Background: an optimization exercise with open tools, aiming at small area. Do not read the settings as production practice.
Where RTL was checked, it was by simulation tests only, not by an equivalence proof against the original.
The series may have gaps, and a smaller design here may also do less where the tests do not look.
No functional check of the RTL was part of run 3.
Power figures rest on the tool's default switching activity, not on a simulated workload.

## run.sh

```bash
#!/bin/bash
# synth_recipe.tcl (not shown) runs the flow's synth.tcl, then flattens the netlist and writes it again
# the make line also repeats each setting of config.mk as NAME=value (left out here)
make -C /OpenROAD-flow-scripts/flow DESIGN_CONFIG=/design/flow/config.mk WORK_HOME=/design/flow/orfs CLKGATE_MAP_FILE= SYNTH_SCRIPT=/design/flow/synth_recipe.tcl finish
```

## config.mk

```make
export PLATFORM = sky130hd
export DESIGN_NAME = accel_display
export DESIGN_NICKNAME = accel_display
export VERILOG_FILES = /design/flow/design.v
export SDC_FILE = /design/flow/constraint.sdc
export NUM_CORES = 4
export LEC_CHECK = 0
export CAP_MARGIN = 20
export CORE_MARGIN = 2
export CORE_UTILIZATION = 40
export PLACE_DENSITY = 0.6
export SLEW_MARGIN = 20
```

## constraint.sdc

```tcl
create_clock -name core_clock -period 20.0 [get_ports {clk}]
set_input_delay 4.0000 -clock core_clock [delete_from_list [all_inputs] [get_ports {clk}]]
set_output_delay 4.0000 -clock core_clock [all_outputs]
set_load 0.01 [all_outputs]
```

## design.v

```verilog
module seg7 (in,out);
	input wire [3:0] in;
	output reg [7:0] out;
	wire [1:0] wire_part;
	reg [5:0] reg_part;
	assign wire_part[1] = 1; 
	assign wire_part[0] = (in[3]&in[2]&(~in[1])&(~in[0])) | ((~in[3])&in[2]&in[1]&in[0]) | ((~in[3])&(~in[2])&(~in[1]));
	always @ (in[3:0]) begin
		case ({in[3],in[2],in[1],in[0]})
			4'b0000: begin
				reg_part = 6'b000000;
				out = {wire_part,reg_part};
			end
			4'b0001: begin
				reg_part = 6'b111001;
				out = {wire_part,reg_part};
			end
			4'b0010: begin
				reg_part = 6'b100100;
				out = {wire_part,reg_part};
			end
			4'b0011: begin
				reg_part = 6'b110000;
				out = {wire_part,reg_part};
			end
			4'b0100: begin
				reg_part = 6'b011001;
				out = {wire_part,reg_part};
			end
			4'b0101: begin
				reg_part = 6'b010010;
				out = {wire_part,reg_part};
			end
			4'b0110: begin
				reg_part = 6'b000010;
				out = {wire_part,reg_part};
			end
			4'b0111: begin
				reg_part = 6'b111000;
				out = {wire_part,reg_part};
			end
			4'b1000: begin
				reg_part = 6'b000000;
				out = {wire_part,reg_part};
			end
			4'b1001: begin
				reg_part = 6'b011000;
				out = {wire_part,reg_part};
			end
			4'b1010: begin
				reg_part = 6'b001000;
				out = {wire_part,reg_part};
			end
			4'b1011: begin
				reg_part = 6'b000011;
				out = {wire_part,reg_part};
			end
			4'b1100: begin
				reg_part = 6'b000110;
				out = {wire_part,reg_part};
			end
			4'b1101: begin
				reg_part = 6'b100001;
				out = {wire_part,reg_part};
			end
			4'b1110: begin
				reg_part = 6'b000110;
				out = {wire_part,reg_part};
			end
			4'b1111: begin
				reg_part = 6'b001110;
				out = {wire_part,reg_part};
			end
		endcase
	end
endmodule
module BCDconvert (bin, nothing, sign, hunBCD, tenBCD, oneBCD);
	input [9:0] bin;
	input [0:0] nothing;
	output reg [7:0] hunBCD, tenBCD, oneBCD;
	output reg [7:0] sign;
	wire [21:0] word;
	reg [21:0] bin2shift;
	reg [9:0] posbin;
	reg [3:0] hun, ten, one;
	wire [7:0] hunD, tenD, oneD;
	assign word = {4'b0000, 4'b0000, 4'b0000, posbin};
	seg7 a0 (.in(one), .out(oneD));
	seg7 a1 (.in(ten), .out(tenD));
	seg7 a2 (.in(hun), .out(hunD));
	always @(*) begin
		posbin = 10'd0;
		bin2shift = 22'd0;
		one = 4'd0;
		ten = 4'd0;
		hun = 4'd0;
		if (! nothing) begin
			if (bin[9] == 1'b1) begin
				sign = 8'b10111111;
				posbin = -bin;
			end else begin
				posbin = bin;
				sign = 8'd255;
			end
			bin2shift = word;
			if (bin2shift[21:18] >= 4'd5) 
				bin2shift[21:18] = bin2shift[21:18] + 4'd3;
			if (bin2shift[17:14] >= 4'd5)
				bin2shift[17:14] = bin2shift[17:14] + 4'd3;
			if (bin2shift[13:10] >= 4'd5)
				bin2shift[13:10] = bin2shift[13:10] + 4'd3;
			bin2shift = bin2shift << 1;
			if (bin2shift[21:18] >= 4'd5) 
				bin2shift[21:18] = bin2shift[21:18] + 4'd3;
			if (bin2shift[17:14] >= 4'd5)
				bin2shift[17:14] = bin2shift[17:14] + 4'd3;
			if (bin2shift[13:10] >= 4'd5)
				bin2shift[13:10] = bin2shift[13:10] + 4'd3;
			bin2shift = bin2shift << 1;
			if (bin2shift[21:18] >= 4'd5) 
				bin2shift[21:18] = bin2shift[21:18] + 4'd3;
			if (bin2shift[17:14] >= 4'd5)
				bin2shift[17:14] = bin2shift[17:14] + 4'd3;
			if (bin2shift[13:10] >= 4'd5)
				bin2shift[13:10] = bin2shift[13:10] + 4'd3;
			bin2shift = bin2shift << 1;
			if (bin2shift[21:18] >= 4'd5) 
				bin2shift[21:18] = bin2shift[21:18] + 4'd3;
			if (bin2shift[17:14] >= 4'd5)
				bin2shift[17:14] = bin2shift[17:14] + 4'd3;
			if (bin2shift[13:10] >= 4'd5)
				bin2shift[13:10] = bin2shift[13:10] + 4'd3;
			bin2shift = bin2shift << 1;
			if (bin2shift[21:18] >= 4'd5) 
				bin2shift[21:18] = bin2shift[21:18] + 4'd3;
			if (bin2shift[17:14] >= 4'd5)
				bin2shift[17:14] = bin2shift[17:14] + 4'd3;
			if (bin2shift[13:10] >= 4'd5)
				bin2shift[13:10] = bin2shift[13:10] + 4'd3;
			bin2shift = bin2shift << 1;
			if (bin2shift[21:18] >= 4'd5) 
				bin2shift[21:18] = bin2shift[21:18] + 4'd3;
			if (bin2shift[17:14] >= 4'd5)
				bin2shift[17:14] = bin2shift[17:14] + 4'd3;
			if (bin2shift[13:10] >= 4'd5)
				bin2shift[13:10] = bin2shift[13:10] + 4'd3;
			bin2shift = bin2shift << 1;
			if (bin2shift[21:18] >= 4'd5) 
				bin2shift[21:18] = bin2shift[21:18] + 4'd3;
			if (bin2shift[17:14] >= 4'd5)
				bin2shift[17:14] = bin2shift[17:14] + 4'd3;
			if (bin2shift[13:10] >= 4'd5)
				bin2shift[13:10] = bin2shift[13:10] + 4'd3;
			bin2shift = bin2shift << 1;
			if (bin2shift[21:18] >= 4'd5) 
				bin2shift[21:18] = bin2shift[21:18] + 4'd3;
			if (bin2shift[17:14] >= 4'd5)
				bin2shift[17:14] = bin2shift[17:14] + 4'd3;
			if (bin2shift[13:10] >= 4'd5)
				bin2shift[13:10] = bin2shift[13:10] + 4'd3;
			bin2shift = bin2shift << 1;
			if (bin2shift[21:18] >= 4'd5) 
				bin2shift[21:18] = bin2shift[21:18] + 4'd3;
			if (bin2shift[17:14] >= 4'd5)
				bin2shift[17:14] = bin2shift[17:14] + 4'd3;
			if (bin2shift[13:10] >= 4'd5)
				bin2shift[13:10] = bin2shift[13:10] + 4'd3;
			bin2shift = bin2shift << 1;
			if (bin2shift[21:18] >= 4'd5) 
				bin2shift[21:18] = bin2shift[21:18] + 4'd3;
			if (bin2shift[17:14] >= 4'd5)
				bin2shift[17:14] = bin2shift[17:14] + 4'd3;
			if (bin2shift[13:10] >= 4'd5)
				bin2shift[13:10] = bin2shift[13:10] + 4'd3;
			bin2shift = bin2shift << 1;
			one = bin2shift[13:10];
			ten = bin2shift[17:14];
			hun = bin2shift[21:18];
			hunBCD = hunD;
			tenBCD = tenD;
			oneBCD = oneD;
		end
		else begin
			 sign = 8'b10111111;
			 hunBCD = 8'b10111111;
			 tenBCD = 8'b10111111;
			 oneBCD = 8'b10111111;
	   end
	end
endmodule
module ram( clock, address, data_out);
	input clock;
	input [7:0] address;  
	output reg [11:0] data_out;
	reg [11:0] mem[255:0];
	initial begin
		mem[0]    = 12'b0010_0100_0111;
		mem[1]    = 12'b0010_0100_0111;
		mem[2]    = 12'b0010_0100_0111;
		mem[3]    = 12'b0010_0100_0111;
		mem[4]    = 12'b0010_0100_0111;
		mem[5]    = 12'b0010_0100_0111;
		mem[6]    = 12'b0010_0100_0111;
		mem[7]    = 12'b0010_0100_0111;
		mem[8]    = 12'b0010_0100_0111;
		mem[9]    = 12'b0010_0100_0111;
		mem[10]    = 12'b0010_0100_0111;
		mem[11]    = 12'b0010_0100_0111;
		mem[12]    = 12'b0010_0100_0111;
		mem[13]    = 12'b0010_0100_0111;
		mem[14]    = 12'b0010_0100_0111;
		mem[15]    = 12'b0010_0100_0111;
		mem[16]    = 12'b0010_0100_0111;
		mem[17]    = 12'b0010_0100_0111;
		mem[18]    = 12'b0010_0100_0111;
		mem[19]    = 12'b0010_0100_0111;
		mem[20]    = 12'b0010_0100_0111;
		mem[21]    = 12'b0010_0100_0111;
		mem[22]    = 12'b0010_0100_0111;
		mem[23]    = 12'b0010_0100_0111;
		mem[24]    = 12'b0010_0100_0111;
		mem[25]    = 12'b0010_0100_0111;
		mem[26]    = 12'b0010_0100_0111;
		mem[27]    = 12'b0010_0100_0111;
		mem[28]    = 12'b0010_0100_0111;
		mem[29]    = 12'b0010_0100_0111;
		mem[30]    = 12'b0010_0100_0111;
		mem[31]    = 12'b0010_0100_0111;
		mem[32]    = 12'b0010_0100_0111;
		mem[33]    = 12'b0010_0100_0111;
		mem[34]    = 12'b0010_0100_0111;
		mem[35]    = 12'b0010_0100_0111;
		mem[36]    = 12'b0010_0100_0111;
		mem[37]    = 12'b0010_0100_0111;
		mem[38]    = 12'b0010_0100_0111;
		mem[39]    = 12'b0010_0100_0111;
		mem[40]    = 12'b0010_0100_0111;
		mem[41]    = 12'b0010_0100_0111;
		mem[42]    = 12'b0010_0100_0111;
		mem[43]    = 12'b0010_0100_0111;
		mem[44]    = 12'b0010_0100_0111;
		mem[45]    = 12'b0010_0100_0111;
		mem[46]    = 12'b0010_0100_0111;
		mem[47]    = 12'b0010_0100_0111;
		mem[48]    = 12'b0010_0100_0111;
		mem[49]    = 12'b0010_0100_0111;
		mem[50]    = 12'b0010_0100_0111;
		mem[51]    = 12'b0010_0100_0111;
		mem[52]    = 12'b0010_0100_0111;
		mem[53]    = 12'b0010_0100_0111;
		mem[54]    = 12'b0010_0100_0111;
		mem[55]    = 12'b0010_0100_0111;
		mem[56]    = 12'b0010_0100_0111;
		mem[57]    = 12'b0010_0100_0111;
		mem[58]    = 12'b0010_0100_0111;
		mem[59]    = 12'b0010_0100_0111;
		mem[60]    = 12'b0010_0100_0111;
		mem[61]    = 12'b0010_0100_0111;
		mem[62]    = 12'b0010_0100_0111;
		mem[63]    = 12'b0010_0100_0111;
		mem[64]    = 12'b1000_1000_1000;
		mem[65]    = 12'b1000_1000_1000;
		mem[66]    = 12'b1000_1000_1000;
		mem[67]    = 12'b1000_1000_1000;
		mem[68]    = 12'b1000_1000_1000;
		mem[69]    = 12'b1000_1000_1000;
		mem[70]    = 12'b0010_0100_0111;
		mem[71]    = 12'b0010_0100_0111;
		mem[72]    = 12'b0010_0100_0111;
		mem[73]    = 12'b0010_0100_0111;
		mem[74]    = 12'b1000_1000_1000;
		mem[75]    = 12'b1000_1000_1000;
		mem[76]    = 12'b1000_1000_1000;
		mem[77]    = 12'b1000_1000_1000;
		mem[78]    = 12'b1000_1000_1000;
		mem[79]    = 12'b1000_1000_1000;
		mem[80]    = 12'b1000_1000_1000;
		mem[81]    = 12'b1000_1000_1000;
		mem[82]    = 12'b1000_1000_1000;
		mem[83]    = 12'b1000_1000_1000;
		mem[84]    = 12'b1000_1000_1000;
		mem[85]    = 12'b1000_1000_1000;
		mem[86]    = 12'b0010_0100_0111;
		mem[87]    = 12'b0010_0100_0111;
		mem[88]    = 12'b0010_0100_0111;
		mem[89]    = 12'b0010_0100_0111;
		mem[90]    = 12'b1000_1000_1000;
		mem[91]    = 12'b1000_1000_1000;
		mem[92]    = 12'b1000_1000_1000;
		mem[93]    = 12'b1000_1000_1000;
		mem[94]    = 12'b1000_1000_1000;
		mem[95]    = 12'b1000_1000_1000;
		mem[96]    = 12'b1000_1000_1000;
		mem[97]    = 12'b1000_1000_1000;
		mem[98]    = 12'b1000_1000_1000;
		mem[99]    = 12'b1000_1000_1000;
		mem[100]    = 12'b1000_1000_1000;
		mem[101]    = 12'b1000_1000_1000;
		mem[102]    = 12'b0010_0100_0111;
		mem[103]    = 12'b0010_0100_0111;
		mem[104]    = 12'b0010_0100_0111;
		mem[105]    = 12'b0010_0100_0111;
		mem[106]    = 12'b1000_1000_1000;
		mem[107]    = 12'b1000_1000_1000;
		mem[108]    = 12'b1000_1000_1000;
		mem[109]    = 12'b1000_1000_1000;
		mem[110]    = 12'b1000_1000_1000;
		mem[111]    = 12'b1000_1000_1000;
		mem[112]    = 12'b1000_1000_1000;
		mem[113]    = 12'b1000_1000_1000;
		mem[114]    = 12'b1000_1000_1000;
		mem[115]    = 12'b1000_1000_1000;
		mem[116]    = 12'b1000_1000_1000;
		mem[117]    = 12'b1000_1000_1000;
		mem[118]    = 12'b0010_0100_0111;
		mem[119]    = 12'b0010_0100_0111;
		mem[120]    = 12'b0010_0100_0111;
		mem[121]    = 12'b0010_0100_0111;
		mem[122]    = 12'b1000_1000_1000;
		mem[123]    = 12'b1000_1000_1000;
		mem[124]    = 12'b1000_1000_1000;
		mem[125]    = 12'b1000_1000_1000;
		mem[126]    = 12'b1000_1000_1000;
		mem[127]    = 12'b1000_1000_1000;
		mem[128]    = 12'b1000_1000_1000;
		mem[129]    = 12'b1000_1000_1000;
		mem[130]    = 12'b1000_1000_1000;
		mem[131]    = 12'b1000_1000_1000;
		mem[132]    = 12'b1000_1000_1000;
		mem[133]    = 12'b1000_1000_1000;
		mem[134]    = 12'b0010_0100_0111;
		mem[135]    = 12'b0010_0100_0111;
		mem[136]    = 12'b0010_0100_0111;
		mem[137]    = 12'b0010_0100_0111;
		mem[138]    = 12'b1000_1000_1000;
		mem[139]    = 12'b1000_1000_1000;
		mem[140]    = 12'b1000_1000_1000;
		mem[141]    = 12'b1000_1000_1000;
		mem[142]    = 12'b1000_1000_1000;
		mem[143]    = 12'b1000_1000_1000;
		mem[144]    = 12'b1000_1000_1000;
		mem[145]    = 12'b1000_1000_1000;
		mem[146]    = 12'b1000_1000_1000;
		mem[147]    = 12'b1000_1000_1000;
		mem[148]    = 12'b1000_1000_1000;
		mem[149]    = 12'b1000_1000_1000;
		mem[150]    = 12'b0010_0100_0111;
		mem[151]    = 12'b0010_0100_0111;
		mem[152]    = 12'b0010_0100_0111;
		mem[153]    = 12'b0010_0100_0111;
		mem[154]    = 12'b1000_1000_1000;
		mem[155]    = 12'b1000_1000_1000;
		mem[156]    = 12'b1000_1000_1000;
		mem[157]    = 12'b1000_1000_1000;
		mem[158]    = 12'b1000_1000_1000;
		mem[159]    = 12'b1000_1000_1000;
		mem[160]    = 12'b1000_1000_1000;
		mem[161]    = 12'b1000_1000_1000;
		mem[162]    = 12'b1000_1000_1000;
		mem[163]    = 12'b1000_1000_1000;
		mem[164]    = 12'b1000_1000_1000;
		mem[165]    = 12'b1000_1000_1000;
		mem[166]    = 12'b0010_0100_0111;
		mem[167]    = 12'b0010_0100_0111;
		mem[168]    = 12'b0010_0100_0111;
		mem[169]    = 12'b0010_0100_0111;
		mem[170]    = 12'b1000_1000_1000;
		mem[171]    = 12'b1000_1000_1000;
		mem[172]    = 12'b1000_1000_1000;
		mem[173]    = 12'b1000_1000_1000;
		mem[174]    = 12'b1000_1000_1000;
		mem[175]    = 12'b1000_1000_1000;
		mem[176]    = 12'b1000_1000_1000;
		mem[177]    = 12'b1000_1000_1000;
		mem[178]    = 12'b1000_1000_1000;
		mem[179]    = 12'b1000_1000_1000;
		mem[180]    = 12'b1000_1000_1000;
		mem[181]    = 12'b1000_1000_1000;
		mem[182]    = 12'b0010_0100_0111;
		mem[183]    = 12'b0010_0100_0111;
		mem[184]    = 12'b0010_0100_0111;
		mem[185]    = 12'b0010_0100_0111;
		mem[186]    = 12'b1000_1000_1000;
		mem[187]    = 12'b1000_1000_1000;
		mem[188]    = 12'b1000_1000_1000;
		mem[189]    = 12'b1000_1000_1000;
		mem[190]    = 12'b1000_1000_1000;
		mem[191]    = 12'b1000_1000_1000;
		mem[192]    = 12'b0010_0100_0111;
		mem[193]    = 12'b0010_0100_0111;
		mem[194]    = 12'b0010_0100_0111;
		mem[195]    = 12'b0010_0100_0111;
		mem[196]    = 12'b0010_0100_0111;
		mem[197]    = 12'b0010_0100_0111;
		mem[198]    = 12'b0010_0100_0111;
		mem[199]    = 12'b0010_0100_0111;
		mem[200]    = 12'b0010_0100_0111;
		mem[201]    = 12'b0010_0100_0111;
		mem[202]    = 12'b1000_1000_1000;
		mem[203]    = 12'b1000_1000_1000;
		mem[204]    = 12'b1000_1000_1000;
		mem[205]    = 12'b1000_1000_1000;
		mem[206]    = 12'b1000_1000_1000;
		mem[207]    = 12'b1000_1000_1000;
		mem[208]    = 12'b0010_0100_0111;
		mem[209]    = 12'b0010_0100_0111;
		mem[210]    = 12'b0010_0100_0111;
		mem[211]    = 12'b0010_0100_0111;
		mem[212]    = 12'b0010_0100_0111;
		mem[213]    = 12'b0010_0100_0111;
		mem[214]    = 12'b0010_0100_0111;
		mem[215]    = 12'b0010_0100_0111;
		mem[216]    = 12'b0010_0100_0111;
		mem[217]    = 12'b0010_0100_0111;
		mem[218]    = 12'b1000_1000_1000;
		mem[219]    = 12'b1000_1000_1000;
		mem[220]    = 12'b1000_1000_1000;
		mem[221]    = 12'b1000_1000_1000;
		mem[222]    = 12'b1000_1000_1000;
		mem[223]    = 12'b1000_1000_1000;
		mem[224]    = 12'b0010_0100_0111;
		mem[225]    = 12'b0010_0100_0111;
		mem[226]    = 12'b0010_0100_0111;
		mem[227]    = 12'b0010_0100_0111;
		mem[228]    = 12'b0010_0100_0111;
		mem[229]    = 12'b0010_0100_0111;
		mem[230]    = 12'b0010_0100_0111;
		mem[231]    = 12'b0010_0100_0111;
		mem[232]    = 12'b0010_0100_0111;
		mem[233]    = 12'b0010_0100_0111;
		mem[234]    = 12'b1000_1000_1000;
		mem[235]    = 12'b1000_1000_1000;
		mem[236]    = 12'b1000_1000_1000;
		mem[237]    = 12'b1000_1000_1000;
		mem[238]    = 12'b1000_1000_1000;
		mem[239]    = 12'b1000_1000_1000;
		mem[240]    = 12'b0010_0100_0111;
		mem[241]    = 12'b0010_0100_0111;
		mem[242]    = 12'b0010_0100_0111;
		mem[243]    = 12'b0010_0100_0111;
		mem[244]    = 12'b0010_0100_0111;
		mem[245]    = 12'b0010_0100_0111;
		mem[246]    = 12'b0010_0100_0111;
		mem[247]    = 12'b0010_0100_0111;
		mem[248]    = 12'b0010_0100_0111;
		mem[249]    = 12'b0010_0100_0111;
		mem[250]    = 12'b1000_1000_1000;
		mem[251]    = 12'b1000_1000_1000;
		mem[252]    = 12'b1000_1000_1000;
		mem[253]    = 12'b1000_1000_1000;
		mem[254]    = 12'b1000_1000_1000;
		mem[255]    = 12'b1000_1000_1000;
	end
	always @(posedge clock) begin
		data_out <= mem[address];  
	end
endmodule 
module vga_controller (pixel_clk, reset_n, h_sync, v_sync, disp_ena, column, row);
	input pixel_clk;
	input reset_n;
	output reg h_sync;
	output reg v_sync;
	output reg disp_ena;
	output reg [9:0] column;
	output reg [9:0] row;
	reg  [9:0] h_count, v_count;
	wire [9:0] h_next, v_next;
	assign h_next = (h_count < 10'd799) ? h_count + 10'd1 : 10'd0;
	assign v_next = (h_count < 10'd799) ? v_count :
	                ((v_count < 10'd524) ? v_count + 10'd1 : 10'd0);
	always @(posedge pixel_clk) begin
		if (!reset_n) begin
			h_count  <= 10'd0;
			v_count  <= 10'd0;
			h_sync   <= 1'b1;
			v_sync   <= 1'b1;
			disp_ena <= 1'b0;
			column   <= 10'd0;
			row      <= 10'd0;
		end else begin
			h_count <= h_next;
			v_count <= v_next;
			h_sync  <= (h_next < 10'd656) || (h_next >= 10'd752);
			v_sync  <= (v_next < 10'd490) || (v_next >= 10'd492);
			if (h_next < 10'd640) column <= h_next;
			if (v_next < 10'd480) row    <= v_next;
			disp_ena <= (h_next < 10'd640) && (v_next < 10'd480);
		end
	end
endmodule
module smoothFilter (clock, reset_n, enable, select, data_x, data_update, smooth_out);
	input clock;
	input reset_n;
	input enable;
	input [1:0] select;
	input [15:0] data_x;
	input [0:0] data_update;
	output reg [32:0] smooth_out;
	reg [32:0] sum;
	reg [32:0] smooth_c, smooth_hold;
	reg [255:0] shiftreg, shiftreg_c;
	always @(posedge clock) begin
		if (!reset_n) begin
			shiftreg    <= 256'd0;
			smooth_hold <= 33'd0;
		end else begin
			shiftreg <= shiftreg_c;
			if (enable == 1'b0)
				smooth_hold <= smooth_c;
		end
	end
	always @(*) begin
	   if (data_update) begin
			shiftreg_c = (shiftreg << 16) + {240'd0, data_x}; 
		end
		else begin
			shiftreg_c = shiftreg;
		end
	end
	always @(*) begin
		sum = 33'd0;
		case (select) 
			2'b00: smooth_c = shiftreg[15:0]; 
			2'b01: begin 
				sum = shiftreg[15:0] + shiftreg[31:16];
				smooth_c = sum >> 1; end
			2'b10: begin
				sum = shiftreg[15:0] + shiftreg[31:16] + shiftreg[47:32] + shiftreg[63:48];
				smooth_c = sum >> 2; end
			default: begin
				sum = shiftreg[15:0] + shiftreg[31:16] + shiftreg[47:32] + shiftreg[63:48]
						+ shiftreg[79:64] + shiftreg[95:80] + shiftreg[111:96] + shiftreg[127:112]
						+ shiftreg[143:128] + shiftreg[159:144] + shiftreg[175:160] + shiftreg[191:176]
						+ shiftreg[207:192] + shiftreg[223:208] + shiftreg[239:224] + shiftreg[255:240];
				smooth_c = sum >> 4; end
		endcase
		if (enable == 1'b0)
			smooth_out = smooth_c;
		else
			smooth_out = smooth_hold;
	end
endmodule
module accel_display(
	input 		          		clk,         
	input 		          		reset_n,
	input 		     [1:0]		SW,
	input 		          		data_update,
	input 		     [15:0]		data_x,
	input 		     [15:0]		data_y,
	output		     [7:0]		HEX0,
	output		     [7:0]		HEX1,
	output		     [7:0]		HEX2,
	output		     [7:0]		HEX3,
	output		reg  [3:0]		VGA_B,
	output		reg  [3:0]		VGA_G,
	output		reg          	VGA_HS,
	output		reg  [3:0]		VGA_R,
	output		reg          	VGA_VS
);
	wire [32:0] smooth_outx, smooth_outy;
	reg  [9:0] pixel_x1, pixel_x2; 
	wire [9:0] x1, x2;
	reg  [9:0] pixel_y1, pixel_y2;
	wire [9:0] y1, y2;
	reg  [7:0] addr;
	wire [11:0] colors;
	reg  [0:0] en;
	reg  [0:0] en_q;
	reg  [9:0] count;
	wire [9:0]  col, row;
	reg  [3:0]   red, green, blue;
	wire  h_sync, v_sync;
	wire  disp_ena;
	smoothFilter x_axis (.clock(clk), .reset_n(reset_n), .enable(VGA_HS), .select(SW[1:0]), .data_x(data_x), 
	                     .data_update(data_update), .smooth_out(smooth_outx));
	smoothFilter y_axis (.clock(clk), .reset_n(reset_n), .enable(VGA_VS), .select(SW[1:0]), .data_x(data_y), 
	                     .data_update(data_update), .smooth_out(smooth_outy));
	BCDconvert BCD_x (.bin(count), .nothing(1'b0), .sign(HEX3), 
	                  .hunBCD(HEX2), .tenBCD(HEX1), .oneBCD(HEX0));
	always @(posedge clk) begin
		if (disp_ena == 1'b1) begin
			VGA_R <= red;
			VGA_B <= blue;
			VGA_G <= green;
		end else begin
			VGA_R <= 4'd0;
			VGA_B <= 4'd0;
			VGA_G <= 4'd0;
		end
		VGA_HS <= h_sync;
		VGA_VS <= v_sync;
	end
	vga_controller control (.pixel_clk(clk), .reset_n(reset_n), .h_sync (h_sync),
                           .v_sync(v_sync), .disp_ena(disp_ena), .column(col), .row(row));
	ram  memory (.clock(clk), .address(addr) , .data_out(colors));
	assign x1 = 10'd311 + smooth_outx[9:0];
	assign x2 = 10'd326 + smooth_outx[9:0];
	assign y1 = 10'd231 + smooth_outy[9:0];
	assign y2 = 10'd246 + smooth_outy[9:0];
	always @(*) begin 
		pixel_x1 = x1;
		pixel_x2 = x2;
	end
	always @(*) begin
		if (y1[9] == 1'b1) begin
			pixel_y1 = 10'd0;
			pixel_y2 = 10'd15;
		end
		else if (y2 >= 10'd479) begin
			pixel_y1 = 10'd464;
			pixel_y2 = 10'd479;
		end
		else begin
			pixel_y1 = y1;
			pixel_y2 = y2;
		end
	end
	always @(posedge clk) begin
		if (!reset_n) begin
			en_q  <= 1'b0;
			count <= 10'd0;
		end else begin
			en_q <= en;
			if (en && !en_q)
				count <= count + 10'd1;
		end
	end
	always @(*) begin
		addr = (row[9:0] - pixel_y1)*16 + (col[9:0] - pixel_x1);
		en   = (pixel_y1 == 10'd0 || pixel_y2 == 10'd479 || pixel_x1 == 10'd55 || pixel_x2 == 10'b1000110000);
	   if ( (col[9:0] >= pixel_x1) && (col[9:0] <= pixel_x2) && (row[9:0] >= pixel_y1 ) && (row[9:0] <= pixel_y2) ) begin
			red     = colors [11:8]; 
			green   = colors [7:4];
			blue    = colors [3:0];
		end
		else begin                                                                             
			if (en) begin
				red     = 4'hf;  
				green   = 4'h0;
				blue    = 4'h0;
			end else begin
				red     = 4'h0;  
				green   = 4'h0;
				blue    = 4'h0;
			end
		end
	end
endmodule
```

==> flow_metrics.tcl, run 1 <==
set metrics [dict create \
    pwr-share-seq 0.448 \
    crit_path_start "count[0]" \
    grt_first_pass_wirelength_um 114000 \
    clock_buffers 79 \
    fin_skew_ps 33.7 \
    cts_hold_buf 0 \
    relSlewSlack 0.240 \
    crit_path_end "HEX1[3]" \
    timing.rr.start "y_axis.shiftreg[0]" \
    async_reset_ff_frac 0 \
    hold_end "VGA_VS" \
    clock.fmax_ghz 0.0624 \
    areaGrowthSynthToFinish_pct 10.5 \
    ios 83 \
    synth_area_per_cell_um2 9.62 \
    grt_pass1_vias 22900 \
    grtUsageTotal 0.151 \
    grt.overflow.total 0 \
    min_from "control.v_sync" \
    finalHoldViolCount 0 \
    synthMuxAreaShare 0.144 \
    buf_share 0.0211 \
    synth-simple-area-share 0.114 \
    cpMaxStageDelayCell "xnor2_1" \
    synth_common_cells "576 x nor2_1, 531 x dfxtp_1, 473 x mux2i_1, 457 x inv_1, 304 x fa_1" \
    synth_area_leaders "dfxtp_1 31%, fa_1 18%, mux2i_1 14%" \
    synthDistinctLibCells 113 \
    regToRegSetupSlack_ps 7240 \
    synth_xor_area_frac 0.0463 \
    critPathMaxStageDelay_ps 790 \
    detail_route.first_pass.iterations 4 \
    place_congestion 0.814 \
    final_common_cell "nor2_1" \
    multi_input_gates 2455 \
    yosysWarnings 6 \
    post_cts_buffers 0 \
    start_kind "register" \
    hp-class "register to register" \
    yosys.cell_count.top_type "nor2_1" \
    p_switching_w 0.000592 \
    internal_power_w 0.00181 \
    synth_top_family_by_area "adder cells" \
    seq_area_frac 0.278 \
    synth_top_area_frac 0.307 \
    cts_resized 0 \
    p_leak_nw 17.4 \
    fin_crit_ps 16020 \
    drc 0 \
    status "complete, no violations" \
    worstSetupPathType "register to output pin" \
    worst_setup_path_end_kind "output pin" \
    slew_viol_final 0 \
    pwr-share-clk 0.467 \
    ctsRootBufferMaster "clkbuf_16" \
    worst_ep_arrival_time_ps 12020 \
    syn_area_um2 34600 \
    tns_ps 0 \
    setup_viol 0 \
    p_comb_frac 0.085 \
    rsz0062_at_grt "false" \
    synth_top_area_cell "dfxtp_1" \
    num_vias 23200 \
    antenna_left 0 \
    multi_input_area_um2 21600 \
    routed_via_density 4.85 \
    htreeDepth 2 \
    maxCapViolations 0 \
    ys_ff_latch 531 \
    final_nets 4097 \
    reg.largest.list "x_axis.shiftreg (224), y_axis.shiftreg (224)" \
    tightest_slew_ps 1140 \
    cts_buffer_depth 3 \
    dpl.hpwl_um 48900 \
    drive_gt1_frac 0.0514 \
    flops_and_latches 531 \
    final-clk-cell-share 0.0527 \
    drt_first_iter_violations 843 \
    largestClassByArea "multi-input combinational cells" \
    maxPowerGroup "clock" \
    cts_tree "done" \
    synth_fa_ha_area_frac 0.235 \
    synth-compound-area-share 0.0824 \
    nWellTaps 1144 \
    path_common_cell "ha_1" \
    p_seq_w 0.00108 \
    min_period_over_period 0.801 \
    worst-path-max-fanout 15 \
    regToRegEndpoint "memory.data_out[9]" \
    swShare 0.246 \
    total_power_w 0.00240 \
    seqCellArea_um2 10600 \
    inv_count 462 \
    worst_r2r_path_depth 45 \
    hold_depth 0 \
    required_ps 16000 \
    clk-insertion-delay-late_ps 640 \
    synthCells 3595 \
    synth-edff-count 0 \
    grt_max_degree 156 \
    multi_input_area_share 0.565 \
    clk_pin_slew_ps 60 \
    buffers_excl_clock 83 \
    clock-sinks 531 \
    synthFlopType "dfxtp_1" \
    final_cell_mix "576 x nor2_1, 531 x dfxtp_1, 473 x mux2i_1" \
    cts_buffers 60 \
    port_buffers 66 \
    yosysSeqAreaShare 0.307 \
    antenna_found_initial 0 \
    pg_clk_w 0.00112 \
    power.density_nw_per_um2 62.9 \
    fillers 8351 \
    diodes 0 \
    pwr.group.combinational_w 0.000204 \
    avgRoutedWirePerCell_um 14.0 \
    start_util 0.405 \
]
==> run 1: layer usage <==
metal / track usage / routed length (um) / vias up
li1: - / - / 11800
met1: 0.207 / 32500 / 11100
met2: 0.254 / 31100 / 219
met3: 0.0196 / 1980 / 77
met4: 0.0340 / 1130 / 0
met5: 0 / 0 / -
==> run 1: worst max-delay path, delay by kind of cell (launching register included) <==
kind / cells / cell delay (ps)
and+or+nand+nor: 18 / 3280
muxes: 1 / 290
xor gates and xnor gates: 5 / 2080
buffers and inverters: 5 / 1130
DFF: 1 / 610
AOI/OAI and AO/OA: 9 / 1890
adders and majority gates: 9 / 2110
==> run 1: stage by stage <==
step           hold slack, ps  utilization  std cells  instance area, um^2  worst slack, ps
2_1_floorplan             310            -       3606                34600             6910
3_3_place_gp              312        0.424       4675                36200             4820
3_5_place_dp              312        0.424       4675                36200             4670
4_1_cts                   319        0.447       4782                38200             3960
5_1_grt                   332        0.447       4782                38200             3090
6_report                  318        0.447       4782                38200             3980
**Run 1: sequential cells colored by instance or generate block**

Other sequential cells in the stronger gray, the rest of the logic in the fainter gray.
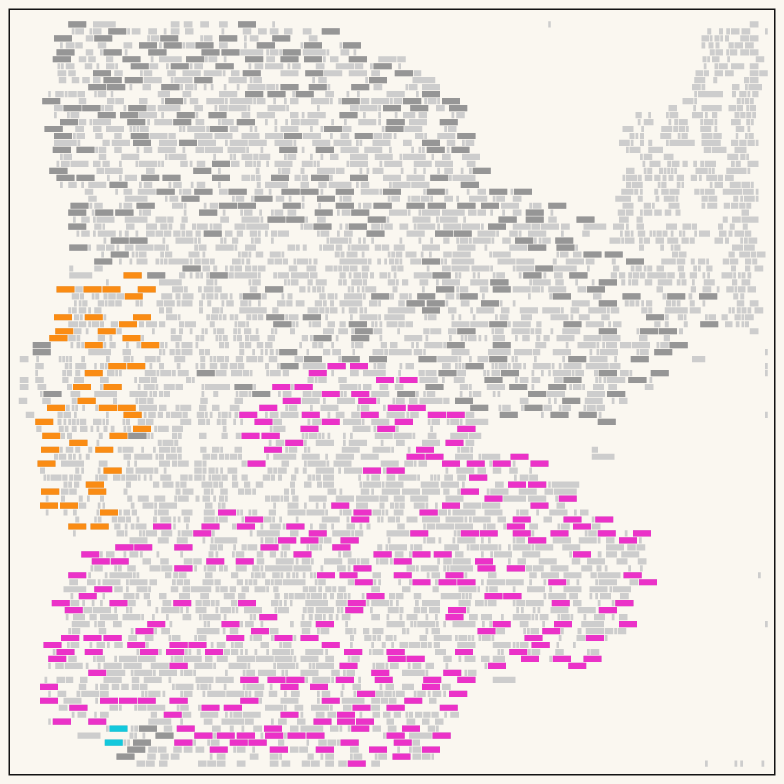
- cyan: `memory` (flops 2)
- orange: `control` (flops 43; where west)
- magenta: `x_axis` (flops 234)
utilization after layout: 0.447
Post-Layout Cell Count: 4,782
die area: 88,800 um^2

**Run 1: full-chip view from the flow's report step**

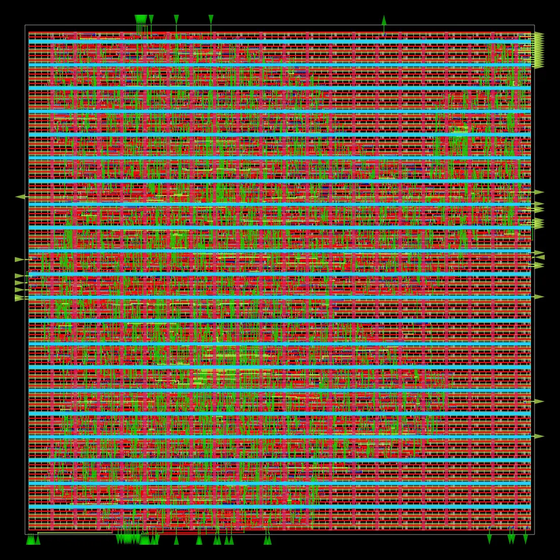
die span in y: 298 um
std cell rows: 107
DRT Wirelength: 66,700 um

**Run 1: floorplan with the power grid**

The bar under the picture is 100 um long. Pins as bars on the die edge.
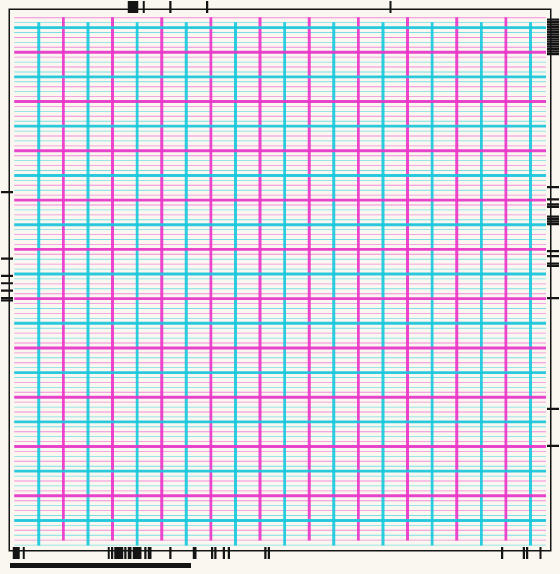
- cyan: VSS
- magenta: VDD
- met4 straps: 21
- signal pins: 83
Chip Width: 298 um
core area: 85,400 um^2
VDD IR max: 0.0709 mV

**Run 1: wires at chosen ports, followed through buffers**

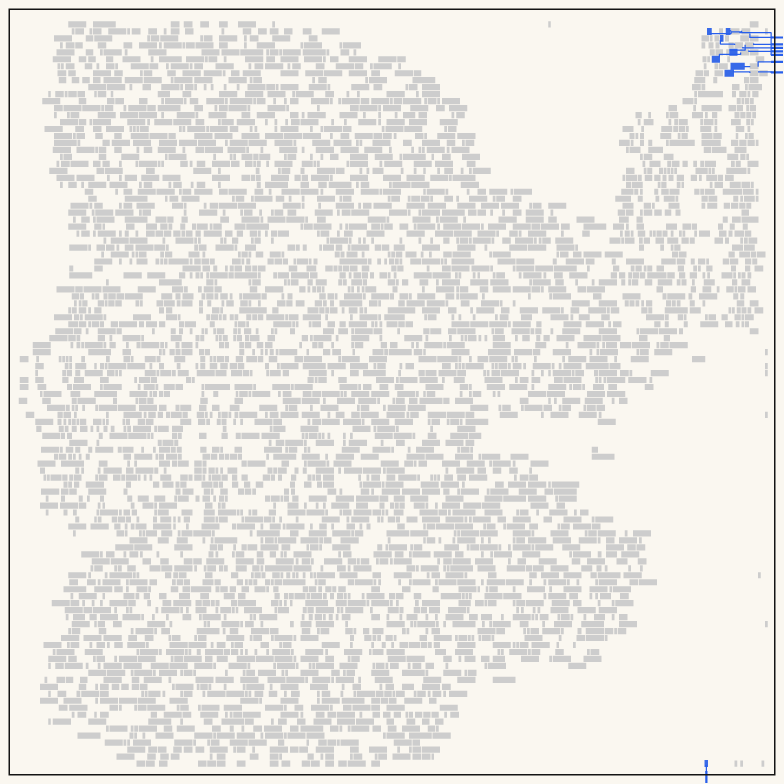
- blue: `HEX2` (direction output; end cells 8; buffers 7; wire 128 um)

**Run 1: track usage over the die**

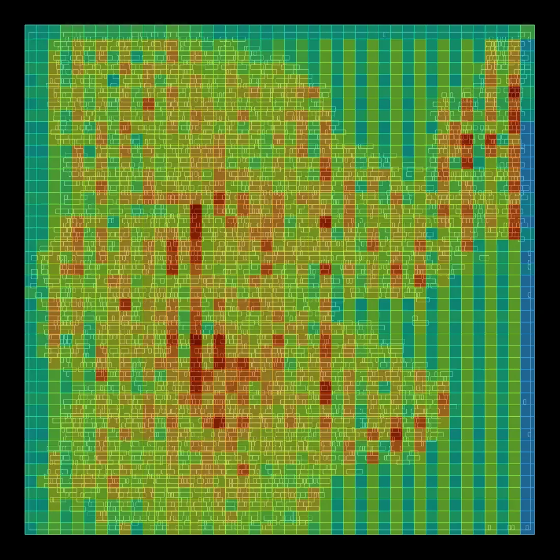

==> run 2: a larger rewrite; changed files in full <==
==> design.v <==
module seg7 (in, out);
	input [3:0] in;
	output reg [7:0] out;
	always @(*) begin
		case (in)
			4'd0: out = 8'b11000000;
			4'd1: out = 8'b11111001;
			4'd2: out = 8'b10100100;
			4'd3: out = 8'b10110000;
			4'd4: out = 8'b10011001;
			4'd5: out = 8'b10010010;
			4'd6: out = 8'b10000010;
			4'd7: out = 8'b11111000;
			4'd8: out = 8'b10000000;
			4'd9: out = 8'b10011000;
			4'd10: out = 8'b10001000;
			4'd11: out = 8'b10000011;
			4'd12: out = 8'b11000110;
			4'd13: out = 8'b10100001;
			4'd14: out = 8'b10000110;
			default: out = 8'b10001110;
		endcase
	end
endmodule
module BCDconvert (clock, reset_n, inc, sign, hunBCD, tenBCD, oneBCD);
	input clock;
	input reset_n;
	input inc;
	output [7:0] sign, hunBCD, tenBCD, oneBCD;
	reg       neg;
	reg [2:0] hun;
	reg [3:0] ten, one;
	wire is511 = (hun == 3'd5) && (ten == 4'd1) && (one == 4'd1);
	wire is1   = (hun == 3'd0) && (ten == 4'd0) && (one == 4'd1);
	always @(posedge clock) begin
		if (!reset_n) begin
			neg <= 1'b0;
			hun <= 3'd0;
			ten <= 4'd0;
			one <= 4'd0;
		end else if (inc) begin
			if (!neg) begin
				neg <= is511;
				if (one == 4'd9) begin
					one <= 4'd0;
					if (ten == 4'd9) begin
						ten <= 4'd0;
						hun <= hun + 3'd1;
					end else
						ten <= ten + 4'd1;
				end else
					one <= one + 4'd1;
			end else begin
				neg <= !is1;
				if (one == 4'd0) begin
					one <= 4'd9;
					if (ten == 4'd0) begin
						ten <= 4'd9;
						hun <= hun - 3'd1;
					end else
						ten <= ten - 4'd1;
				end else
					one <= one - 4'd1;
			end
		end
	end
	seg7 a0 (.in(one), .out(oneBCD));
	seg7 a1 (.in(ten), .out(tenBCD));
	seg7 a2 (.in({1'b0, hun}), .out(hunBCD));
	assign sign = neg ? 8'b10111111 : 8'b11111111;
endmodule
module ram (clock, address, data_out);
	input clock;
	input [7:0] address;
	output reg data_out;
	wire [3:0] r = address[7:4];
	wire [3:0] c = address[3:0];
	wire mid  = (r >= 4'd4) && (r <= 4'd11);
	wire low  = (r >= 4'd12);
	wire grey = (mid && ((c <= 4'd5) || (c >= 4'd10))) || (low && (c >= 4'd10));
	always @(posedge clock)
		data_out <= grey;
endmodule
module vga_controller (pixel_clk, reset_n, h_sync, v_sync, disp_ena, column, row);
	input pixel_clk;
	input reset_n;
	output h_sync;
	output v_sync;
	output disp_ena;
	output [9:0] column;
	output [9:0] row;
	reg  [9:0] h_count, v_count;
	reg        first;
	wire       h_end = (h_count == 10'd799);
	wire       h_blank = h_count[9] & (h_count[8] | h_count[7]);    
	wire       v_blank = v_count[9] | (&v_count[8:5]);              
	always @(posedge pixel_clk) begin
		first <= !reset_n;
		if (!reset_n) begin
			h_count <= 10'd0;
			v_count <= 10'd0;
		end else begin
			h_count <= h_end ? 10'd0 : h_count + 10'd1;
			if (h_end)
				v_count <= (v_count == 10'd524) ? 10'd0 : v_count + 10'd1;
		end
	end
	assign h_sync   = !((h_count >= 10'd656) && (h_count < 10'd752));
	assign v_sync   = !((v_count >= 10'd490) && (v_count < 10'd492));
	assign disp_ena = !first && !h_blank && !v_blank;
	assign column   = h_blank ? 10'd639 : h_count;
	assign row      = v_blank ? 10'd479 : v_count;
endmodule
module smoothFilter (clock, reset_n, enable, select, data_in, data_update, full, smooth_out);
	input clock;
	input reset_n;
	input enable;
	input [1:0] select;
	input [13:0] data_in;
	input data_update;
	input full;
	output [9:0] smooth_out;
	reg [223:0] shiftreg;
	reg [13:0] acc;
	reg [9:0] smooth_hold;
	reg [9:0] smooth_c;
	always @(posedge clock) begin
		if (data_update)
			shiftreg <= {shiftreg[209:0], data_in};
		if (!reset_n) begin
			shiftreg[11:0]  <= 12'd0;
			shiftreg[25:14] <= 12'd0;
			shiftreg[39:28] <= 12'd0;
			shiftreg[53:42] <= 12'd0;
		end
	end
	always @(posedge clock) begin
		if (!reset_n)
			acc <= 14'd0;
		else if (data_update)
			acc <= acc + data_in - (full ? shiftreg[223:210] : 14'd0);
	end
	wire [11:0] sum01 = shiftreg[11:0] + shiftreg[25:14];
	wire [11:0] sum23 = shiftreg[39:28] + shiftreg[53:42];
	wire [11:0] sum4  = sum01 + sum23;
	always @(*) begin
		case (select)
			2'b00: smooth_c = shiftreg[9:0];
			2'b01: smooth_c = sum01[10:1];
			2'b10: smooth_c = sum4[11:2];
			default: smooth_c = acc[13:4];
		endcase
	end
	always @(posedge clock) begin
		if (!reset_n)
			smooth_hold <= 10'd0;
		else if (!enable)
			smooth_hold <= smooth_c;
	end
	assign smooth_out = enable ? smooth_hold : smooth_c;
endmodule
module accel_display(
	input 		          		clk,         
	input 		          		reset_n,
	input 		     [1:0]		SW,
	input 		          		data_update,
	input 		     [15:0]		data_x,
	input 		     [15:0]		data_y,
	output		     [7:0]		HEX0,
	output		     [7:0]		HEX1,
	output		     [7:0]		HEX2,
	output		     [7:0]		HEX3,
	output		     [3:0]		VGA_B,
	output		     [3:0]		VGA_G,
	output		reg          	VGA_HS,
	output		     [3:0]		VGA_R,
	output		reg          	VGA_VS
);
	wire [9:0] fx, fy;
	wire [9:0] col, row;
	wire h_sync, v_sync, disp_ena;
	wire grey;
	reg [3:0] nsamp;
	reg       full;
	always @(posedge clk) begin
		if (!reset_n) begin
			nsamp <= 4'd0;
			full  <= 1'b0;
		end else if (data_update) begin
			nsamp <= nsamp + 4'd1;
			if (nsamp == 4'd15)
				full <= 1'b1;
		end
	end
	smoothFilter x_axis (.clock(clk), .reset_n(reset_n), .enable(VGA_HS), .select(SW), .data_in(data_x[13:0]),
	                     .data_update(data_update), .full(full), .smooth_out(fx));
	smoothFilter y_axis (.clock(clk), .reset_n(reset_n), .enable(VGA_VS), .select(SW), .data_in(data_y[13:0]),
	                     .data_update(data_update), .full(full), .smooth_out(fy));
	vga_controller control (.pixel_clk(clk), .reset_n(reset_n), .h_sync(h_sync),
	                        .v_sync(v_sync), .disp_ena(disp_ena), .column(col), .row(row));
	wire [9:0] x1 = 10'd311 + fx;
	wire [9:0] y1 = 10'd231 + fy;
	wire       y_lo = y1[9];                  
	wire       y_hi = !y1[9] && (y1 >= 10'd464);  
	wire [9:0] py1 = y_lo ? 10'd0 : (y_hi ? 10'd464 : y1);
	wire en = y_lo || (y1 == 10'd0) || y_hi || (x1 == 10'd55) || (x1 == 10'd545);
	wire [9:0] dcol = col - x1;
	wire [9:0] drow = row - py1;
	wire in_x = (dcol[9:4] == 6'd0) && !(x1 > 10'd1008);   
	wire in_y = (drow[9:4] == 6'd0);
	wire [7:0] addr = {drow[3:0] + dcol[7:4], dcol[3:0]};
	ram memory (.clock(clk), .address(addr), .data_out(grey));
	reg c_red, c_blue, c_grey;
	always @(posedge clk) begin
		c_red  <= disp_ena && !(in_x && in_y) && en;
		c_blue <= disp_ena && in_x && in_y && !grey;
		c_grey <= disp_ena && in_x && in_y && grey;
		VGA_HS <= h_sync;
		VGA_VS <= v_sync;
	end
	assign VGA_R = {c_red | c_grey, c_red, c_red | c_blue, c_red};
	assign VGA_G = {c_grey, c_blue, 2'b00};
	assign VGA_B = {c_grey, c_blue, c_blue, c_blue};
	reg en_q;
	always @(posedge clk) begin
		if (!reset_n)
			en_q <= 1'b0;
		else
			en_q <= en;
	end
	BCDconvert BCD_x (.clock(clk), .reset_n(reset_n), .inc(en && !en_q), .sign(HEX3),
	                  .hunBCD(HEX2), .tenBCD(HEX1), .oneBCD(HEX0));
endmodule
**Run 2: track usage over the die**

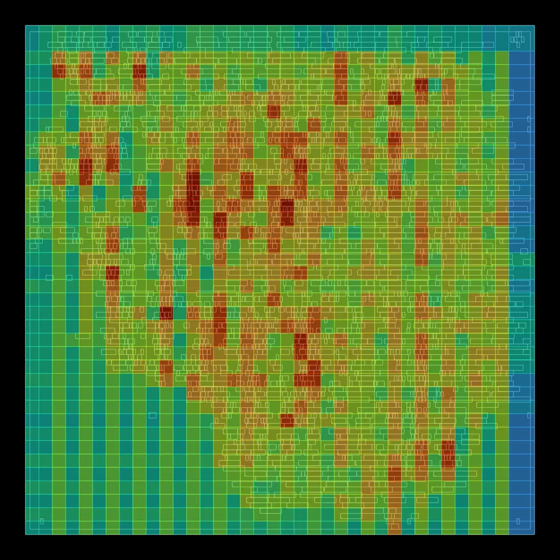
most used routing layer: met2
met2 Track Usage GR: 0.240
met3 Usage GRT: 0.0229
met1 global-route usage: 0.213
wire per inst: 15.9 um

**Run 2: placed cells, one color a class**

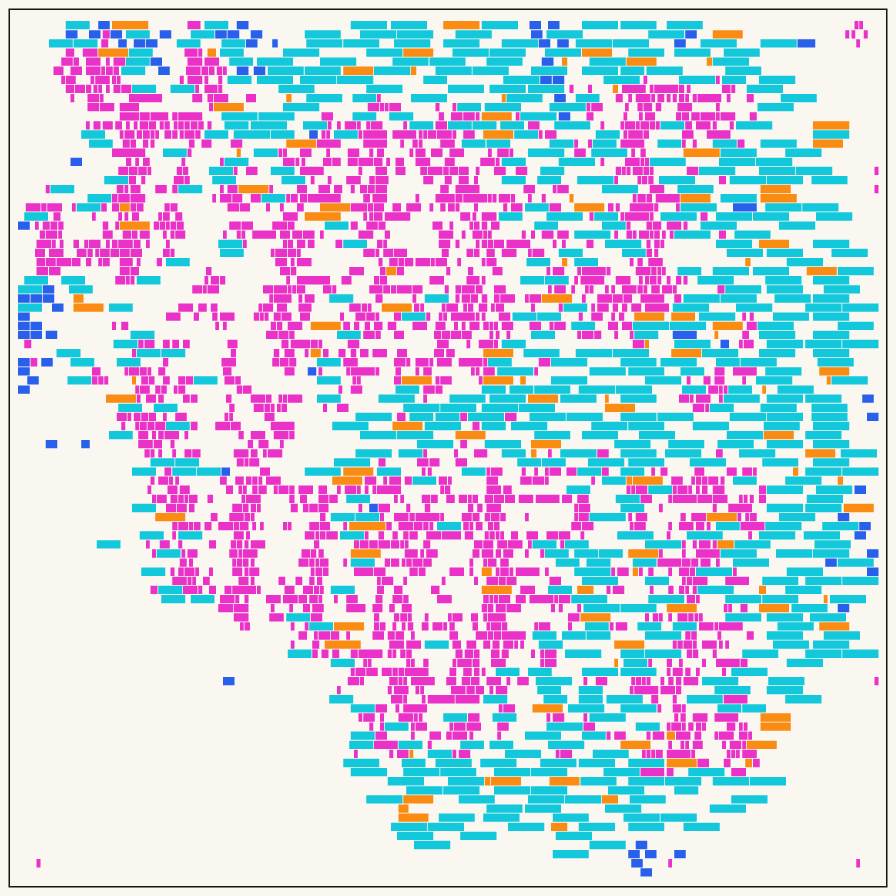
- blue: other buffers and delay cells (cells 75; share of their area 2.6%)
- orange: clock drivers and dummy loads (cells 112; share of their area 7.2%)
- magenta: combinational and other logic (cells 1,636; share of their area 39%)
- cyan: flops (cells 562; share of their area 51%)

==> flow_metrics.tcl, run 2 <==
set metrics [dict create \
    status "complete, no violations" \
    start_util 0.404 \
    synthCells 2277 \
    clock-sinks 562 \
    worst_r2r_path_depth 34 \
    required_ps 20480 \
    buf_share 0.0251 \
    ctsRootBufferMaster "clkbuf_16" \
    synth_area_leaders "edfxtp_1 40%, dfxtp_1 16%, ha_1 5.5%" \
    buffers_excl_clock 75 \
    crit_path_end "c_red" \
    yosysSeqAreaShare 0.557 \
    seqCellArea_um2 14800 \
    multi_input_gates 1372 \
    diodes 0 \
    async_reset_ff_frac 0 \
    min_from "y_axis.shiftreg[107]" \
    worst-path-max-fanout 35 \
    grt_max_degree 185 \
    final_cell_mix "352 x edfxtp_1, 257 x inv_1, 228 x nor2_1" \
    areaGrowthSynthToFinish_pct 13.3 \
    inv_count 264 \
    dpl.hpwl_um 34800 \
    syn_area_um2 26500 \
    p_leak_nw 12.2 \
    crit_buf_inv 4 \
    final_common_cell "edfxtp_1" \
    power.density_nw_per_um2 94.3 \
    vdd_ir_drop_max_mv 0.0753 \
    synth-simple-area-share 0.107 \
    routed_via_density 5.01 \
    htreeDepth 2 \
    crit_path_start "SW[0]" \
    grt_pass1_vias 16300 \
    synth-edff-count 352 \
    min_period_over_period 0.506 \
    path_common_cell "a21oi_1" \
    clk_pin_slew_ps 60 \
    reg.largest.list "x_axis.shiftreg (224), y_axis.shiftreg (224)" \
    fin_skew_ps 59.2 \
    final-clk-cell-share 0.0694 \
    synth_common_cells "352 x edfxtp_1, 257 x inv_1, 228 x nor2_1, 210 x dfxtp_1, 130 x mux2i_1" \
    multi_input_area_share 0.345 \
    multi_input_area_um2 10400 \
    largestClassByArea "flip-flops and latches" \
    grt_first_pass_wirelength_um 84200 \
    fin_crit_ps 10120 \
    drc 0 \
    slew_viol_final 0 \
    flops_and_latches 562 \
    synth_top_family_by_area "simple AND/OR/NAND/NOR gates" \
    seq_area_frac 0.492 \
    drive_gt1_frac 0.0742 \
    fp.dieH_um 262 \
    dieWidth_um 262 \
    clk-insertion-delay-late_ps 640 \
    critPathMaxStageDelay_ps 570 \
    fillers 5937 \
    pre_cts_ws_ps 9280 \
    grtUsageTotal 0.152 \
    cts_buffer_depth 3 \
    ios 83 \
    final_nets 2540 \
    worst_setup_path_end_kind "register" \
    core-area_um2 65700 \
    synth_top_area_frac 0.398 \
    num_vias 16300 \
    cts_buffers 59 \
    finalHoldViolCount 0 \
    clock.fmax_ghz 0.0989 \
    hp-class "register to register" \
    critical-path-top-delay-family "simple AND/OR/NAND/NOR gates" \
    ys_ff_latch 562 \
    synth_area_per_cell_um2 11.7 \
    start_kind "input pin" \
    detail_route.first_pass.iterations 5 \
    hold_depth 0 \
    hold_end "y_axis.shiftreg[121]" \
    synth-compound-area-share 0.101 \
    post_cts_buffers 0 \
    yosys.cell_count.top_type "edfxtp_1" \
    synth_xor_area_frac 0.0330 \
    tightest_slew_ps 1020 \
    nWellTaps 864 \
    yosysWarnings 6 \
    design.die.area_um2 68400 \
    port_buffers 66 \
    cts_resized 0 \
    grt.overflow.total 0 \
    place_congestion 0.852 \
    synth_fa_ha_area_frac 0.0947 \
    antenna_left 0 \
    layout_setup_ws_ps 9880 \
    routed_wl_um 51700 \
    synthFlopType "edfxtp_1" \
    cpMaxStageDelayCell "or4_1" \
    cp.depth 27 \
    worstSetupPathType "input pin to register" \
    worst_ep_arrival_time_ps 10590 \
    synthMuxAreaShare 0.0525 \
    timing.rr.start "y_axis.shiftreg[0]" \
    rows 94 \
    tns_ps 0 \
    regToRegSetupSlack_ps 11670 \
    antenna_found_initial 0 \
    synth_top_area_cell "edfxtp_1" \
    relSlewSlack 0.319 \
    cts_tree "done" \
    setup_viol 0 \
    drt_first_iter_violations 910 \
    clock_buffers 74 \
    regToRegEndpoint "c_red" \
    cts_hold_buf 0 \
    rsz0062_at_grt "false" \
    synthDistinctLibCells 114 \
    maxCapViolations 0 \
]
==> run 2: changes by cell type after synthesis, sizes merged, moves of 54 or more <==
cell | previous run | this run
inv | 460 | 263
xnor2 | 125 | 59
clkbuf | 92 | 38
fa | 304 | 53
mux2i | 477 | 131
nor2 | 578 | 230
dfxtp | 531 | 210
edfxtp | 0 | 352
==> run 2: through the flow <==
stage          area (um^2)  cells  hold slack, ps  power [W]   util
6_report             30100   3249             364    0.00283  0.457
5_1_grt              30100   3249             364    0.00297  0.457
4_1_cts              30100   3249             360    0.00287  0.457
3_5_place_dp         28000   3137             405    0.00171  0.425
3_3_place_gp         28000   3137             401    0.00170  0.425
2_1_floorplan        26600   2287             400    0.00161      -
==> run 2: metal layers <==
layer  track usage  vias to the layer above  part of all wire
met3        0.0229                       92             0.037
met4        0.0511                        0             0.027
met1         0.213                     7871              0.49
li1              -                     8051                 -
met5             0                        -                 0
met2         0.240                      271              0.45
==> run 2: report_power, final <==
group	switching [W]	internal, W	leakage, nW
Combinational	0.000200	0.000145	6.04
Clock	0.000474	0.000672	1.03
Sequential	0.0000387	0.00130	5.18
Total	0.000713	0.00212	12.2
**Run 2: wires at chosen ports, followed through buffers**

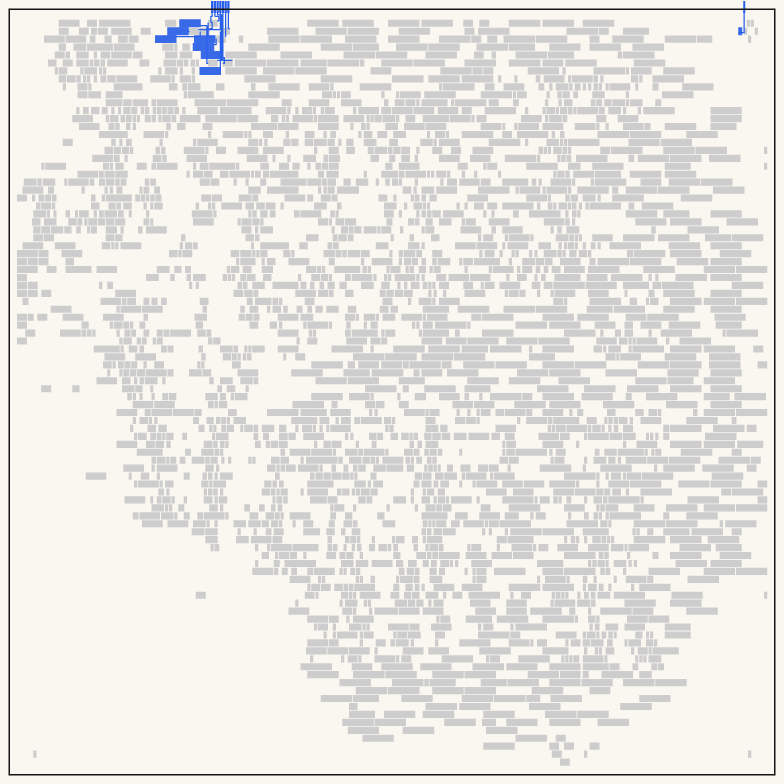

==> inputs of run 3 (changes only) <==
--- a/design.v
+++ b/design.v
@@ -3,21 +3,30 @@
 	output reg [7:0] out;
 	always @(*) begin
+		casez (in)
+			4'b0000: out = 8'b11000000;
+			4'b0001: out = 8'b11111001;
+			4'b0010: out = 8'b10100100;
+			4'b0011: out = 8'b10110000;
+			4'b0100: out = 8'b10011001;
+			4'b0101: out = 8'b10010010;
+			4'b0110: out = 8'b10000010;
+			4'b0111: out = 8'b11111000;
+			4'b1??0: out = 8'b10000000;
+			default: out = 8'b10011000;
+		endcase
+	end
+endmodule
+module seg7h (in, out);
+	input [2:0] in;
+	output reg [7:0] out;
+	always @(*) begin
 		case (in)
-			4'd0: out = 8'b11000000;
-			4'd1: out = 8'b11111001;
-			4'd2: out = 8'b10100100;
-			4'd3: out = 8'b10110000;
-			4'd4: out = 8'b10011001;
-			4'd5: out = 8'b10010010;
-			4'd6: out = 8'b10000010;
-			4'd7: out = 8'b11111000;
-			4'd8: out = 8'b10000000;
-			4'd9: out = 8'b10011000;
-			4'd10: out = 8'b10001000;
-			4'd11: out = 8'b10000011;
-			4'd12: out = 8'b11000110;
-			4'd13: out = 8'b10100001;
-			4'd14: out = 8'b10000110;
-			default: out = 8'b10001110;
+			3'd0: out = 8'b11000000;
+			3'd1: out = 8'b11111001;
+			3'd2: out = 8'b10100100;
+			3'd3: out = 8'b10110000;
+			3'd4: out = 8'b10011001;
+			3'd5: out = 8'b10010010;
+			default: out = 8'b11000000;
 		endcase
 	end
@@ -67,5 +76,5 @@
 	seg7 a0 (.in(one), .out(oneBCD));
 	seg7 a1 (.in(ten), .out(tenBCD));
-	seg7 a2 (.in({1'b0, hun}), .out(hunBCD));
+	seg7h a2 (.in(hun), .out(hunBCD));
 	assign sign = neg ? 8'b10111111 : 8'b11111111;
 endmodule
@@ -112,42 +121,48 @@
 	assign row      = v_blank ? 10'd479 : v_count;
 endmodule
-module smoothFilter (clock, reset_n, enable, select, data_in, data_update, full, smooth_out);
+module smoothFilter (clock, reset_n, enable, select, valid, data_in, data_update, smooth_out);
 	input clock;
 	input reset_n;
 	input enable;
 	input [1:0] select;
+	input valid;
 	input [13:0] data_in;
 	input data_update;
-	input full;
 	output [9:0] smooth_out;
-	reg [223:0] shiftreg;
-	reg [13:0] acc;
+	reg [13:0] psum;
+	reg [223:0] past;     
 	reg [9:0] smooth_hold;
 	reg [9:0] smooth_c;
+	reg [13:0] old;
+	always @(posedge clock) begin
+		if (!reset_n)
+			psum <= 14'd0;
+		else if (data_update)
+			psum <= psum + data_in;
+	end
 	always @(posedge clock) begin
 		if (data_update)
-			shiftreg <= {shiftreg[209:0], data_in};
-		if (!reset_n) begin
-			shiftreg[11:0]  <= 12'd0;
-			shiftreg[25:14] <= 12'd0;
-			shiftreg[39:28] <= 12'd0;
-			shiftreg[53:42] <= 12'd0;
-		end
-	end
-	always @(posedge clock) begin
-		if (!reset_n)
-			acc <= 14'd0;
-		else if (data_update)
-			acc <= acc + data_in - (full ? shiftreg[223:210] : 14'd0);
-	end
-	wire [11:0] sum01 = shiftreg[11:0] + shiftreg[25:14];
-	wire [11:0] sum23 = shiftreg[39:28] + shiftreg[53:42];
-	wire [11:0] sum4  = sum01 + sum23;
+			past <= {past[209:0], psum};
+	end
 	always @(*) begin
 		case (select)
-			2'b00: smooth_c = shiftreg[9:0];
-			2'b01: smooth_c = sum01[10:1];
-			2'b10: smooth_c = sum4[11:2];
-			default: smooth_c = acc[13:4];
+			2'b00: old[9:0] = past[9:0];
+			2'b01: old[9:0] = past[23:14];
+			2'b10: old[9:0] = past[51:42];
+			default: old[9:0] = past[219:210];
+		endcase
+		old[10] = select[1] ? (select[0] ? past[220] : past[52]) : past[24];
+		old[11] = select[0] ? past[221] : past[53];
+		old[13:12] = past[223:222];
+		if (!valid)
+			old = 14'd0;
+	end
+	wire [13:0] diff = psum - old;
+	always @(*) begin
+		case (select)
+			2'b00: smooth_c = diff[9:0];
+			2'b01: smooth_c = diff[10:1];
+			2'b10: smooth_c = diff[11:2];
+			default: smooth_c = diff[13:4];
 		endcase
 	end
@@ -193,8 +208,17 @@
 		end
 	end
-	smoothFilter x_axis (.clock(clk), .reset_n(reset_n), .enable(VGA_HS), .select(SW), .data_in(data_x[13:0]),
-	                     .data_update(data_update), .full(full), .smooth_out(fx));
-	smoothFilter y_axis (.clock(clk), .reset_n(reset_n), .enable(VGA_VS), .select(SW), .data_in(data_y[13:0]),
-	                     .data_update(data_update), .full(full), .smooth_out(fy));
+	reg valid;
+	always @(*) begin
+		case (SW)
+			2'b00: valid = full || (nsamp != 4'd0);
+			2'b01: valid = full || (nsamp >= 4'd2);
+			2'b10: valid = full || (nsamp >= 4'd4);
+			default: valid = full;
+		endcase
+	end
+	smoothFilter x_axis (.clock(clk), .reset_n(reset_n), .enable(VGA_HS), .select(SW), .valid(valid),
+	                     .data_in(data_x[13:0]), .data_update(data_update), .smooth_out(fx));
+	smoothFilter y_axis (.clock(clk), .reset_n(reset_n), .enable(VGA_VS), .select(SW), .valid(valid),
+	                     .data_in(data_y[13:0]), .data_update(data_update), .smooth_out(fy));
 	vga_controller control (.pixel_clk(clk), .reset_n(reset_n), .h_sync(h_sync),
 	                        .v_sync(v_sync), .disp_ena(disp_ena), .column(col), .row(row));
--- a/config.mk
+++ b/config.mk
@@ -6,7 +6,9 @@
 export NUM_CORES = 4
 export LEC_CHECK = 0
+export ABC_AREA = 1
 export CAP_MARGIN = 20
 export CORE_MARGIN = 2
 export CORE_UTILIZATION = 40
+export CTS_BUF_LIST = sky130_fd_sc_hd__clkbuf_4 sky130_fd_sc_hd__clkbuf_8
 export PLACE_DENSITY = 0.6
 export SLEW_MARGIN = 20
**Run 3: wires at chosen ports, followed through buffers**

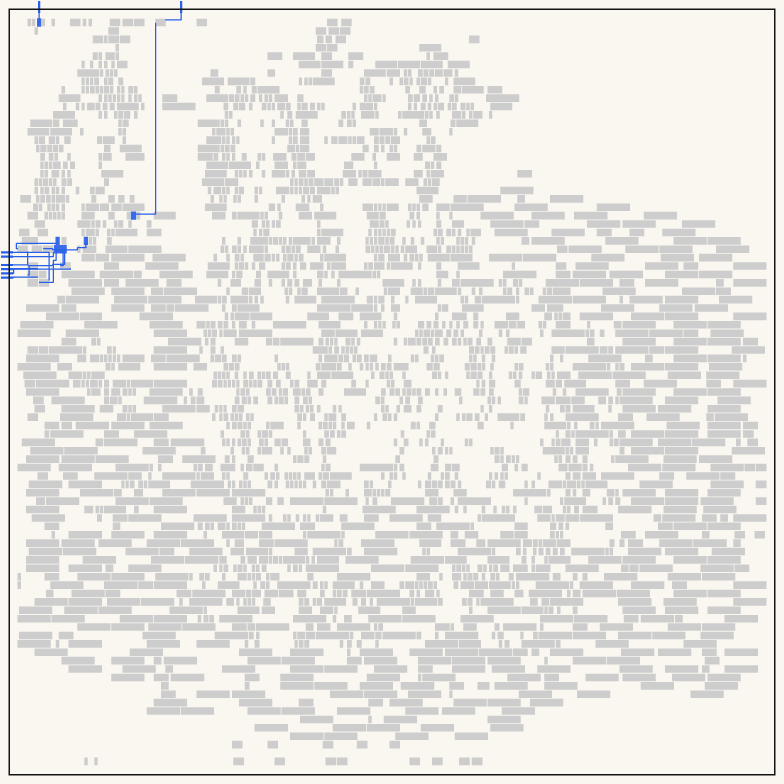
- blue: `HEX2` (direction output; end cells 7; buffers 7; wire 237 um)
port buffer count: 66
# IOs: 83

**Run 3: floorplan with the power grid**

The bar under the picture is 50 um long. Pins as bars on the die edge.
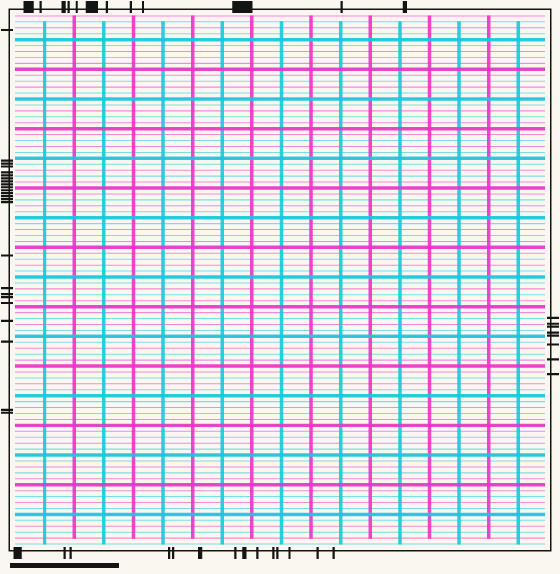
- magenta: VDD
- cyan: VSS
- signal pins: 83
- rows: 89

==> flow_metrics.tcl, run 3 <==
set metrics [dict create \
    crit_buf_inv 9 \
    clock-sinks 541 \
    diodes 0 \
    final_cell_mix "448 x edfxtp_1, 404 x nand2_1, 233 x inv_1" \
    clk-insertion-delay-late_ps 670 \
    power.density_nw_per_um2 97.4 \
    clock.fmax_ghz 0.0871 \
    synthCells 2131 \
    start_util 0.403 \
    num_vias 15100 \
    grt_max_degree 98 \
    final_area_um2 27100 \
    relSlewSlack 0.291 \
    yosysWarnings 7 \
    htreeDepth 3 \
    routed_wl_um 47800 \
    min_period_over_period 0.574 \
    async_reset_ff_frac 0 \
    design.die.area_um2 61300 \
    multi_input_area_um2 7170 \
    core-area_um2 58800 \
    total_power_w 0.00263 \
    holdWs_ps 396 \
    finalHoldViolCount 0 \
    pre_cts_ws_ps 7820 \
    grt.met3_usage 0.0347 \
    synth-edff-count 448 \
    vdd_ir_drop_max_mv 0.0645 \
    multi_input_gates 1289 \
    pwr-share-clk 0.389 \
    cpMaxStageDelayCell "clkdlybuf4s50_1" \
    swShare 0.250 \
    p_switching_w 0.000660 \
    drive_gt1_frac 0.107 \
    synth_top_area_cell "edfxtp_1" \
    fp.dieH_um 248 \
    seqCellArea_um2 15300 \
    dieWidth_um 248 \
    antenna_found_initial 0 \
    dpl-instance-area_um2 25200 \
    critical-path-top-delay-family "simple AND/OR/NAND/NOR gates" \
    p_comb_frac 0.108 \
    worstSetupPathType "input pin to register" \
    fin_crit_ps 11490 \
    topRoutingLayerUsed "met4" \
    fin_skew_ps 25.4 \
    dr_wl_met3_um 2160 \
    post-route-util 0.460 \
    required_ps 20600 \
    hold_end "x_axis.past[192]" \
    synth_common_cells "448 x edfxtp_1, 404 x nand2_1, 234 x inv_1, 183 x nor2_1, 166 x nand3_1" \
    cts_buffers 87 \
    hp-class "register to register" \
    min_from "x_axis.past[178]" \
    seq_area_frac 0.566 \
    grt_first_pass_wirelength_um 77400 \
    status "complete, no violations" \
    detail_route.first_pass.iterations 5 \
    worst-path-max-fanout 38 \
    setup_viol 0 \
    final-clk-cell-share 0.0701 \
    start_kind "input pin" \
    drt_first_iter_violations 1079 \
    regToRegSetupSlack_ps 12880 \
    dp_cells 2931 \
    final_common_cell "edfxtp_1" \
    worst_ep_arrival_time_ps 12090 \
    path_common_cell "nand2_1" \
    yosysSeqAreaShare 0.646 \
    fillers 5365 \
    cts_resized 0 \
    inv_count 249 \
    timing.rr.start "nsamp[1]" \
    slew_viol_final 0 \
    synth_area_leaders "edfxtp_1 57%, dfxtp_1 7.8%, nand2_1 6.4%" \
    critPathMaxStageDelay_ps 550 \
    layout_setup_ws_ps 8510 \
    nWellTaps 773 \
    busiest_layer "met2" \
    stdcell_count 3091 \
    final_nets 2385 \
    grt_pass1_vias 15100 \
    rows 89 \
    wl_met2_um 22400 \
    antenna_left 0 \
    regToRegEndpoint "memory.data_out" \
    buf_share 0.0284 \
    yosys.cell_count.top_type "edfxtp_1" \
    synth_top_area_frac 0.567 \
    synthDistinctLibCells 57 \
    buffers_excl_clock 79 \
    internal_power_w 0.00197 \
    maxCapViolations 0 \
    cts_hold_buf 0 \
    synthFlopType "edfxtp_1" \
    met2_usage 0.259 \
    ctsRootBufferMaster "clkbuf_8" \
    areaGrowthSynthToFinish_pct 14.0 \
    worst_setup_path_end_kind "register" \
    cts_buffer_depth 3 \
    tns_ps 0 \
    post_cts_buffers 0 \
    p_leak_nw 11.2 \
    reg.largest.list "x_axis.past (224), y_axis.past (224)" \
    largestClassByArea "flip-flops and latches" \
    pwr-share-seq 0.503 \
    syn_area_um2 23700 \
    rsz0062_at_grt "false" \
    drc 0 \
    avgRoutedWirePerCell_um 15.5 \
    routed_via_density 4.89 \
    clock_buffers 119 \
    cts_tree "done" \
    grtUsageTotal 0.159 \
    worst_r2r_path_depth 40 \
]
[run 3: cell families (layout without fill, tap and decap cells)]
logic type | after synthesis | in the layout | share of synthesized area
xor+xnor | 52 | 52 | 0.0195
flops | 541 | 541 | 0.646
compound gates | 231 | 231 | 0.0551
fa+ha+maj | 101 | 101 | 0.0552
buf+inv | 311 | 488 | 0.0538
other cells | 2 | 12 | 0.000317
simple gates | 893 | 893 | 0.170
[run 3: worst max path at each step]
stage           from              end  cells after the start
2_1_floorplan  SW[0]  memory.data_out                     40
3_3_place_gp   SW[0]  memory.data_out                     43
3_5_place_dp   SW[0]  memory.data_out                     43
4_1_cts        SW[0]  memory.data_out                     43
5_1_grt        SW[0]  memory.data_out                     43
6_report       SW[0]  memory.data_out                     43
[run 3: power by group through the flow]
stage | registers (W) | clock network [W] | logic, W
2_1_floorplan | 0.00133 | 0 | 0.000203
3_3_place_gp | 0.00134 | 0 | 0.000279
3_5_place_dp | 0.00135 | 0 | 0.000285
4_1_cts | 0.00133 | 0.00106 | 0.000286
5_1_grt | 0.00133 | 0.00111 | 0.000326
6_report | 0.00132 | 0.00102 | 0.000285
**Run 3: track usage over the die**

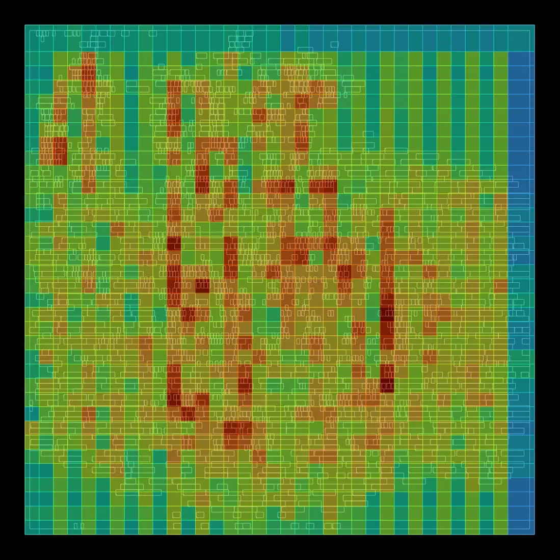

==> inputs of run 4 (changes only) <==
--- a/design.v
+++ b/design.v
@@ -97,27 +97,28 @@
 	output v_sync;
 	output disp_ena;
-	output [9:0] column;
-	output [9:0] row;
-	reg  [9:0] h_count, v_count;
+	output [9:0] column;    
+	output [9:0] row;       
+	reg  [9:0] hc, vc;      
 	reg        first;
-	wire       h_end = (h_count == 10'd799);
-	wire       h_blank = h_count[9] & (h_count[8] | h_count[7]);    
-	wire       v_blank = v_count[9] | (&v_count[8:5]);              
+	wire       h_end   = (hc == 10'd488);                   
+	wire       v_end   = (vc == 10'd293);                   
+	wire       h_blank = (hc >= 10'd329) && (hc <= 10'd488);  
+	wire       v_blank = (vc >= 10'd249) && (vc <= 10'd293);  
 	always @(posedge pixel_clk) begin
 		first <= !reset_n;
 		if (!reset_n) begin
-			h_count <= 10'd0;
-			v_count <= 10'd0;
+			hc <= 10'd713;
+			vc <= 10'd793;
 		end else begin
-			h_count <= h_end ? 10'd0 : h_count + 10'd1;
+			hc <= h_end ? 10'd713 : hc + 10'd1;
 			if (h_end)
-				v_count <= (v_count == 10'd524) ? 10'd0 : v_count + 10'd1;
+				vc <= v_end ? 10'd793 : vc + 10'd1;
 		end
 	end
-	assign h_sync   = !((h_count >= 10'd656) && (h_count < 10'd752));
-	assign v_sync   = !((v_count >= 10'd490) && (v_count < 10'd492));
+	assign h_sync   = !((hc >= 10'd345) && (hc < 10'd441));    
+	assign v_sync   = !((vc == 10'd259) || (vc == 10'd260));   
 	assign disp_ena = !first && !h_blank && !v_blank;
-	assign column   = h_blank ? 10'd639 : h_count;
-	assign row      = v_blank ? 10'd479 : v_count;
+	assign column   = h_end ? 10'd328 : hc;
+	assign row      = v_end ? 10'd248 : vc;
 endmodule
 module smoothFilter (clock, reset_n, enable, select, valid, data_in, data_update, smooth_out);
@@ -223,13 +224,11 @@
 	vga_controller control (.pixel_clk(clk), .reset_n(reset_n), .h_sync(h_sync),
 	                        .v_sync(v_sync), .disp_ena(disp_ena), .column(col), .row(row));
-	wire [9:0] x1 = 10'd311 + fx;
-	wire [9:0] y1 = 10'd231 + fy;
-	wire       y_lo = y1[9];                  
-	wire       y_hi = !y1[9] && (y1 >= 10'd464);  
-	wire [9:0] py1 = y_lo ? 10'd0 : (y_hi ? 10'd464 : y1);
-	wire en = y_lo || (y1 == 10'd0) || y_hi || (x1 == 10'd55) || (x1 == 10'd545);
-	wire [9:0] dcol = col - x1;
-	wire [9:0] drow = row - py1;
-	wire in_x = (dcol[9:4] == 6'd0) && !(x1 > 10'd1008);   
+	wire y_lo = (fy >= 10'd281) && (fy <= 10'd792);   
+	wire y_hi = (fy >= 10'd233) && (fy <= 10'd280);   
+	wire [9:0] q = y_lo ? 10'd793 : (y_hi ? 10'd233 : fy);    
+	wire en = y_lo || y_hi || (fy == 10'd793) || (fx == 10'd768) || (fx == 10'd234);
+	wire [9:0] dcol = col - fx;    
+	wire [9:0] drow = row - q;     
+	wire in_x = (dcol[9:4] == 6'd0) && !((fx >= 10'd698) && (fx <= 10'd712));   
 	wire in_y = (drow[9:4] == 6'd0);
 	wire [7:0] addr = {drow[3:0] + dcol[7:4], dcol[3:0]};
==> flow/run.sh (new file) <==
#!/bin/bash
# Layout flow: the standard ORFS flow with smaller port buffers, a clock
# tree of smaller buffers without dummy loads, and power (size) recovery
# after global routing. Each step's full output stays in orfs/logs; make's
# own output goes to flow_make.log here.
set -euo pipefail
cd "$(dirname "$0")/.."
export BUFFER_PORTS_ARGS="-buffer_cell sky130_fd_sc_hd__buf_1"
export CTS_ARGS="-sink_clustering_enable -repair_clock_nets -dont_use_dummy_load -buf_list sky130_fd_sc_hd__clkbuf_8 -sink_clustering_size 20 -sink_clustering_max_diameter 60"
export RECOVER_POWER=100
bash standard.sh > flow_make.log 2>&1
==> standard.sh (new file) <==
#!/bin/bash
# synth_recipe.tcl (not shown) runs the flow's synth.tcl, then flattens the netlist and writes it again
# the make line also repeats each setting of config.mk as NAME=value (left out here)
make -C /OpenROAD-flow-scripts/flow DESIGN_CONFIG=/design/flow/config.mk WORK_HOME=/design/flow/orfs CLKGATE_MAP_FILE= SYNTH_SCRIPT=/design/flow/synth_recipe.tcl "${@:-finish}"
--- a/config.mk
+++ b/config.mk
@@ -9,6 +9,5 @@
 export CAP_MARGIN = 20
 export CORE_MARGIN = 2
-export CORE_UTILIZATION = 40
-export CTS_BUF_LIST = sky130_fd_sc_hd__clkbuf_4 sky130_fd_sc_hd__clkbuf_8
-export PLACE_DENSITY = 0.6
+export CORE_UTILIZATION = 60
+export PLACE_DENSITY = 0.75
 export SLEW_MARGIN = 20
removed: run.sh
**Run 4: track usage over the die**

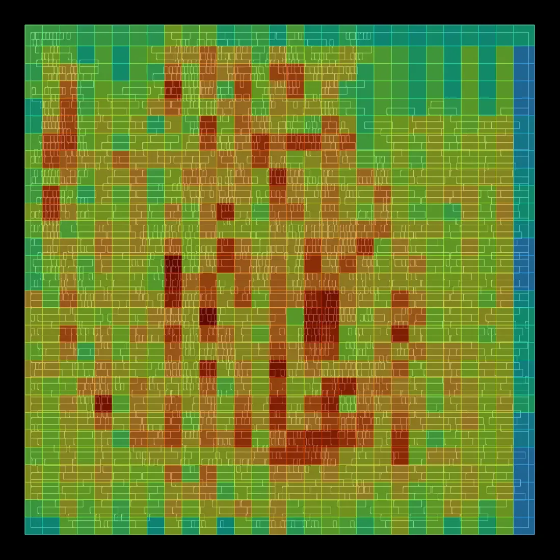
met1 global-route usage: 0.287
wire per inst: 16.2 um
GRT Overall Usage: 0.213

**Run 4: wires at chosen ports, followed through buffers**

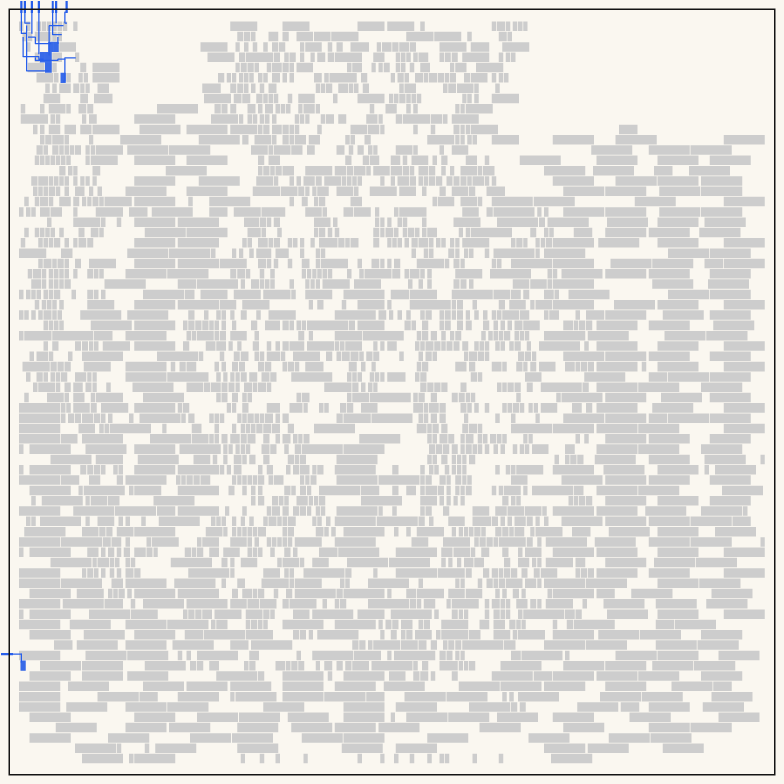

==> flow_metrics.tcl, run 4 <==
set metrics [dict create \
    dpl-instance-area_um2 24100 \
    p_leak_nw 9.93 \
    internal_power_w 0.00156 \
    synth_fa_ha_area_frac 0.0554 \
    critical-path-top-delay-family "buffers and inverters" \
    so_faults "capacitance limit, slew limit" \
    start_util 0.607 \
    p_switching_w 0.000525 \
    worst_r2r_path_depth 43 \
    topRoutingLayerUsed "met4" \
    yosys.cell_count.top_type "edfxtp_1" \
    ctsRootBufferMaster "clkbuf_8" \
    power.density_nw_per_um2 85.2 \
    min_period_over_period 0.641 \
    areaGrowthSynthToFinish_pct 4.61 \
    start_kind "input pin" \
    p_seq_w 0.00133 \
    antenna_found_initial 0 \
    synth_common_cells "448 x edfxtp_1, 391 x nand2_1, 228 x inv_1, 172 x nor2_1, 147 x nand3_1" \
    final_area_um2 24500 \
    wl_met2_um 20300 \
    final_cell_mix "448 x edfxtp_1, 397 x nand2_1, 229 x inv_1" \
    slew_viol_final 534 \
    finalHoldViolCount 0 \
    maxCapViolations 7 \
    pwr-share-clk 0.235 \
    worstSetupPathType "input pin to register" \
    cts_buffers 39 \
    synth_top_area_frac 0.575 \
    grt_pass1_vias 13900 \
    stdcell_count 2649 \
    regToRegSetupSlack_ps 12560 \
    tns_ps 0 \
    cts_buffer_depth 3 \
    worst-path-max-fanout 101 \
    synthMuxAreaShare 0 \
    cts_resized 0 \
    dp_cells 2610 \
    detail_route.first_pass.iterations 5 \
    crit_buf_inv 4 \
    met2_usage 0.355 \
    routed_wl_um 42900 \
    clock-sinks 541 \
    final_common_cell "edfxtp_1" \
    port_buffers 66 \
    drc 0 \
    rsz0062_at_grt "false" \
    antenna_left 0 \
    final_nets 2270 \
    synth_top_family_by_area "simple AND/OR/NAND/NOR gates" \
    cpMaxStageDelayCell "clkbuf_1" \
    synthDistinctLibCells 53 \
    reg.largest.list "x_axis.past (224), y_axis.past (224)" \
    synth-compound-area-share 0.0603 \
    pg_clk_w 0.000490 \
    drt_first_iter_violations 969 \
    fin_skew_ps 62.0 \
    grt.met3_usage 0.0387 \
    critPathMaxStageDelay_ps 3550 \
    dr_wl_met3_um 1980 \
    synth_xor_area_frac 0.0180 \
    relSlewSlack -2.18 \
    syn_area_um2 23400 \
    synth_top_area_cell "edfxtp_1" \
    cts_hold_buf 0 \
    synth_area_leaders "edfxtp_1 57%, dfxtp_1 8.0%, nand2_1 6.3%" \
    status "complete, but fails checks" \
    pwr.group.combinational_w 0.000267 \
    dieWidth_um 201 \
    vdd_ir_drop_max_mv 0.0679 \
]
-- run 4: worst paths after layout --
check,from,end
max,data_update,x_axis.psum[10]
min,y_axis.past[122],y_axis.past[136]
max reg2reg,nsamp[1],c_blue
min reg2reg,y_axis.past[122],y_axis.past[136]
-- run 4: area by class of cell --
cell class / instances / area (um^2)
Inverter: 237 / 891
Clock buffer: 39 / 537
Multi-Input combinational cell: 1234 / 6770
Sequential cell: 541 / 15300
Tap cell: 518 / 648
Timing Repair Buffer: 80 / 319
Fill cell: 3047 / 14100
-- run 4: through the flow --
stage	total power, W	util	worst slack, ps	hold slack (ps)
6_report	0.00209	0.635	7180	380
5_1_grt	0.00219	0.635	5950	385
4_1_cts	0.00210	0.638	9540	382
3_5_place_dp	0.00161	0.624	8950	405
3_3_place_gp	0.00160	0.624	9010	401
2_1_floorplan	0.00153	-	10460	392
-- run 4: worst register-to-register path: cells and delay by family, from the launching register on --
family                   cells  cell delay (ps)
AO/OA/AOI/OAI                7             1360
XOR/XNOR                     1              130
adder cells (fa/ha/maj)      5             1250
buffers and inverters        5             1230
flip-flops                   1              430
AND/OR/NAND/NOR             25             2920
**Run 4: sequential cells colored by instance or generate block**

Other sequential cells in the stronger gray, the rest of the logic in the fainter gray.
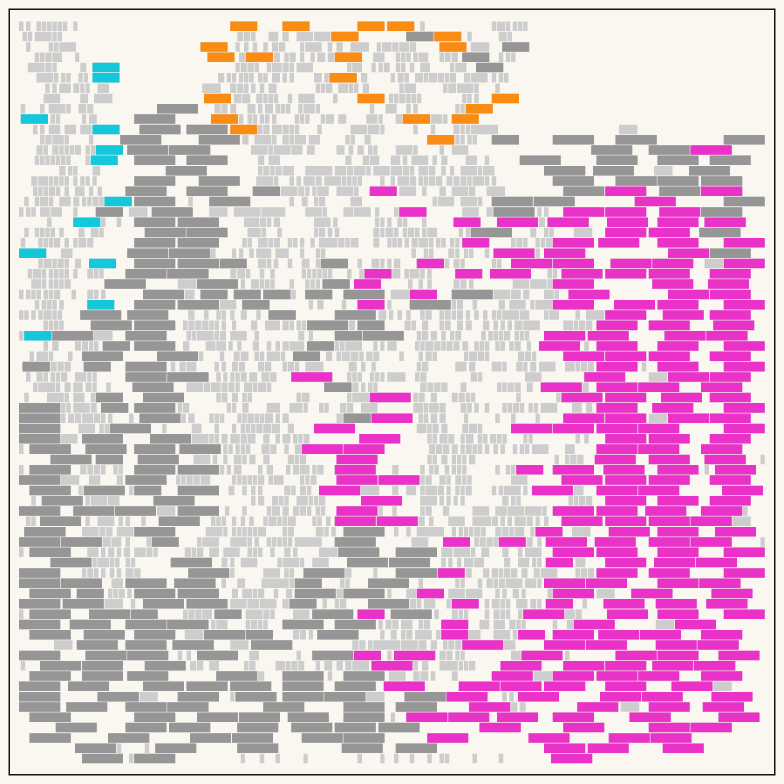

==> inputs of run 5 (changes only) <==
--- a/flow/run.sh
+++ b/flow/run.sh
@@ -7,5 +7,5 @@
 cd "$(dirname "$0")/.."
 export BUFFER_PORTS_ARGS="-buffer_cell sky130_fd_sc_hd__buf_1"
-export CTS_ARGS="-sink_clustering_enable -repair_clock_nets -dont_use_dummy_load -buf_list sky130_fd_sc_hd__clkbuf_8 -sink_clustering_size 20 -sink_clustering_max_diameter 60"
+export CTS_ARGS="-sink_clustering_enable -repair_clock_nets -dont_use_dummy_load -buf_list {sky130_fd_sc_hd__clkbuf_8 sky130_fd_sc_hd__clkbuf_16} -sink_clustering_size 30 -sink_clustering_max_diameter 100"
 export RECOVER_POWER=100
 bash standard.sh > flow_make.log 2>&1
**Run 5: sequential cells colored by instance or generate block**

Other sequential cells in the stronger gray, the rest of the logic in the fainter gray.
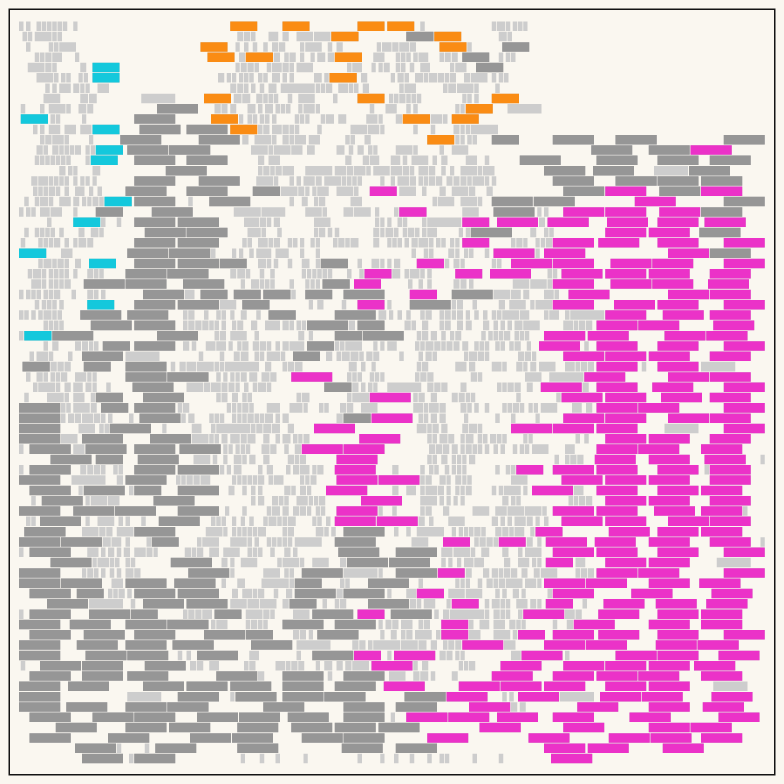
- magenta: `x_axis` (flops 248)
- orange: `control` (flops 21; where north)
- cyan: `BCD_x` (flops 12; where north-west)
- not colored: 260

==> flow_metrics.tcl, run 5 <==
set metrics [dict create \
    seqCellArea_um2 15300 \
    grt.met3_usage 0.0233 \
    synth_common_cells "448 x edfxtp_1, 391 x nand2_1, 228 x inv_1, 172 x nor2_1, 147 x nand3_1" \
    hold_end "y_axis.past[136]" \
    regToRegSetupSlack_ps 12580 \
    cts_buffers 22 \
    cts_tree "done" \
    slew_viol_final 534 \
    tightest_slew_ps 4760 \
    port_buffers 66 \
    timing.rr.start "nsamp[1]" \
    drc 0 \
    grt_max_degree 102 \
    cts_resized 0 \
    clk-insertion-delay-late_ps 560 \
    topRoutingLayerUsed "met4" \
    clock.fmax_ghz 0.0776 \
    setup_viol 0 \
    hp-class "register to register" \
    worstSetupPathType "input pin to register" \
    crit_path_start "data_update" \
    grt.overflow.total 0 \
    seq_area_frac 0.625 \
    regToRegEndpoint "c_blue" \
    ctsRootBufferMaster "clkbuf_16" \
    synthCells 2076 \
    clock_buffers 22 \
    yosysWarnings 7 \
    buffers_excl_clock 80 \
    wl_met2_um 20800 \
    min_period_over_period 0.644 \
    met2_usage 0.365 \
    start_util 0.607 \
    fin_skew_ps 32.2 \
    grt_first_pass_wirelength_um 68900 \
    synth_area_leaders "edfxtp_1 57%, dfxtp_1 8.0%, nand2_1 6.3%" \
    dr_wl_met3_um 1470 \
    inv_count 237 \
    num_vias 14400 \
    ios 83 \
    synth-edff-count 448 \
    fin_crit_ps 12890 \
    drive_gt1_frac 0.0322 \
    place_congestion 0.881 \
    dp_cells 2610 \
    dpl.hpwl_um 27800 \
    design.die.area_um2 40600 \
    use_met1 0.288 \
    tns_ps 0 \
    clock-sinks 541 \
    flops_and_latches 541 \
    synth_top_area_cell "edfxtp_1" \
    finalHoldViolCount 0 \
    yosysSeqAreaShare 0.654 \
    rows 72 \
    multi_input_gates 1234 \
    hold_depth 0 \
    ys_ff_latch 541 \
    drt_first_iter_violations 990 \
    routed_via_density 5.46 \
    required_ps 20510 \
    final-clk-cell-share 0.0225 \
    maxCapViolations 7 \
    power.density_nw_per_um2 85.8 \
    final_common_cell "edfxtp_1" \
    diodes 0 \
    synthFlopType "edfxtp_1" \
    cts_hold_buf 0 \
    worst_setup_path_end_kind "register" \
    final_nets 2253 \
    crit_path_end "x_axis.psum[8]" \
    status "complete, but fails checks" \
    largestClassByArea "flip-flops and latches" \
    min_from "y_axis.past[122]" \
    yosys.cell_count.top_type "edfxtp_1" \
    dpl-instance-area_um2 24100 \
    vdd_ir_drop_max_mv 0.0781 \
    areaGrowthSynthToFinish_pct 4.67 \
    final_cell_mix "448 x edfxtp_1, 397 x nand2_1, 229 x inv_1" \
    synthDistinctLibCells 53 \
    antenna_found_initial 0 \
    fillers 3017 \
    antenna_left 0 \
    synth_area_per_cell_um2 11.3 \
    multi_input_area_share 0.276 \
    relSlewSlack -2.17 \
    nWellTaps 518 \
    busiest_layer "met2" \
    buf_share 0.0130 \
    reg.largest.list "x_axis.past (224), y_axis.past (224)" \
    post_cts_buffers 0 \
    worst-path-max-fanout 101 \
    grt_pass1_vias 13800 \
    detail_route.first_pass.iterations 6 \
    async_reset_ff_frac 0 \
    worst_r2r_path_depth 43 \
    so_faults "capacitance limit, slew limit" \
    clk_pin_slew_ps 100 \
    cts_buffer_depth 3 \
    start_kind "input pin" \
    stdcell_count 2632 \
    worst_ep_arrival_time_ps 13400 \
    p_leak_nw 9.92 \
    synth_top_area_frac 0.575 \
    syn_area_um2 23400 \
    avgRoutedWirePerCell_um 16.3 \
    multi_input_area_um2 6770 \
    rsz0062_at_grt "false" \
    wl_met1_um 19700 \
    htreeDepth 1 \
    final_area_um2 24500 \
    grtUsageTotal 0.211 \
    routed_wl_um 42900 \
]
**Run 5: floorplan with the power grid**

The bar under the picture is 50 um long. Pins as bars on the die edge.
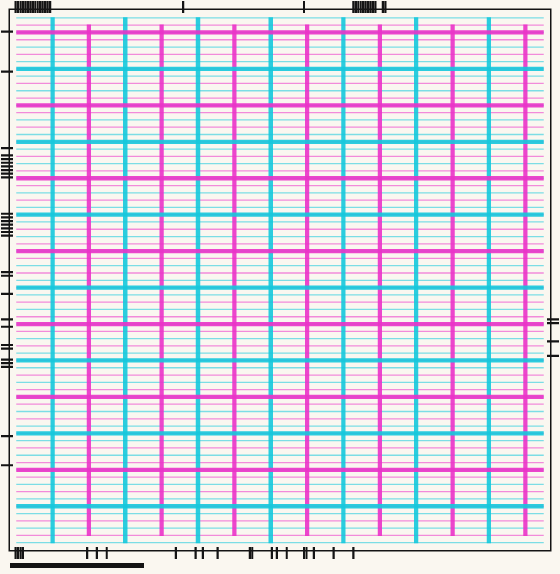
- magenta: VDD
- cyan: VSS
- met1 rails: 73
- met5 straps: 14
- signal pins: 83
- met4 straps: 14
- rows: 72
Chip Width: 201 um
die span in y: 201 um
core area: 38,600 um^2

[run 5: through the flow]
step	hold slack [ps]	util	setup slack (ps)	power [W]
floorplan	392	-	10460	0.00153
global placement	401	0.624	9010	0.00160
detailed placement	405	0.624	8950	0.00161
CTS	402	0.638	9490	0.00212
global route	416	0.635	5830	0.00220
finish	394	0.635	7110	0.00210
[run 5: logic make-up (layout without fill, tap and decap cells)]
kind of cell | count (synthesis) | in the layout | synth area share
AND/OR/NAND/NOR | 826 | 826 | 0.157
flip-flops | 541 | 541 | 0.654
buffers and inverters | 311 | 339 | 0.0542
AO/OA/AOI/OAI | 248 | 248 | 0.0603
adder cells (fa/ha/maj) | 100 | 100 | 0.0554
XOR/XNOR | 48 | 48 | 0.0180
other | 2 | 12 | 0.000321
[run 5: worst max-delay path: stages]
cell	delay (ps)
clkbuf_1	2090
clkbuf_1	3070
clkbuf_1	3550
nor2_1	170
nor2_1	200
o21ai_0	100
inv_1	80
[run 5: power breakdown]
group / switching [W] / internal (W)
logic: 0.000181 / 0.0000876
clock network: 0.000305 / 0.000199
registers: 0.0000316 / 0.00130
**Run 5: full-chip view from the flow's report step**

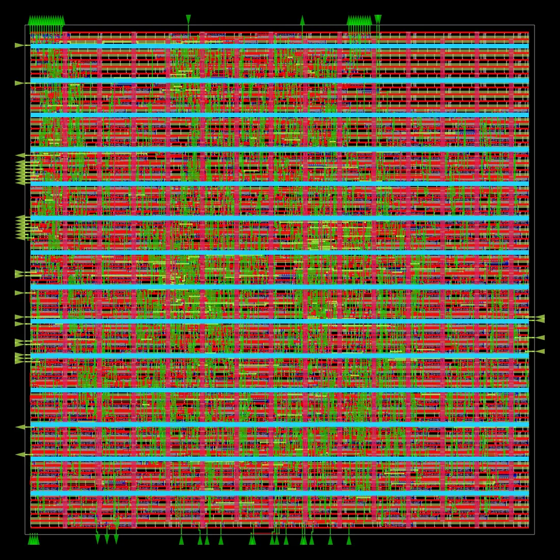

==> inputs of run 6 (changes only) <==
==> run.sh (new file) <==
#!/bin/bash
# synth_recipe.tcl (not shown) runs the flow's synth.tcl, then flattens the netlist and writes it again
# the make line also repeats each setting of config.mk as NAME=value (left out here)
make -C /OpenROAD-flow-scripts/flow DESIGN_CONFIG=/design/flow/config.mk WORK_HOME=/design/flow/orfs CLKGATE_MAP_FILE= SYNTH_SCRIPT=/design/flow/synth_recipe.tcl finish
--- a/config.mk
+++ b/config.mk
@@ -10,4 +10,7 @@
 export CORE_MARGIN = 2
 export CORE_UTILIZATION = 60
+export CTS_BUF_LIST = sky130_fd_sc_hd__clkbuf_8
+export CTS_CLUSTER_DIAMETER = 60
+export CTS_CLUSTER_SIZE = 20
 export PLACE_DENSITY = 0.75
 export SLEW_MARGIN = 20
removed: flow/run.sh
removed: standard.sh
**Run 6: full-chip view from the flow's report step**

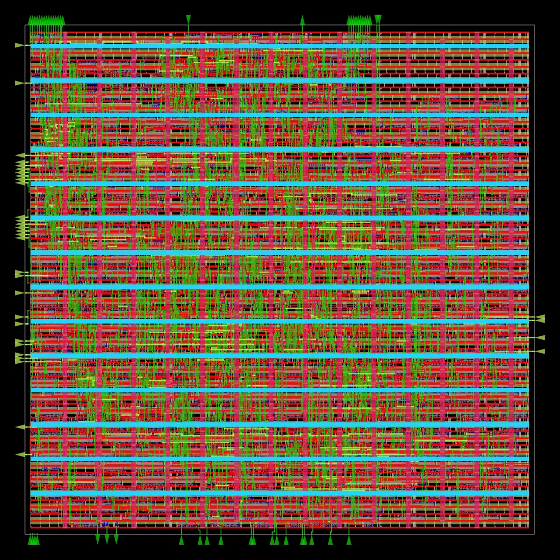
std cell rows: 72
Finished Cell Area: 25,400 um^2
Post-Layout Cell Count: 2,679
die area: 40,600 um^2
utilization after layout: 0.659

==> flow_metrics.tcl, run 6 <==
set metrics [dict create \
    clock.fmax_ghz 0.0946 \
    status "complete, no violations" \
    power.density_nw_per_um2 87.5 \
    reg.largest.list "x_axis.past (224), y_axis.past (224)" \
    rsz0062_at_grt "false" \
    hp-class "register to register" \
    synth_area_per_cell_um2 11.3 \
    areaGrowthSynthToFinish_pct 8.52 \
    async_reset_ff_frac 0 \
    ctsRootBufferMaster "clkbuf_8" \
    synth-edff-count 448 \
    dieWidth_um 201 \
    clock-sinks 541 \
    grt.overflow.total 0 \
    port_buffers 66 \
    dp_cells 2606 \
    synth_area_leaders "edfxtp_1 57%, dfxtp_1 8.0%, nand2_1 6.3%" \
    synth_common_cells "448 x edfxtp_1, 391 x nand2_1, 228 x inv_1, 172 x nor2_1, 147 x nand3_1" \
    tightest_slew_ps 891 \
    p_leak_nw 10.3 \
    ios 83 \
    dpl.hpwl_um 28200 \
    htreeDepth 2 \
    worstSetupPathType "input pin to register" \
    ys_ff_latch 541 \
    seqCellArea_um2 15300 \
    antenna_left 0 \
    required_ps 20570 \
    fp.dieH_um 201 \
    cts_tree "done" \
    start_util 0.607 \
    use_met1 0.289 \
    synthFlopType "edfxtp_1" \
    cts_hold_buf 0 \
    final_common_cell "edfxtp_1" \
    cpMaxStageDelayCell "clkdlybuf4s50_1" \
    fin_crit_ps 10570 \
    met2_usage 0.361 \
    grt_max_degree 210 \
    yosysWarnings 7 \
    avgRoutedWirePerCell_um 16.3 \
    start_kind "input pin" \
    min_from "x_axis.past[35]" \
    crit_path_end "memory.data_out" \
    cts_resized 0 \
    final_cell_mix "448 x edfxtp_1, 391 x nand2_1, 238 x inv_1" \
    regToRegEndpoint "memory.data_out" \
    syn_area_um2 23400 \
    critical-path-top-delay-family "buffers and inverters" \
    critPathMaxStageDelay_ps 490 \
    routed_via_density 5.44 \
    antenna_found_initial 0 \
    worst-path-max-fanout 40 \
    min_period_over_period 0.529 \
    layout_setup_ws_ps 9430 \
    grt_first_pass_wirelength_um 70400 \
    clk_pin_slew_ps 110 \
    hold_end "x_axis.past[49]" \
    setup_viol 0 \
    cts_buffer_depth 3 \
    slew_viol_final 0 \
    tns_ps 0 \
    fillers 2976 \
    grt_pass1_vias 14200 \
    yosys.cell_count.top_type "edfxtp_1" \
    synthCells 2076 \
    relSlewSlack 0.405 \
    crit_buf_inv 11 \
    pre_cts_ws_ps 8750 \
    core-area_um2 38600 \
    holdWs_ps 419 \
    synth_top_area_frac 0.575 \
    grtUsageTotal 0.217 \
    timing.rr.start "nsamp[1]" \
    routed_wl_um 43700 \
    grt.met3_usage 0.0410 \
    crit_path_start "SW[1]" \
    worst_r2r_path_depth 38 \
    worst_setup_path_end_kind "register" \
    drt_first_iter_violations 974 \
    diodes 0 \
    regToRegSetupSlack_ps 13620 \
    hold_depth 0 \
    num_vias 14600 \
    worst_ep_arrival_time_ps 11140 \
    vdd_ir_drop_max_mv 0.0700 \
    cp.depth 41 \
    detail_route.first_pass.iterations 5 \
    multi_input_area_um2 6860 \
    drc 0 \
    yosysSeqAreaShare 0.654 \
    clk-insertion-delay-late_ps 660 \
    post_cts_buffers 0 \
    maxCapViolations 0 \
    cts_buffers 40 \
    place_congestion 0.883 \
    fin_skew_ps 50.7 \
    synthDistinctLibCells 53 \
    finalHoldViolCount 0 \
    drive_gt1_frac 0.0597 \
    busiest_layer "met2" \
    final_nets 2268 \
    synth_top_area_cell "edfxtp_1" \
]
**Run 6: placed cells, one color a class**

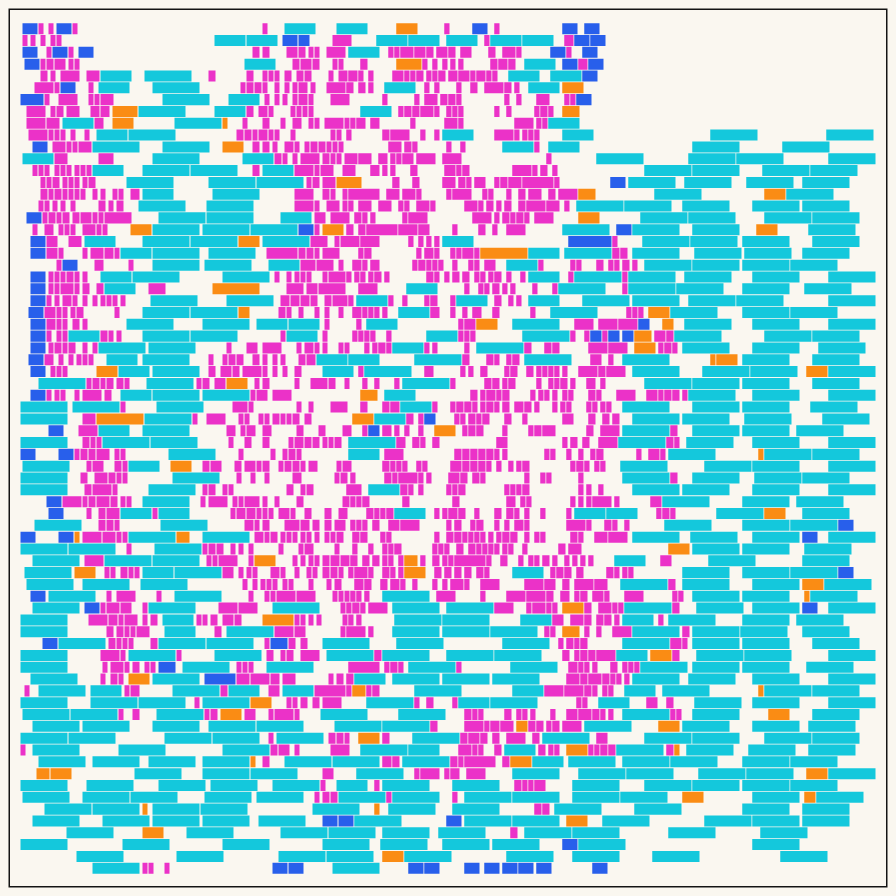
- blue: other buffers and delay cells (cells 77; share of their area 3.2%)
- cyan: flops (cells 541; share of their area 62%)
- orange: clock drivers and dummy loads (cells 72; share of their area 3.6%)
- magenta: combinational and other logic (cells 1,471; share of their area 31%)
Seq/total area: 0.603

## run 6: cell counts after synthesis
No cell type changed its count.
## run 6: power by group
part	internal (W)	switching (W)
combinational	0.0000931	0.000182
clock	0.000253	0.000371
sequential	0.00129	0.0000311
total	0.00164	0.000584
## run 6: kinds of logic (layout without fill, tap and decap cells)
kind of cell,count (synthesis),in the layout,synth area share
AO/OA/AOI/OAI,248,248,0.0603
AND/OR/NAND/NOR,826,826,0.157
buffers and inverters,311,386,0.0542
adder cells (fa/ha/maj),100,100,0.0554
other,2,12,0.000321
XOR/XNOR,48,48,0.0180
flip-flops,541,541,0.654
## run 6: layout make-up
class	instances	share of cell area
tap	518	0.0255
inverter	237	0.0352
clock buffer	42	0.0228
clock inverter	30	0.0125
multi-input combinational	1234	0.270
timing repair buffer	77	0.0310
sequential	541	0.603
## run 6: routing by layer
layer	routed length, um	vias up
li1	-	7192
met1	19600	6962
met2	20700	342
met3	2120	85
met4	1220	0
met5	0	-
## run 6: per-stage QoR
step	total power [W]	util	cell area (um^2)
floorplan	0.00153	-	23400
global placement	0.00161	0.635	24500
detailed placement	0.00162	0.635	24500
CTS	0.00224	0.658	25400
global route	0.00233	0.659	25400
finish	0.00222	0.659	25400
**Run 6: track usage over the die**

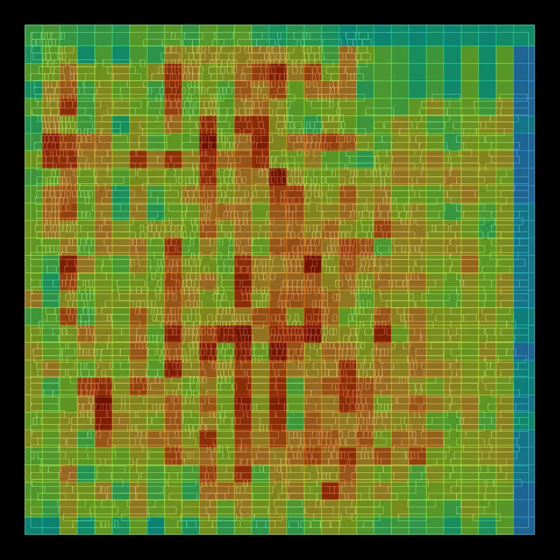

==> inputs of run 7 (changes only) <==
==> flow/run.sh (new file) <==
#!/bin/bash
# Layout flow: the standard ORFS flow, with
#  - the combinational logic of the standard synthesis re-mapped by ABC for
#    area (flip-flops kept as they are: same instances, names and cells),
#  - port buffers of the smallest buffer,
#  - a clock tree of clkbuf_8 without dummy loads.
# Each tool's full output goes to a log file here (the ORFS steps also keep
# theirs under orfs/logs).
set -euo pipefail
W=$(pwd)
export BUFFER_PORTS_ARGS="-buffer_cell sky130_fd_sc_hd__buf_1"
export CTS_ARGS="-sink_clustering_enable -repair_clock_nets -dont_use_dummy_load -buf_list sky130_fd_sc_hd__clkbuf_16 -sink_clustering_size 30 -sink_clustering_max_diameter 80"
bash standard.sh synth > "$W/synth_make.log" 2>&1
RES="$W/orfs/results/$FLOW_PLATFORM/accel_display/base"
cp "$RES/1_2_yosys.v" "$W/standard_synth.v"
LIB="$FLOW_HOME/platforms/$FLOW_PLATFORM/lib/sky130_fd_sc_hd__tt_025C_1v80.lib" \
NETLIST="$W/standard_synth.v" TOP="$FLOW_TOP" ABCSCRIPT="$W/flow/resyn.abc" \
OUT="$W/resyn.v" yosys -c "$W/flow/resyn.tcl" > "$W/resyn.log" 2>&1
cp "$W/resyn.v" "$RES/1_2_yosys.v"
rm -f "$RES/1_synth.odb" "$RES/1_synth.sdc"
bash standard.sh > "$W/layout_make.log" 2>&1
==> flow/resyn.abc (new file) <==
strash
dch -f
map -a
mfs2
strash
dch -f
map -a
mfs2
strash
dch -f
map -a
mfs2
strash
dch -f
map -a
mfs2
strash
dch -f
map -a
topo
dnsize -c
==> flow/resyn.tcl (new file) <==
# Re-map the combinational logic of the standard synthesis for area.
# Flip-flops and tie cells stay as they are (same instances, names and
# types); every other cell is turned back into logic and mapped again by ABC.
yosys -import
set lib $::env(LIB)
read_liberty -ignore_miss_func $lib
read_verilog $::env(NETLIST)
hierarchy -top $::env(TOP)
# flip-flops, latches, tie cells and anything else ABC cannot map stay as cells
blackbox *__df* *__edf* *__sdf* *__sedf* *__dl* *__sdl* *__conb* *__tap* *__fill* *__decap* *__diode* *__probe* *__lpflow* *__ebuf* *__einv* *__clkdlybuf* *__dlygate* *__dlymetal*
flatten
opt_clean -purge
stat -liberty $lib
abc -liberty $lib -dont_use sky130_fd_sc_hd__probe_p_8 -dont_use sky130_fd_sc_hd__probec_p_8 -dont_use sky130_fd_sc_hd__lpflow_* -script $::env(ABCSCRIPT)
opt_clean -purge
hilomap -singleton -hicell sky130_fd_sc_hd__conb_1 HI -locell sky130_fd_sc_hd__conb_1 LO
yosys rename -enumerate
stat -liberty $lib
check
write_verilog -noattr -noexpr -nohex -nodec $::env(OUT)
==> standard.sh (new file) <==
#!/bin/bash
# synth_recipe.tcl (not shown) runs the flow's synth.tcl, then flattens the netlist and writes it again
# the make line also repeats each setting of config.mk as NAME=value (left out here)
make -C /OpenROAD-flow-scripts/flow DESIGN_CONFIG=/design/flow/config.mk WORK_HOME=/design/flow/orfs CLKGATE_MAP_FILE= SYNTH_SCRIPT=/design/flow/synth_recipe.tcl "${@:-finish}"
--- a/config.mk
+++ b/config.mk
@@ -10,7 +10,4 @@
 export CORE_MARGIN = 2
 export CORE_UTILIZATION = 60
-export CTS_BUF_LIST = sky130_fd_sc_hd__clkbuf_8
-export CTS_CLUSTER_DIAMETER = 60
-export CTS_CLUSTER_SIZE = 20
 export PLACE_DENSITY = 0.75
 export SLEW_MARGIN = 20
removed: run.sh
**Run 7: track usage over the die**

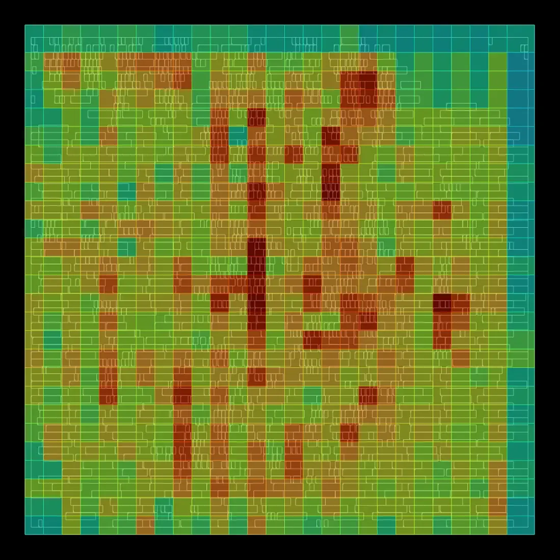
met3 Usage GRT: 0.0220
GRT Overall Usage: 0.210
wire per inst: 17.2 um

==> flow_metrics.tcl, run 7 <==
set metrics [dict create \
    slew_viol_final 0 \
    place_congestion 0.873 \
    worstSetupPathType "input pin to register" \
    cts_hold_buf 0 \
    syn_area_um2 20700 \
    worst-path-max-fanout 33 \
    synthCells 1651 \
    routed_wl_um 37900 \
    drive_gt1_frac 0.0391 \
    layout_setup_ws_ps 6770 \
    clk_pin_slew_ps 110 \
    start_util 0.613 \
    cts_buffer_depth 3 \
    wl_met1_um 17200 \
    grt.overflow.total 0 \
    pre_cts_ws_ps 6300 \
    yosysWarnings 7 \
    htreeDepth 1 \
    dp_cells 2187 \
    core-area_um2 33700 \
    post_cts_buffers 0 \
    multi_input_area_um2 4770 \
    areaGrowthSynthToFinish_pct 7.54 \
    tns_ps 0 \
    maxCapViolations 0 \
    routed_via_density 5.62 \
    cpMaxStageDelayCell "clkinv_1" \
    worst_ep_arrival_time_ps 13700 \
    seqCellArea_um2 15300 \
    stdcell_count 2212 \
    hp-class "register to register" \
    start_kind "input pin" \
    status "complete, no violations" \
    clock-sinks 541 \
    dieWidth_um 190 \
    dr_wl_met3_um 1800 \
    final_nets 1802 \
    fp.dieH_um 190 \
    fin_skew_ps 47.9 \
    num_vias 12400 \
    cts_resized 0 \
    detail_route.first_pass.iterations 5 \
    wl_met2_um 17800 \
    synth_area_per_cell_um2 12.5 \
    grt_pass1_vias 11800 \
    final_area_um2 22200 \
    antenna_found_initial 0 \
    dpl-instance-area_um2 21600 \
    vdd_ir_drop_max_mv 0.0728 \
    clk-insertion-delay-late_ps 570 \
    critPathMaxStageDelay_ps 820 \
    rsz0062_at_grt "false" \
    rows 67 \
    min_period_over_period 0.661 \
    finalHoldViolCount 0 \
    fillers 2486 \
    antenna_left 0 \
    drt_first_iter_violations 1051 \
    total_power_w 0.00199 \
    dpl.hpwl_um 23900 \
    relSlewSlack 0.207 \
    clock.fmax_ghz 0.0756 \
    tightest_slew_ps 1190 \
    required_ps 20470 \
    port_buffers 66 \
    ios 83 \
    reg.largest.list "x_axis.past (224), y_axis.past (224)" \
    grt_max_degree 199 \
    holdWs_ps 392 \
    hold_depth 0 \
    topRoutingLayerUsed "met4" \
    worst_r2r_path_depth 43 \
    final_common_cell "edfxtp_1" \
    fin_crit_ps 13230 \
    final_cell_mix "448 x edfxtp_1, 214 x nand2_1, 202 x nor2_1" \
]
**Run 7: wires at chosen ports, followed through buffers**

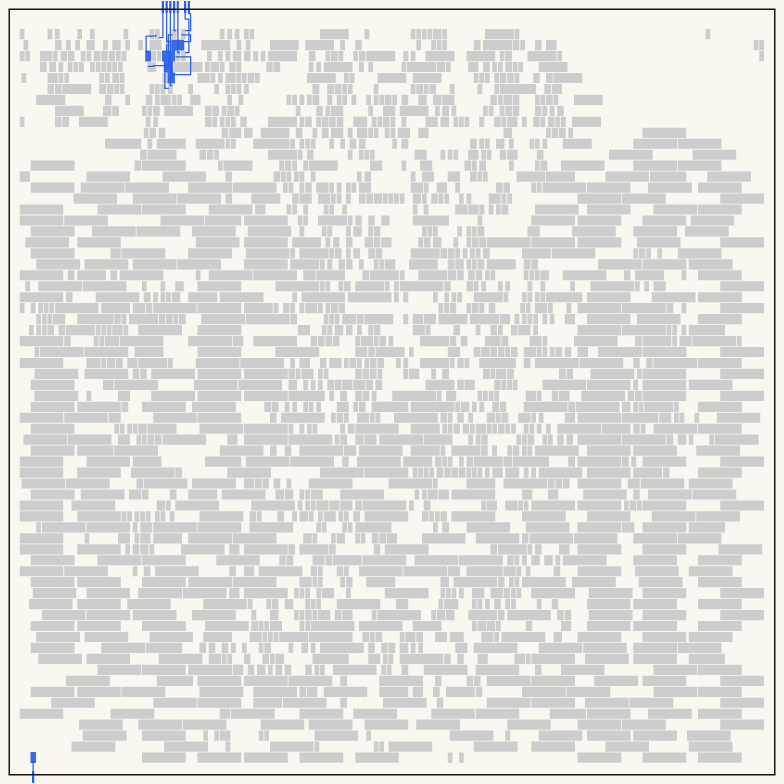
- blue: `HEX2` (direction output; end cells 7; buffers 7; wire 129 um)

==> run 7: area by class of cell <==
class / count / area share
sequential: 541 / 0.689
multi-input combinational: 953 / 0.214
inverter: 167 / 0.0282
clock buffer: 24 / 0.0270
tap: 448 / 0.0252
timing repair buffer: 78 / 0.0160
antenna: 1 / 0.000113
==> run 7: path summary, 6_finish.rpt <==
check	startpoint	end	slack, ps
worst max-delay path	SW[1]	memory.data_out	6770
worst min register to register	y_axis.past[63]	y_axis.past[77]	390
worst min-delay path	y_axis.past[63]	y_axis.past[77]	390
worst max register to register	nsamp[3]	memory.data_out	11690
==> run 7: critical path, delay by kind of cell <==
kind / cells / cell delay, ps
buffers and inverters: 9 / 2840
xor gates and xnor gates: 3 / 560
AOI/OAI and AO/OA: 16 / 2860
and+or+nand+nor: 22 / 3390
==> run 7: power by group <==
part           internal [W]  leakage (nW)  total (W)  switching [W]
combinational     0.0000437          2.31   0.000143      0.0000990
sequential          0.00129          5.17    0.00132      0.0000298
clock              0.000215         0.296   0.000525       0.000309
==> run 7: per-layer routing <==
metal,up-vias,global-route usage
li1,6068,-
met1,5960,0.300
met2,329,0.345
met3,64,0.0220
met4,0,0.0653
met5,-,0
**Run 7: sequential cells colored by instance or generate block**

Other sequential cells in the stronger gray, the rest of the logic in the fainter gray.
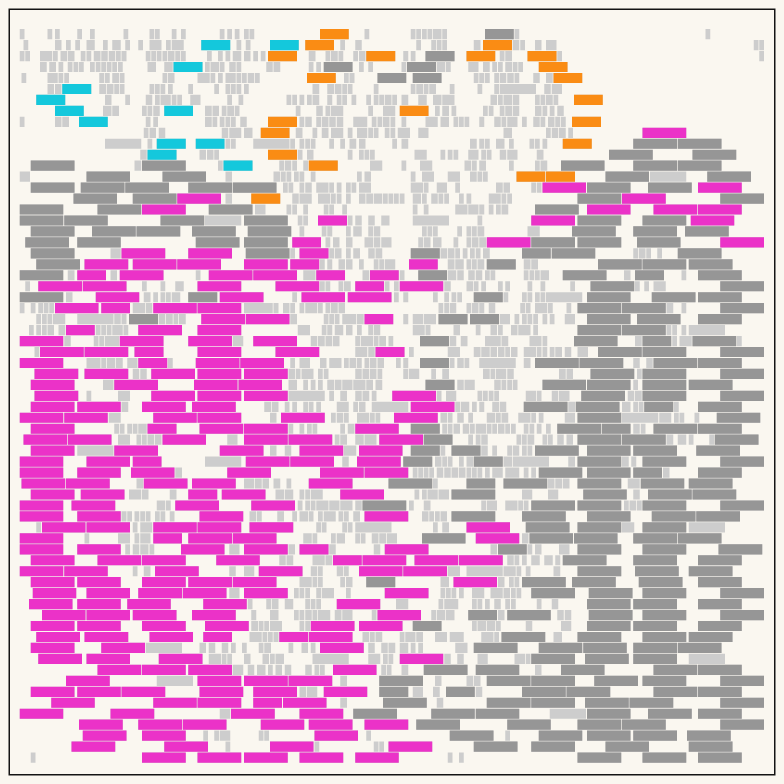

==> inputs of run 8 (changes only) <==
--- a/flow/run.sh
+++ b/flow/run.sh
@@ -10,5 +10,5 @@
 W=$(pwd)
 export BUFFER_PORTS_ARGS="-buffer_cell sky130_fd_sc_hd__buf_1"
-export CTS_ARGS="-sink_clustering_enable -repair_clock_nets -dont_use_dummy_load -buf_list sky130_fd_sc_hd__clkbuf_16 -sink_clustering_size 30 -sink_clustering_max_diameter 80"
+export CTS_ARGS="-sink_clustering_enable -repair_clock_nets -dont_use_dummy_load -buf_list sky130_fd_sc_hd__clkbuf_4 -sink_clustering_size 9 -sink_clustering_max_diameter 40"
 bash standard.sh synth > "$W/synth_make.log" 2>&1
 RES="$W/orfs/results/$FLOW_PLATFORM/accel_display/base"
**Run 8: sequential cells colored by instance or generate block**

Other sequential cells in the stronger gray, the rest of the logic in the fainter gray.
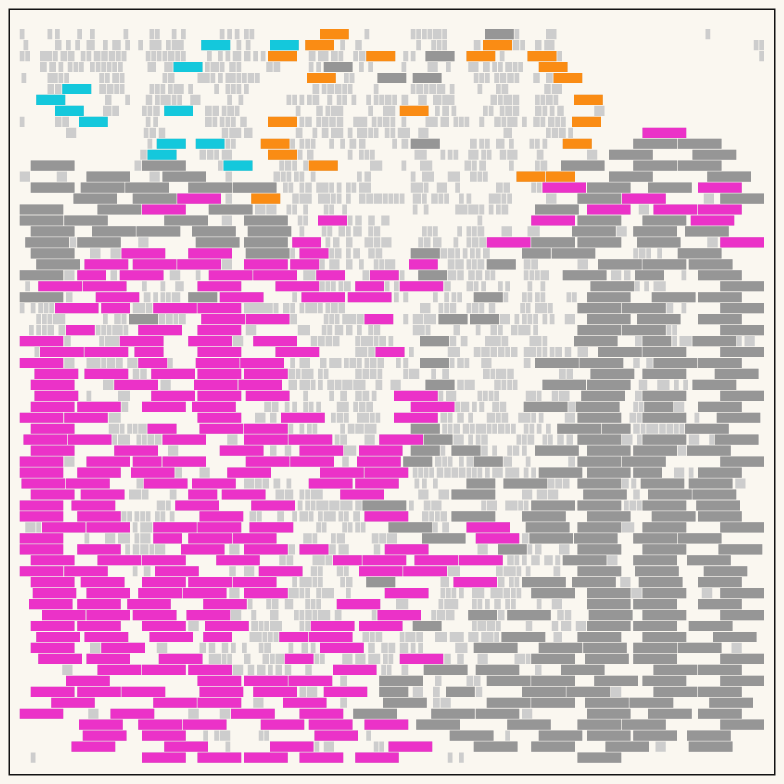
- orange: `control` (flops 21; where north)
- magenta: `x_axis` (flops 248)
- cyan: `BCD_x` (flops 12; where north-west)
- not colored: 260
die area: 35,900 um^2
utilization after layout: 0.659
Post-Layout Cell Count: 2,264

==> flow_metrics.tcl, run 8 <==
set metrics [dict create \
    status "complete, no violations" \
    dpl-instance-area_um2 21600 \
    worst_ep_arrival_time_ps 13690 \
    vdd_ir_drop_max_mv 0.0646 \
    required_ps 20630 \
    worst_setup_path_end_kind "register" \
    clk-insertion-delay-late_ps 760 \
    multi_input_gates 953 \
    clk_pin_slew_ps 90 \
    finalHoldViolCount 0 \
    path_common_cell "nand2_1" \
    avgRoutedWirePerCell_um 17.0 \
    buffers_excl_clock 78 \
    syn_area_um2 20700 \
    largestClassByArea "flip-flops and latches" \
    wl_met1_um 17500 \
    layout_setup_ws_ps 6940 \
    grt.overflow.total 0 \
    swShare 0.234 \
    worstSetupPathType "input pin to register" \
    clock-sinks 541 \
    p_comb_frac 0.072 \
    detail_route.first_pass.iterations 5 \
    topRoutingLayerUsed "met4" \
    setup_viol 0 \
    grt.met3_usage 0.0478 \
    ctsRootBufferMaster "clkbuf_4" \
    final_nets 1854 \
    slew_viol_final 0 \
    drt_first_iter_violations 1045 \
    p_leak_nw 7.82 \
    cpMaxStageDelayCell "clkinv_1" \
    num_vias 12700 \
    reg.largest.list "x_axis.past (224), y_axis.past (224)" \
    ios 83 \
    cts_buffers 76 \
    start_util 0.613 \
    clock.fmax_ghz 0.0766 \
    use_met1 0.306 \
    htreeDepth 3 \
    seqCellArea_um2 15300 \
    yosysWarnings 7 \
    tightest_slew_ps 1110 \
    met2_usage 0.336 \
    critical-path-top-delay-family "simple AND/OR/NAND/NOR gates" \
    grtUsageTotal 0.218 \
    grt_pass1_vias 12200 \
    drc 0 \
    fillers 2542 \
    inv_count 167 \
    multi_input_area_um2 4770 \
    grt_max_degree 199 \
    tns_ps 0 \
    internal_power_w 0.00151 \
    p_switching_w 0.000461 \
    routed_wl_um 38600 \
    diodes 1 \
    power.density_nw_per_um2 88.8 \
    start_kind "input pin" \
    rsz0062_at_grt "false" \
    holdWs_ps 374 \
    grt_first_pass_wirelength_um 61100 \
    min_period_over_period 0.653 \
    fin_skew_ps 85.9 \
    core-area_um2 33700 \
    clock_buffers 76 \
    pre_cts_ws_ps 6300 \
    pwr-share-seq 0.670 \
    final_cell_mix "448 x edfxtp_1, 214 x nand2_1, 202 x nor2_1" \
    buf_share 0.0160 \
    drive_gt1_frac 0.0667 \
    nWellTaps 448 \
    fin_crit_ps 13060 \
    crit_buf_inv 9 \
    dr_wl_met3_um 2270 \
    seq_area_frac 0.690 \
    final-clk-cell-share 0.0257 \
    regToRegSetupSlack_ps 11590 \
    cts_buffer_depth 3 \
    relSlewSlack 0.260 \
    hp-class "register to register" \
    synthCells 1651 \
    flops_and_latches 541 \
    port_buffers 66 \
    antenna_found_initial 1 \
    busiest_layer "met2" \
    dpl.hpwl_um 23900 \
    cts_hold_buf 0 \
    cts_resized 0 \
    place_congestion 0.873 \
    final_common_cell "edfxtp_1" \
    routed_via_density 5.61 \
    critPathMaxStageDelay_ps 800 \
    cts_tree "done" \
    areaGrowthSynthToFinish_pct 7.40 \
    multi_input_area_share 0.215 \
    synth_area_per_cell_um2 12.5 \
    post_cts_buffers 0 \
    worst-path-max-fanout 33 \
    wl_met2_um 17700 \
    antenna_left 0 \
    maxCapViolations 0 \
    pwr-share-clk 0.258 \
]
**Run 8: full-chip view from the flow's report step**

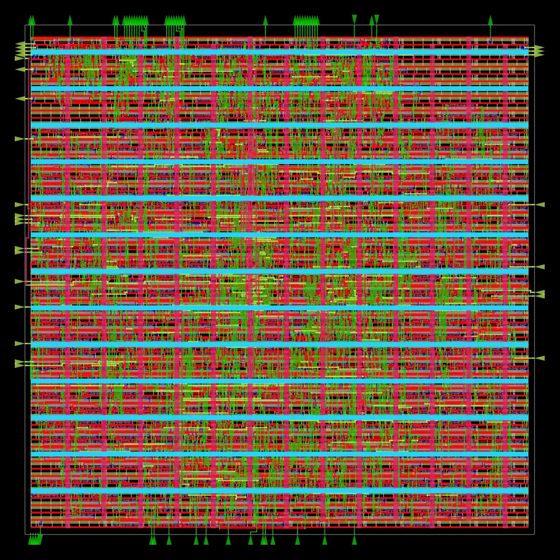
Finished Cell Area: 22,200 um^2
std cell rows: 67
Chip Width: 190 um
die span in y: 190 um

run 8: worst register-to-register path, delay by kind of cell (launching register included):
family,cells,cell delay (ps)
XOR/XNOR,3,560
AO/OA/AOI/OAI,16,2880
flip-flops,1,360
buffers and inverters,4,1240
AND/OR/NAND/NOR,20,3240
run 8: through the flow:
step	total power, W	cells
6_report	0.00197	2264
5_1_grt	0.00206	2264
4_1_cts	0.00199	2263
3_5_place_dp	0.00149	2187
3_3_place_gp	0.00148	2187
2_1_floorplan	0.00142	1661
run 8: power by group through the flow:
stage	registers (W)	logic (W)	clock network (W)
finish	0.00132	0.000142	0.000509
global route	0.00133	0.000160	0.000575
CTS	0.00132	0.000142	0.000532
detailed placement	0.00134	0.000142	0
global placement	0.00134	0.000136	0
floorplan	0.00133	0.0000898	0
run 8: worst paths after layout:
| check | startpoint | endpoint | cells after the start |
|---|---|---|---|
| worst max-delay path | SW[1] | memory.data_out | 50 |
| worst min-delay path | x_axis.past[66] | x_axis.past[80] | 0 |
| worst max register to register | nsamp[3] | memory.data_out | 43 |
| worst min register to register | x_axis.past[66] | x_axis.past[80] | 0 |
**Run 8: wires at chosen ports, followed through buffers**

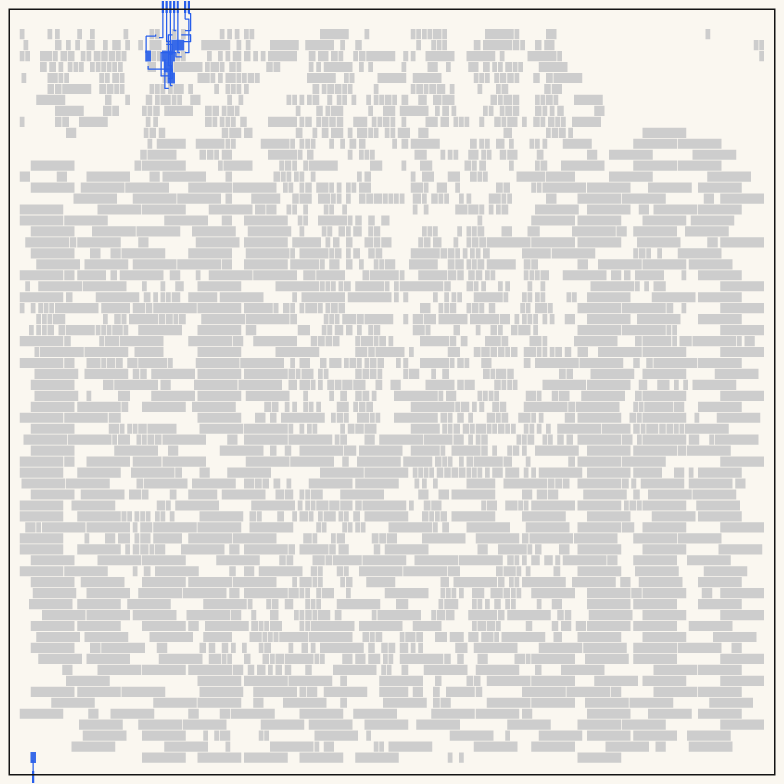

==> inputs of run 9 (changes only) <==
--- a/flow/run.sh
+++ b/flow/run.sh
@@ -10,5 +10,5 @@
 W=$(pwd)
 export BUFFER_PORTS_ARGS="-buffer_cell sky130_fd_sc_hd__buf_1"
-export CTS_ARGS="-sink_clustering_enable -repair_clock_nets -dont_use_dummy_load -buf_list sky130_fd_sc_hd__clkbuf_4 -sink_clustering_size 9 -sink_clustering_max_diameter 40"
+export CTS_ARGS="-sink_clustering_enable -repair_clock_nets -dont_use_dummy_load -buf_list {sky130_fd_sc_hd__clkbuf_4 sky130_fd_sc_hd__clkbuf_8} -sink_clustering_size 12 -sink_clustering_max_diameter 50"
 bash standard.sh synth > "$W/synth_make.log" 2>&1
 RES="$W/orfs/results/$FLOW_PLATFORM/accel_display/base"
**Run 9: wires at chosen ports, followed through buffers**

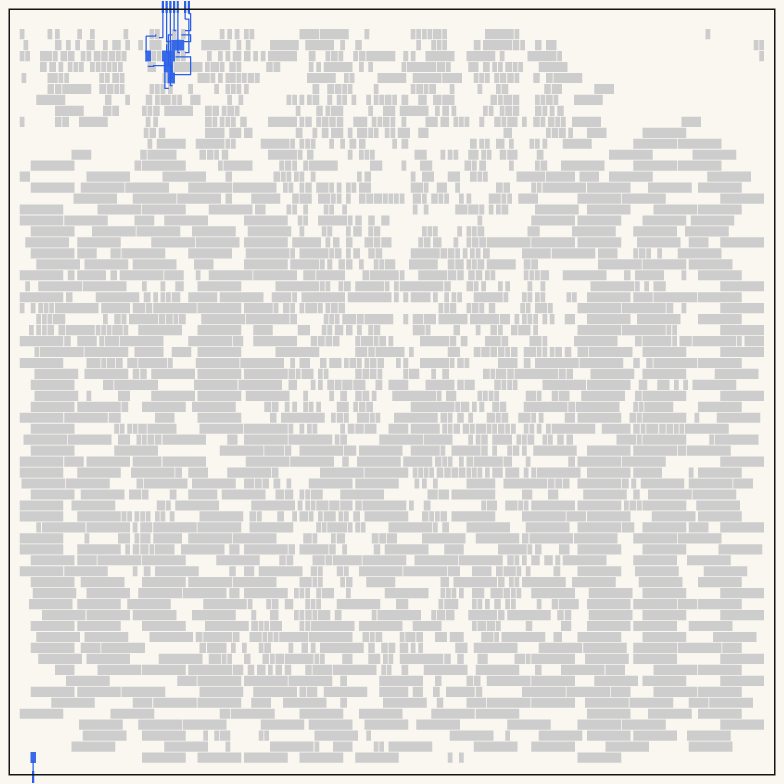

==> flow_metrics.tcl, run 9 <==
set metrics [dict create \
    routed_via_density 5.57 \
    start_kind "input pin" \
    worst_setup_path_end_kind "register" \
    p_leak_nw 7.86 \
    hp-class "register to register" \
    dp_cells 2187 \
    drt_first_iter_violations 1052 \
    reg.largest.list "x_axis.past (224), y_axis.past (224)" \
    htreeDepth 2 \
    core-area_um2 33700 \
    cpMaxStageDelayCell "clkinv_1" \
    dpl.hpwl_um 23900 \
    grt.overflow.total 0 \
    final-clk-cell-share 0.0332 \
    place_congestion 0.873 \
    nWellTaps 448 \
    dieWidth_um 190 \
    fin_crit_ps 13180 \
    tightest_slew_ps 1040 \
    buf_share 0.0159 \
    worst-path-max-fanout 33 \
    critPathMaxStageDelay_ps 800 \
    multi_input_area_share 0.213 \
    clock.fmax_ghz 0.0759 \
    num_vias 12500 \
    cts_resized 0 \
    worst_ep_arrival_time_ps 13720 \
    critical-path-top-delay-family "simple AND/OR/NAND/NOR gates" \
    final_cell_mix "448 x edfxtp_1, 214 x nand2_1, 202 x nor2_1" \
    synth_area_per_cell_um2 12.5 \
    fillers 2485 \
    worstSetupPathType "input pin to register" \
    largestClassByArea "flip-flops and latches" \
    fin_skew_ps 62.2 \
    grt_max_degree 199 \
    routed_wl_um 38000 \
    hold_depth 0 \
    min_period_over_period 0.659 \
    ios 83 \
    worst_r2r_path_depth 43 \
    dpl-instance-area_um2 21600 \
    grt_pass1_vias 12000 \
    areaGrowthSynthToFinish_pct 8.22 \
    multi_input_area_um2 4770 \
    required_ps 20540 \
    finalHoldViolCount 0 \
    antenna_left 0 \
    port_buffers 66 \
    maxCapViolations 0 \
    diodes 0 \
    clock-sinks 541 \
    drive_gt1_frac 0.0552 \
    post-route-util 0.664 \
    flops_and_latches 541 \
    holdWs_ps 391 \
    detail_route.first_pass.iterations 5 \
    cts_buffers 54 \
    drc 0 \
    clk_pin_slew_ps 70 \
    fp.dieH_um 190 \
    cts_hold_buf 0 \
    grt_first_pass_wirelength_um 60400 \
    avgRoutedWirePerCell_um 17.0 \
    buffers_excl_clock 78 \
    relSlewSlack 0.304 \
    slew_viol_final 0 \
    ctsRootBufferMaster "clkbuf_8" \
    start_util 0.613 \
    rows 67 \
    status "complete, no violations" \
    clock_buffers 54 \
    synthCells 1651 \
    total_power_w 0.00203 \
    vdd_ir_drop_max_mv 0.0670 \
    tns_ps 0 \
    final_common_cell "edfxtp_1" \
    crit_buf_inv 9 \
    grtUsageTotal 0.215 \
    cts_buffer_depth 3 \
    design.die.area_um2 35900 \
    antenna_found_initial 0 \
    setup_viol 0 \
    syn_area_um2 20700 \
    pre_cts_ws_ps 6300 \
    yosysWarnings 7 \
    cp.depth 50 \
    path_common_cell "nand2_1" \
    multi_input_gates 953 \
    stdcell_count 2241 \
    post_cts_buffers 0 \
    rsz0062_at_grt "false" \
    inv_count 167 \
    final_nets 1832 \
    seqCellArea_um2 15300 \
    power.density_nw_per_um2 91.0 \
    clk-insertion-delay-late_ps 640 \
]
**Run 9: placed cells, one color a class**

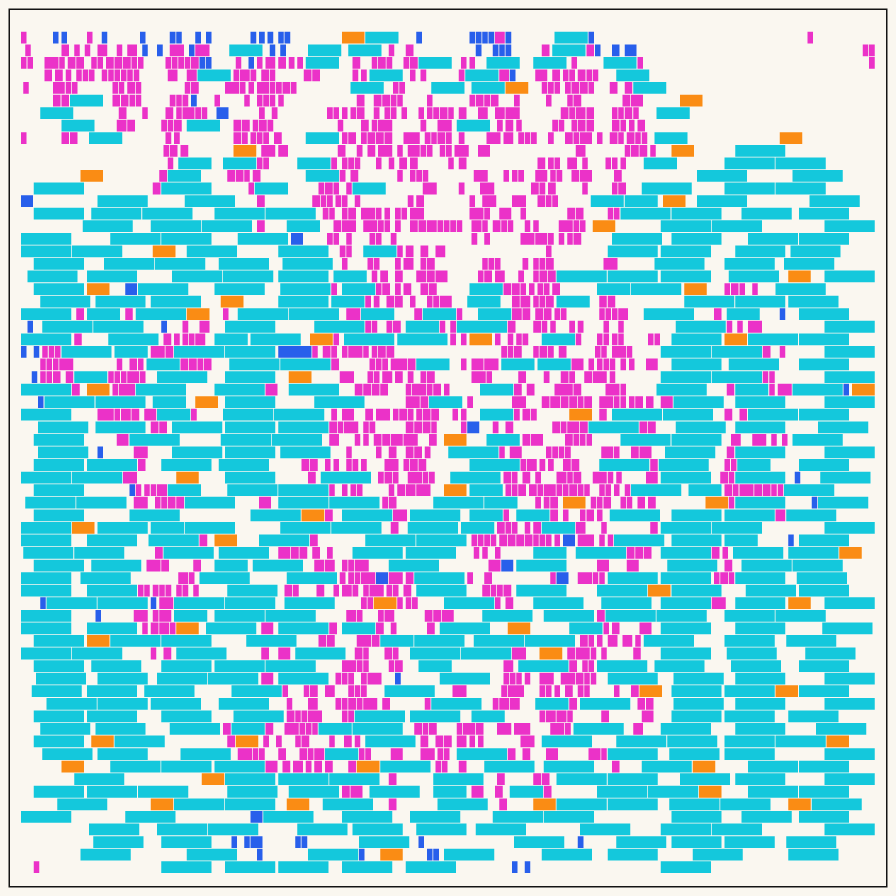
- orange: clock drivers (cells 54; share of their area 3.4%)
- blue: other buffers and delay cells (cells 78; share of their area 1.6%)
- cyan: flops (cells 541; share of their area 70%)
- magenta: combinational and other logic (cells 1,120; share of their area 25%)
Finished Cell Area: 22,400 um^2
Seq/total area: 0.685

[run 9: cell count changes in the layout (fill, tap and decap cells not counted)]
| cell | delta |
|---|---|
| clkbuf_4 | -76 |
| clkbuf_8 | +54 |
| diode_2 | -1 |
[run 9: per-layer routing]
metal  routed length [um]  vias to the layer above  GRT usage
met5                    0                        -          0
met4                 1010                        0     0.0778
met3                 1920                       77     0.0437
met2                17500                      338      0.335
met1                17600                     5946      0.305
li1                     -                     6127          -
[run 9: final timing paths]
kind | startpoint | end | slack [ps]
worst max-delay path | SW[1] | memory.data_out | 6820
worst min register to register | y_axis.past[11] | y_axis.past[25] | 390
worst max register to register | nsamp[3] | memory.data_out | 11610
worst min-delay path | y_axis.past[11] | y_axis.past[25] | 390
[run 9: worst register-to-register path, delay by kind of cell, from the launching register on]
family | cells | cell delay [ps]
AOI/OAI and AO/OA | 16 | 2900
DFF | 1 | 350
xor gates and xnor gates | 3 | 560
and+or+nand+nor | 20 | 3250
buffers and inverters | 4 | 1250
[run 9: report_power, final]
group	internal, W	leakage, nW	total [W]	switching (W)
registers	0.00129	5.17	0.00132	0.0000293
logic	0.0000437	2.31	0.000142	0.0000985
clock network	0.000239	0.388	0.000572	0.000333

Re-timed with assumed drivers on the ports (clkbuf_16 on the clock, buf_2 on other inputs), run 9 has 6.843 ns of setup slack against 6.821 ns with ideal ports, and 6.181 ns once port delays also move by the mid clock arrival of 0.662 ns.
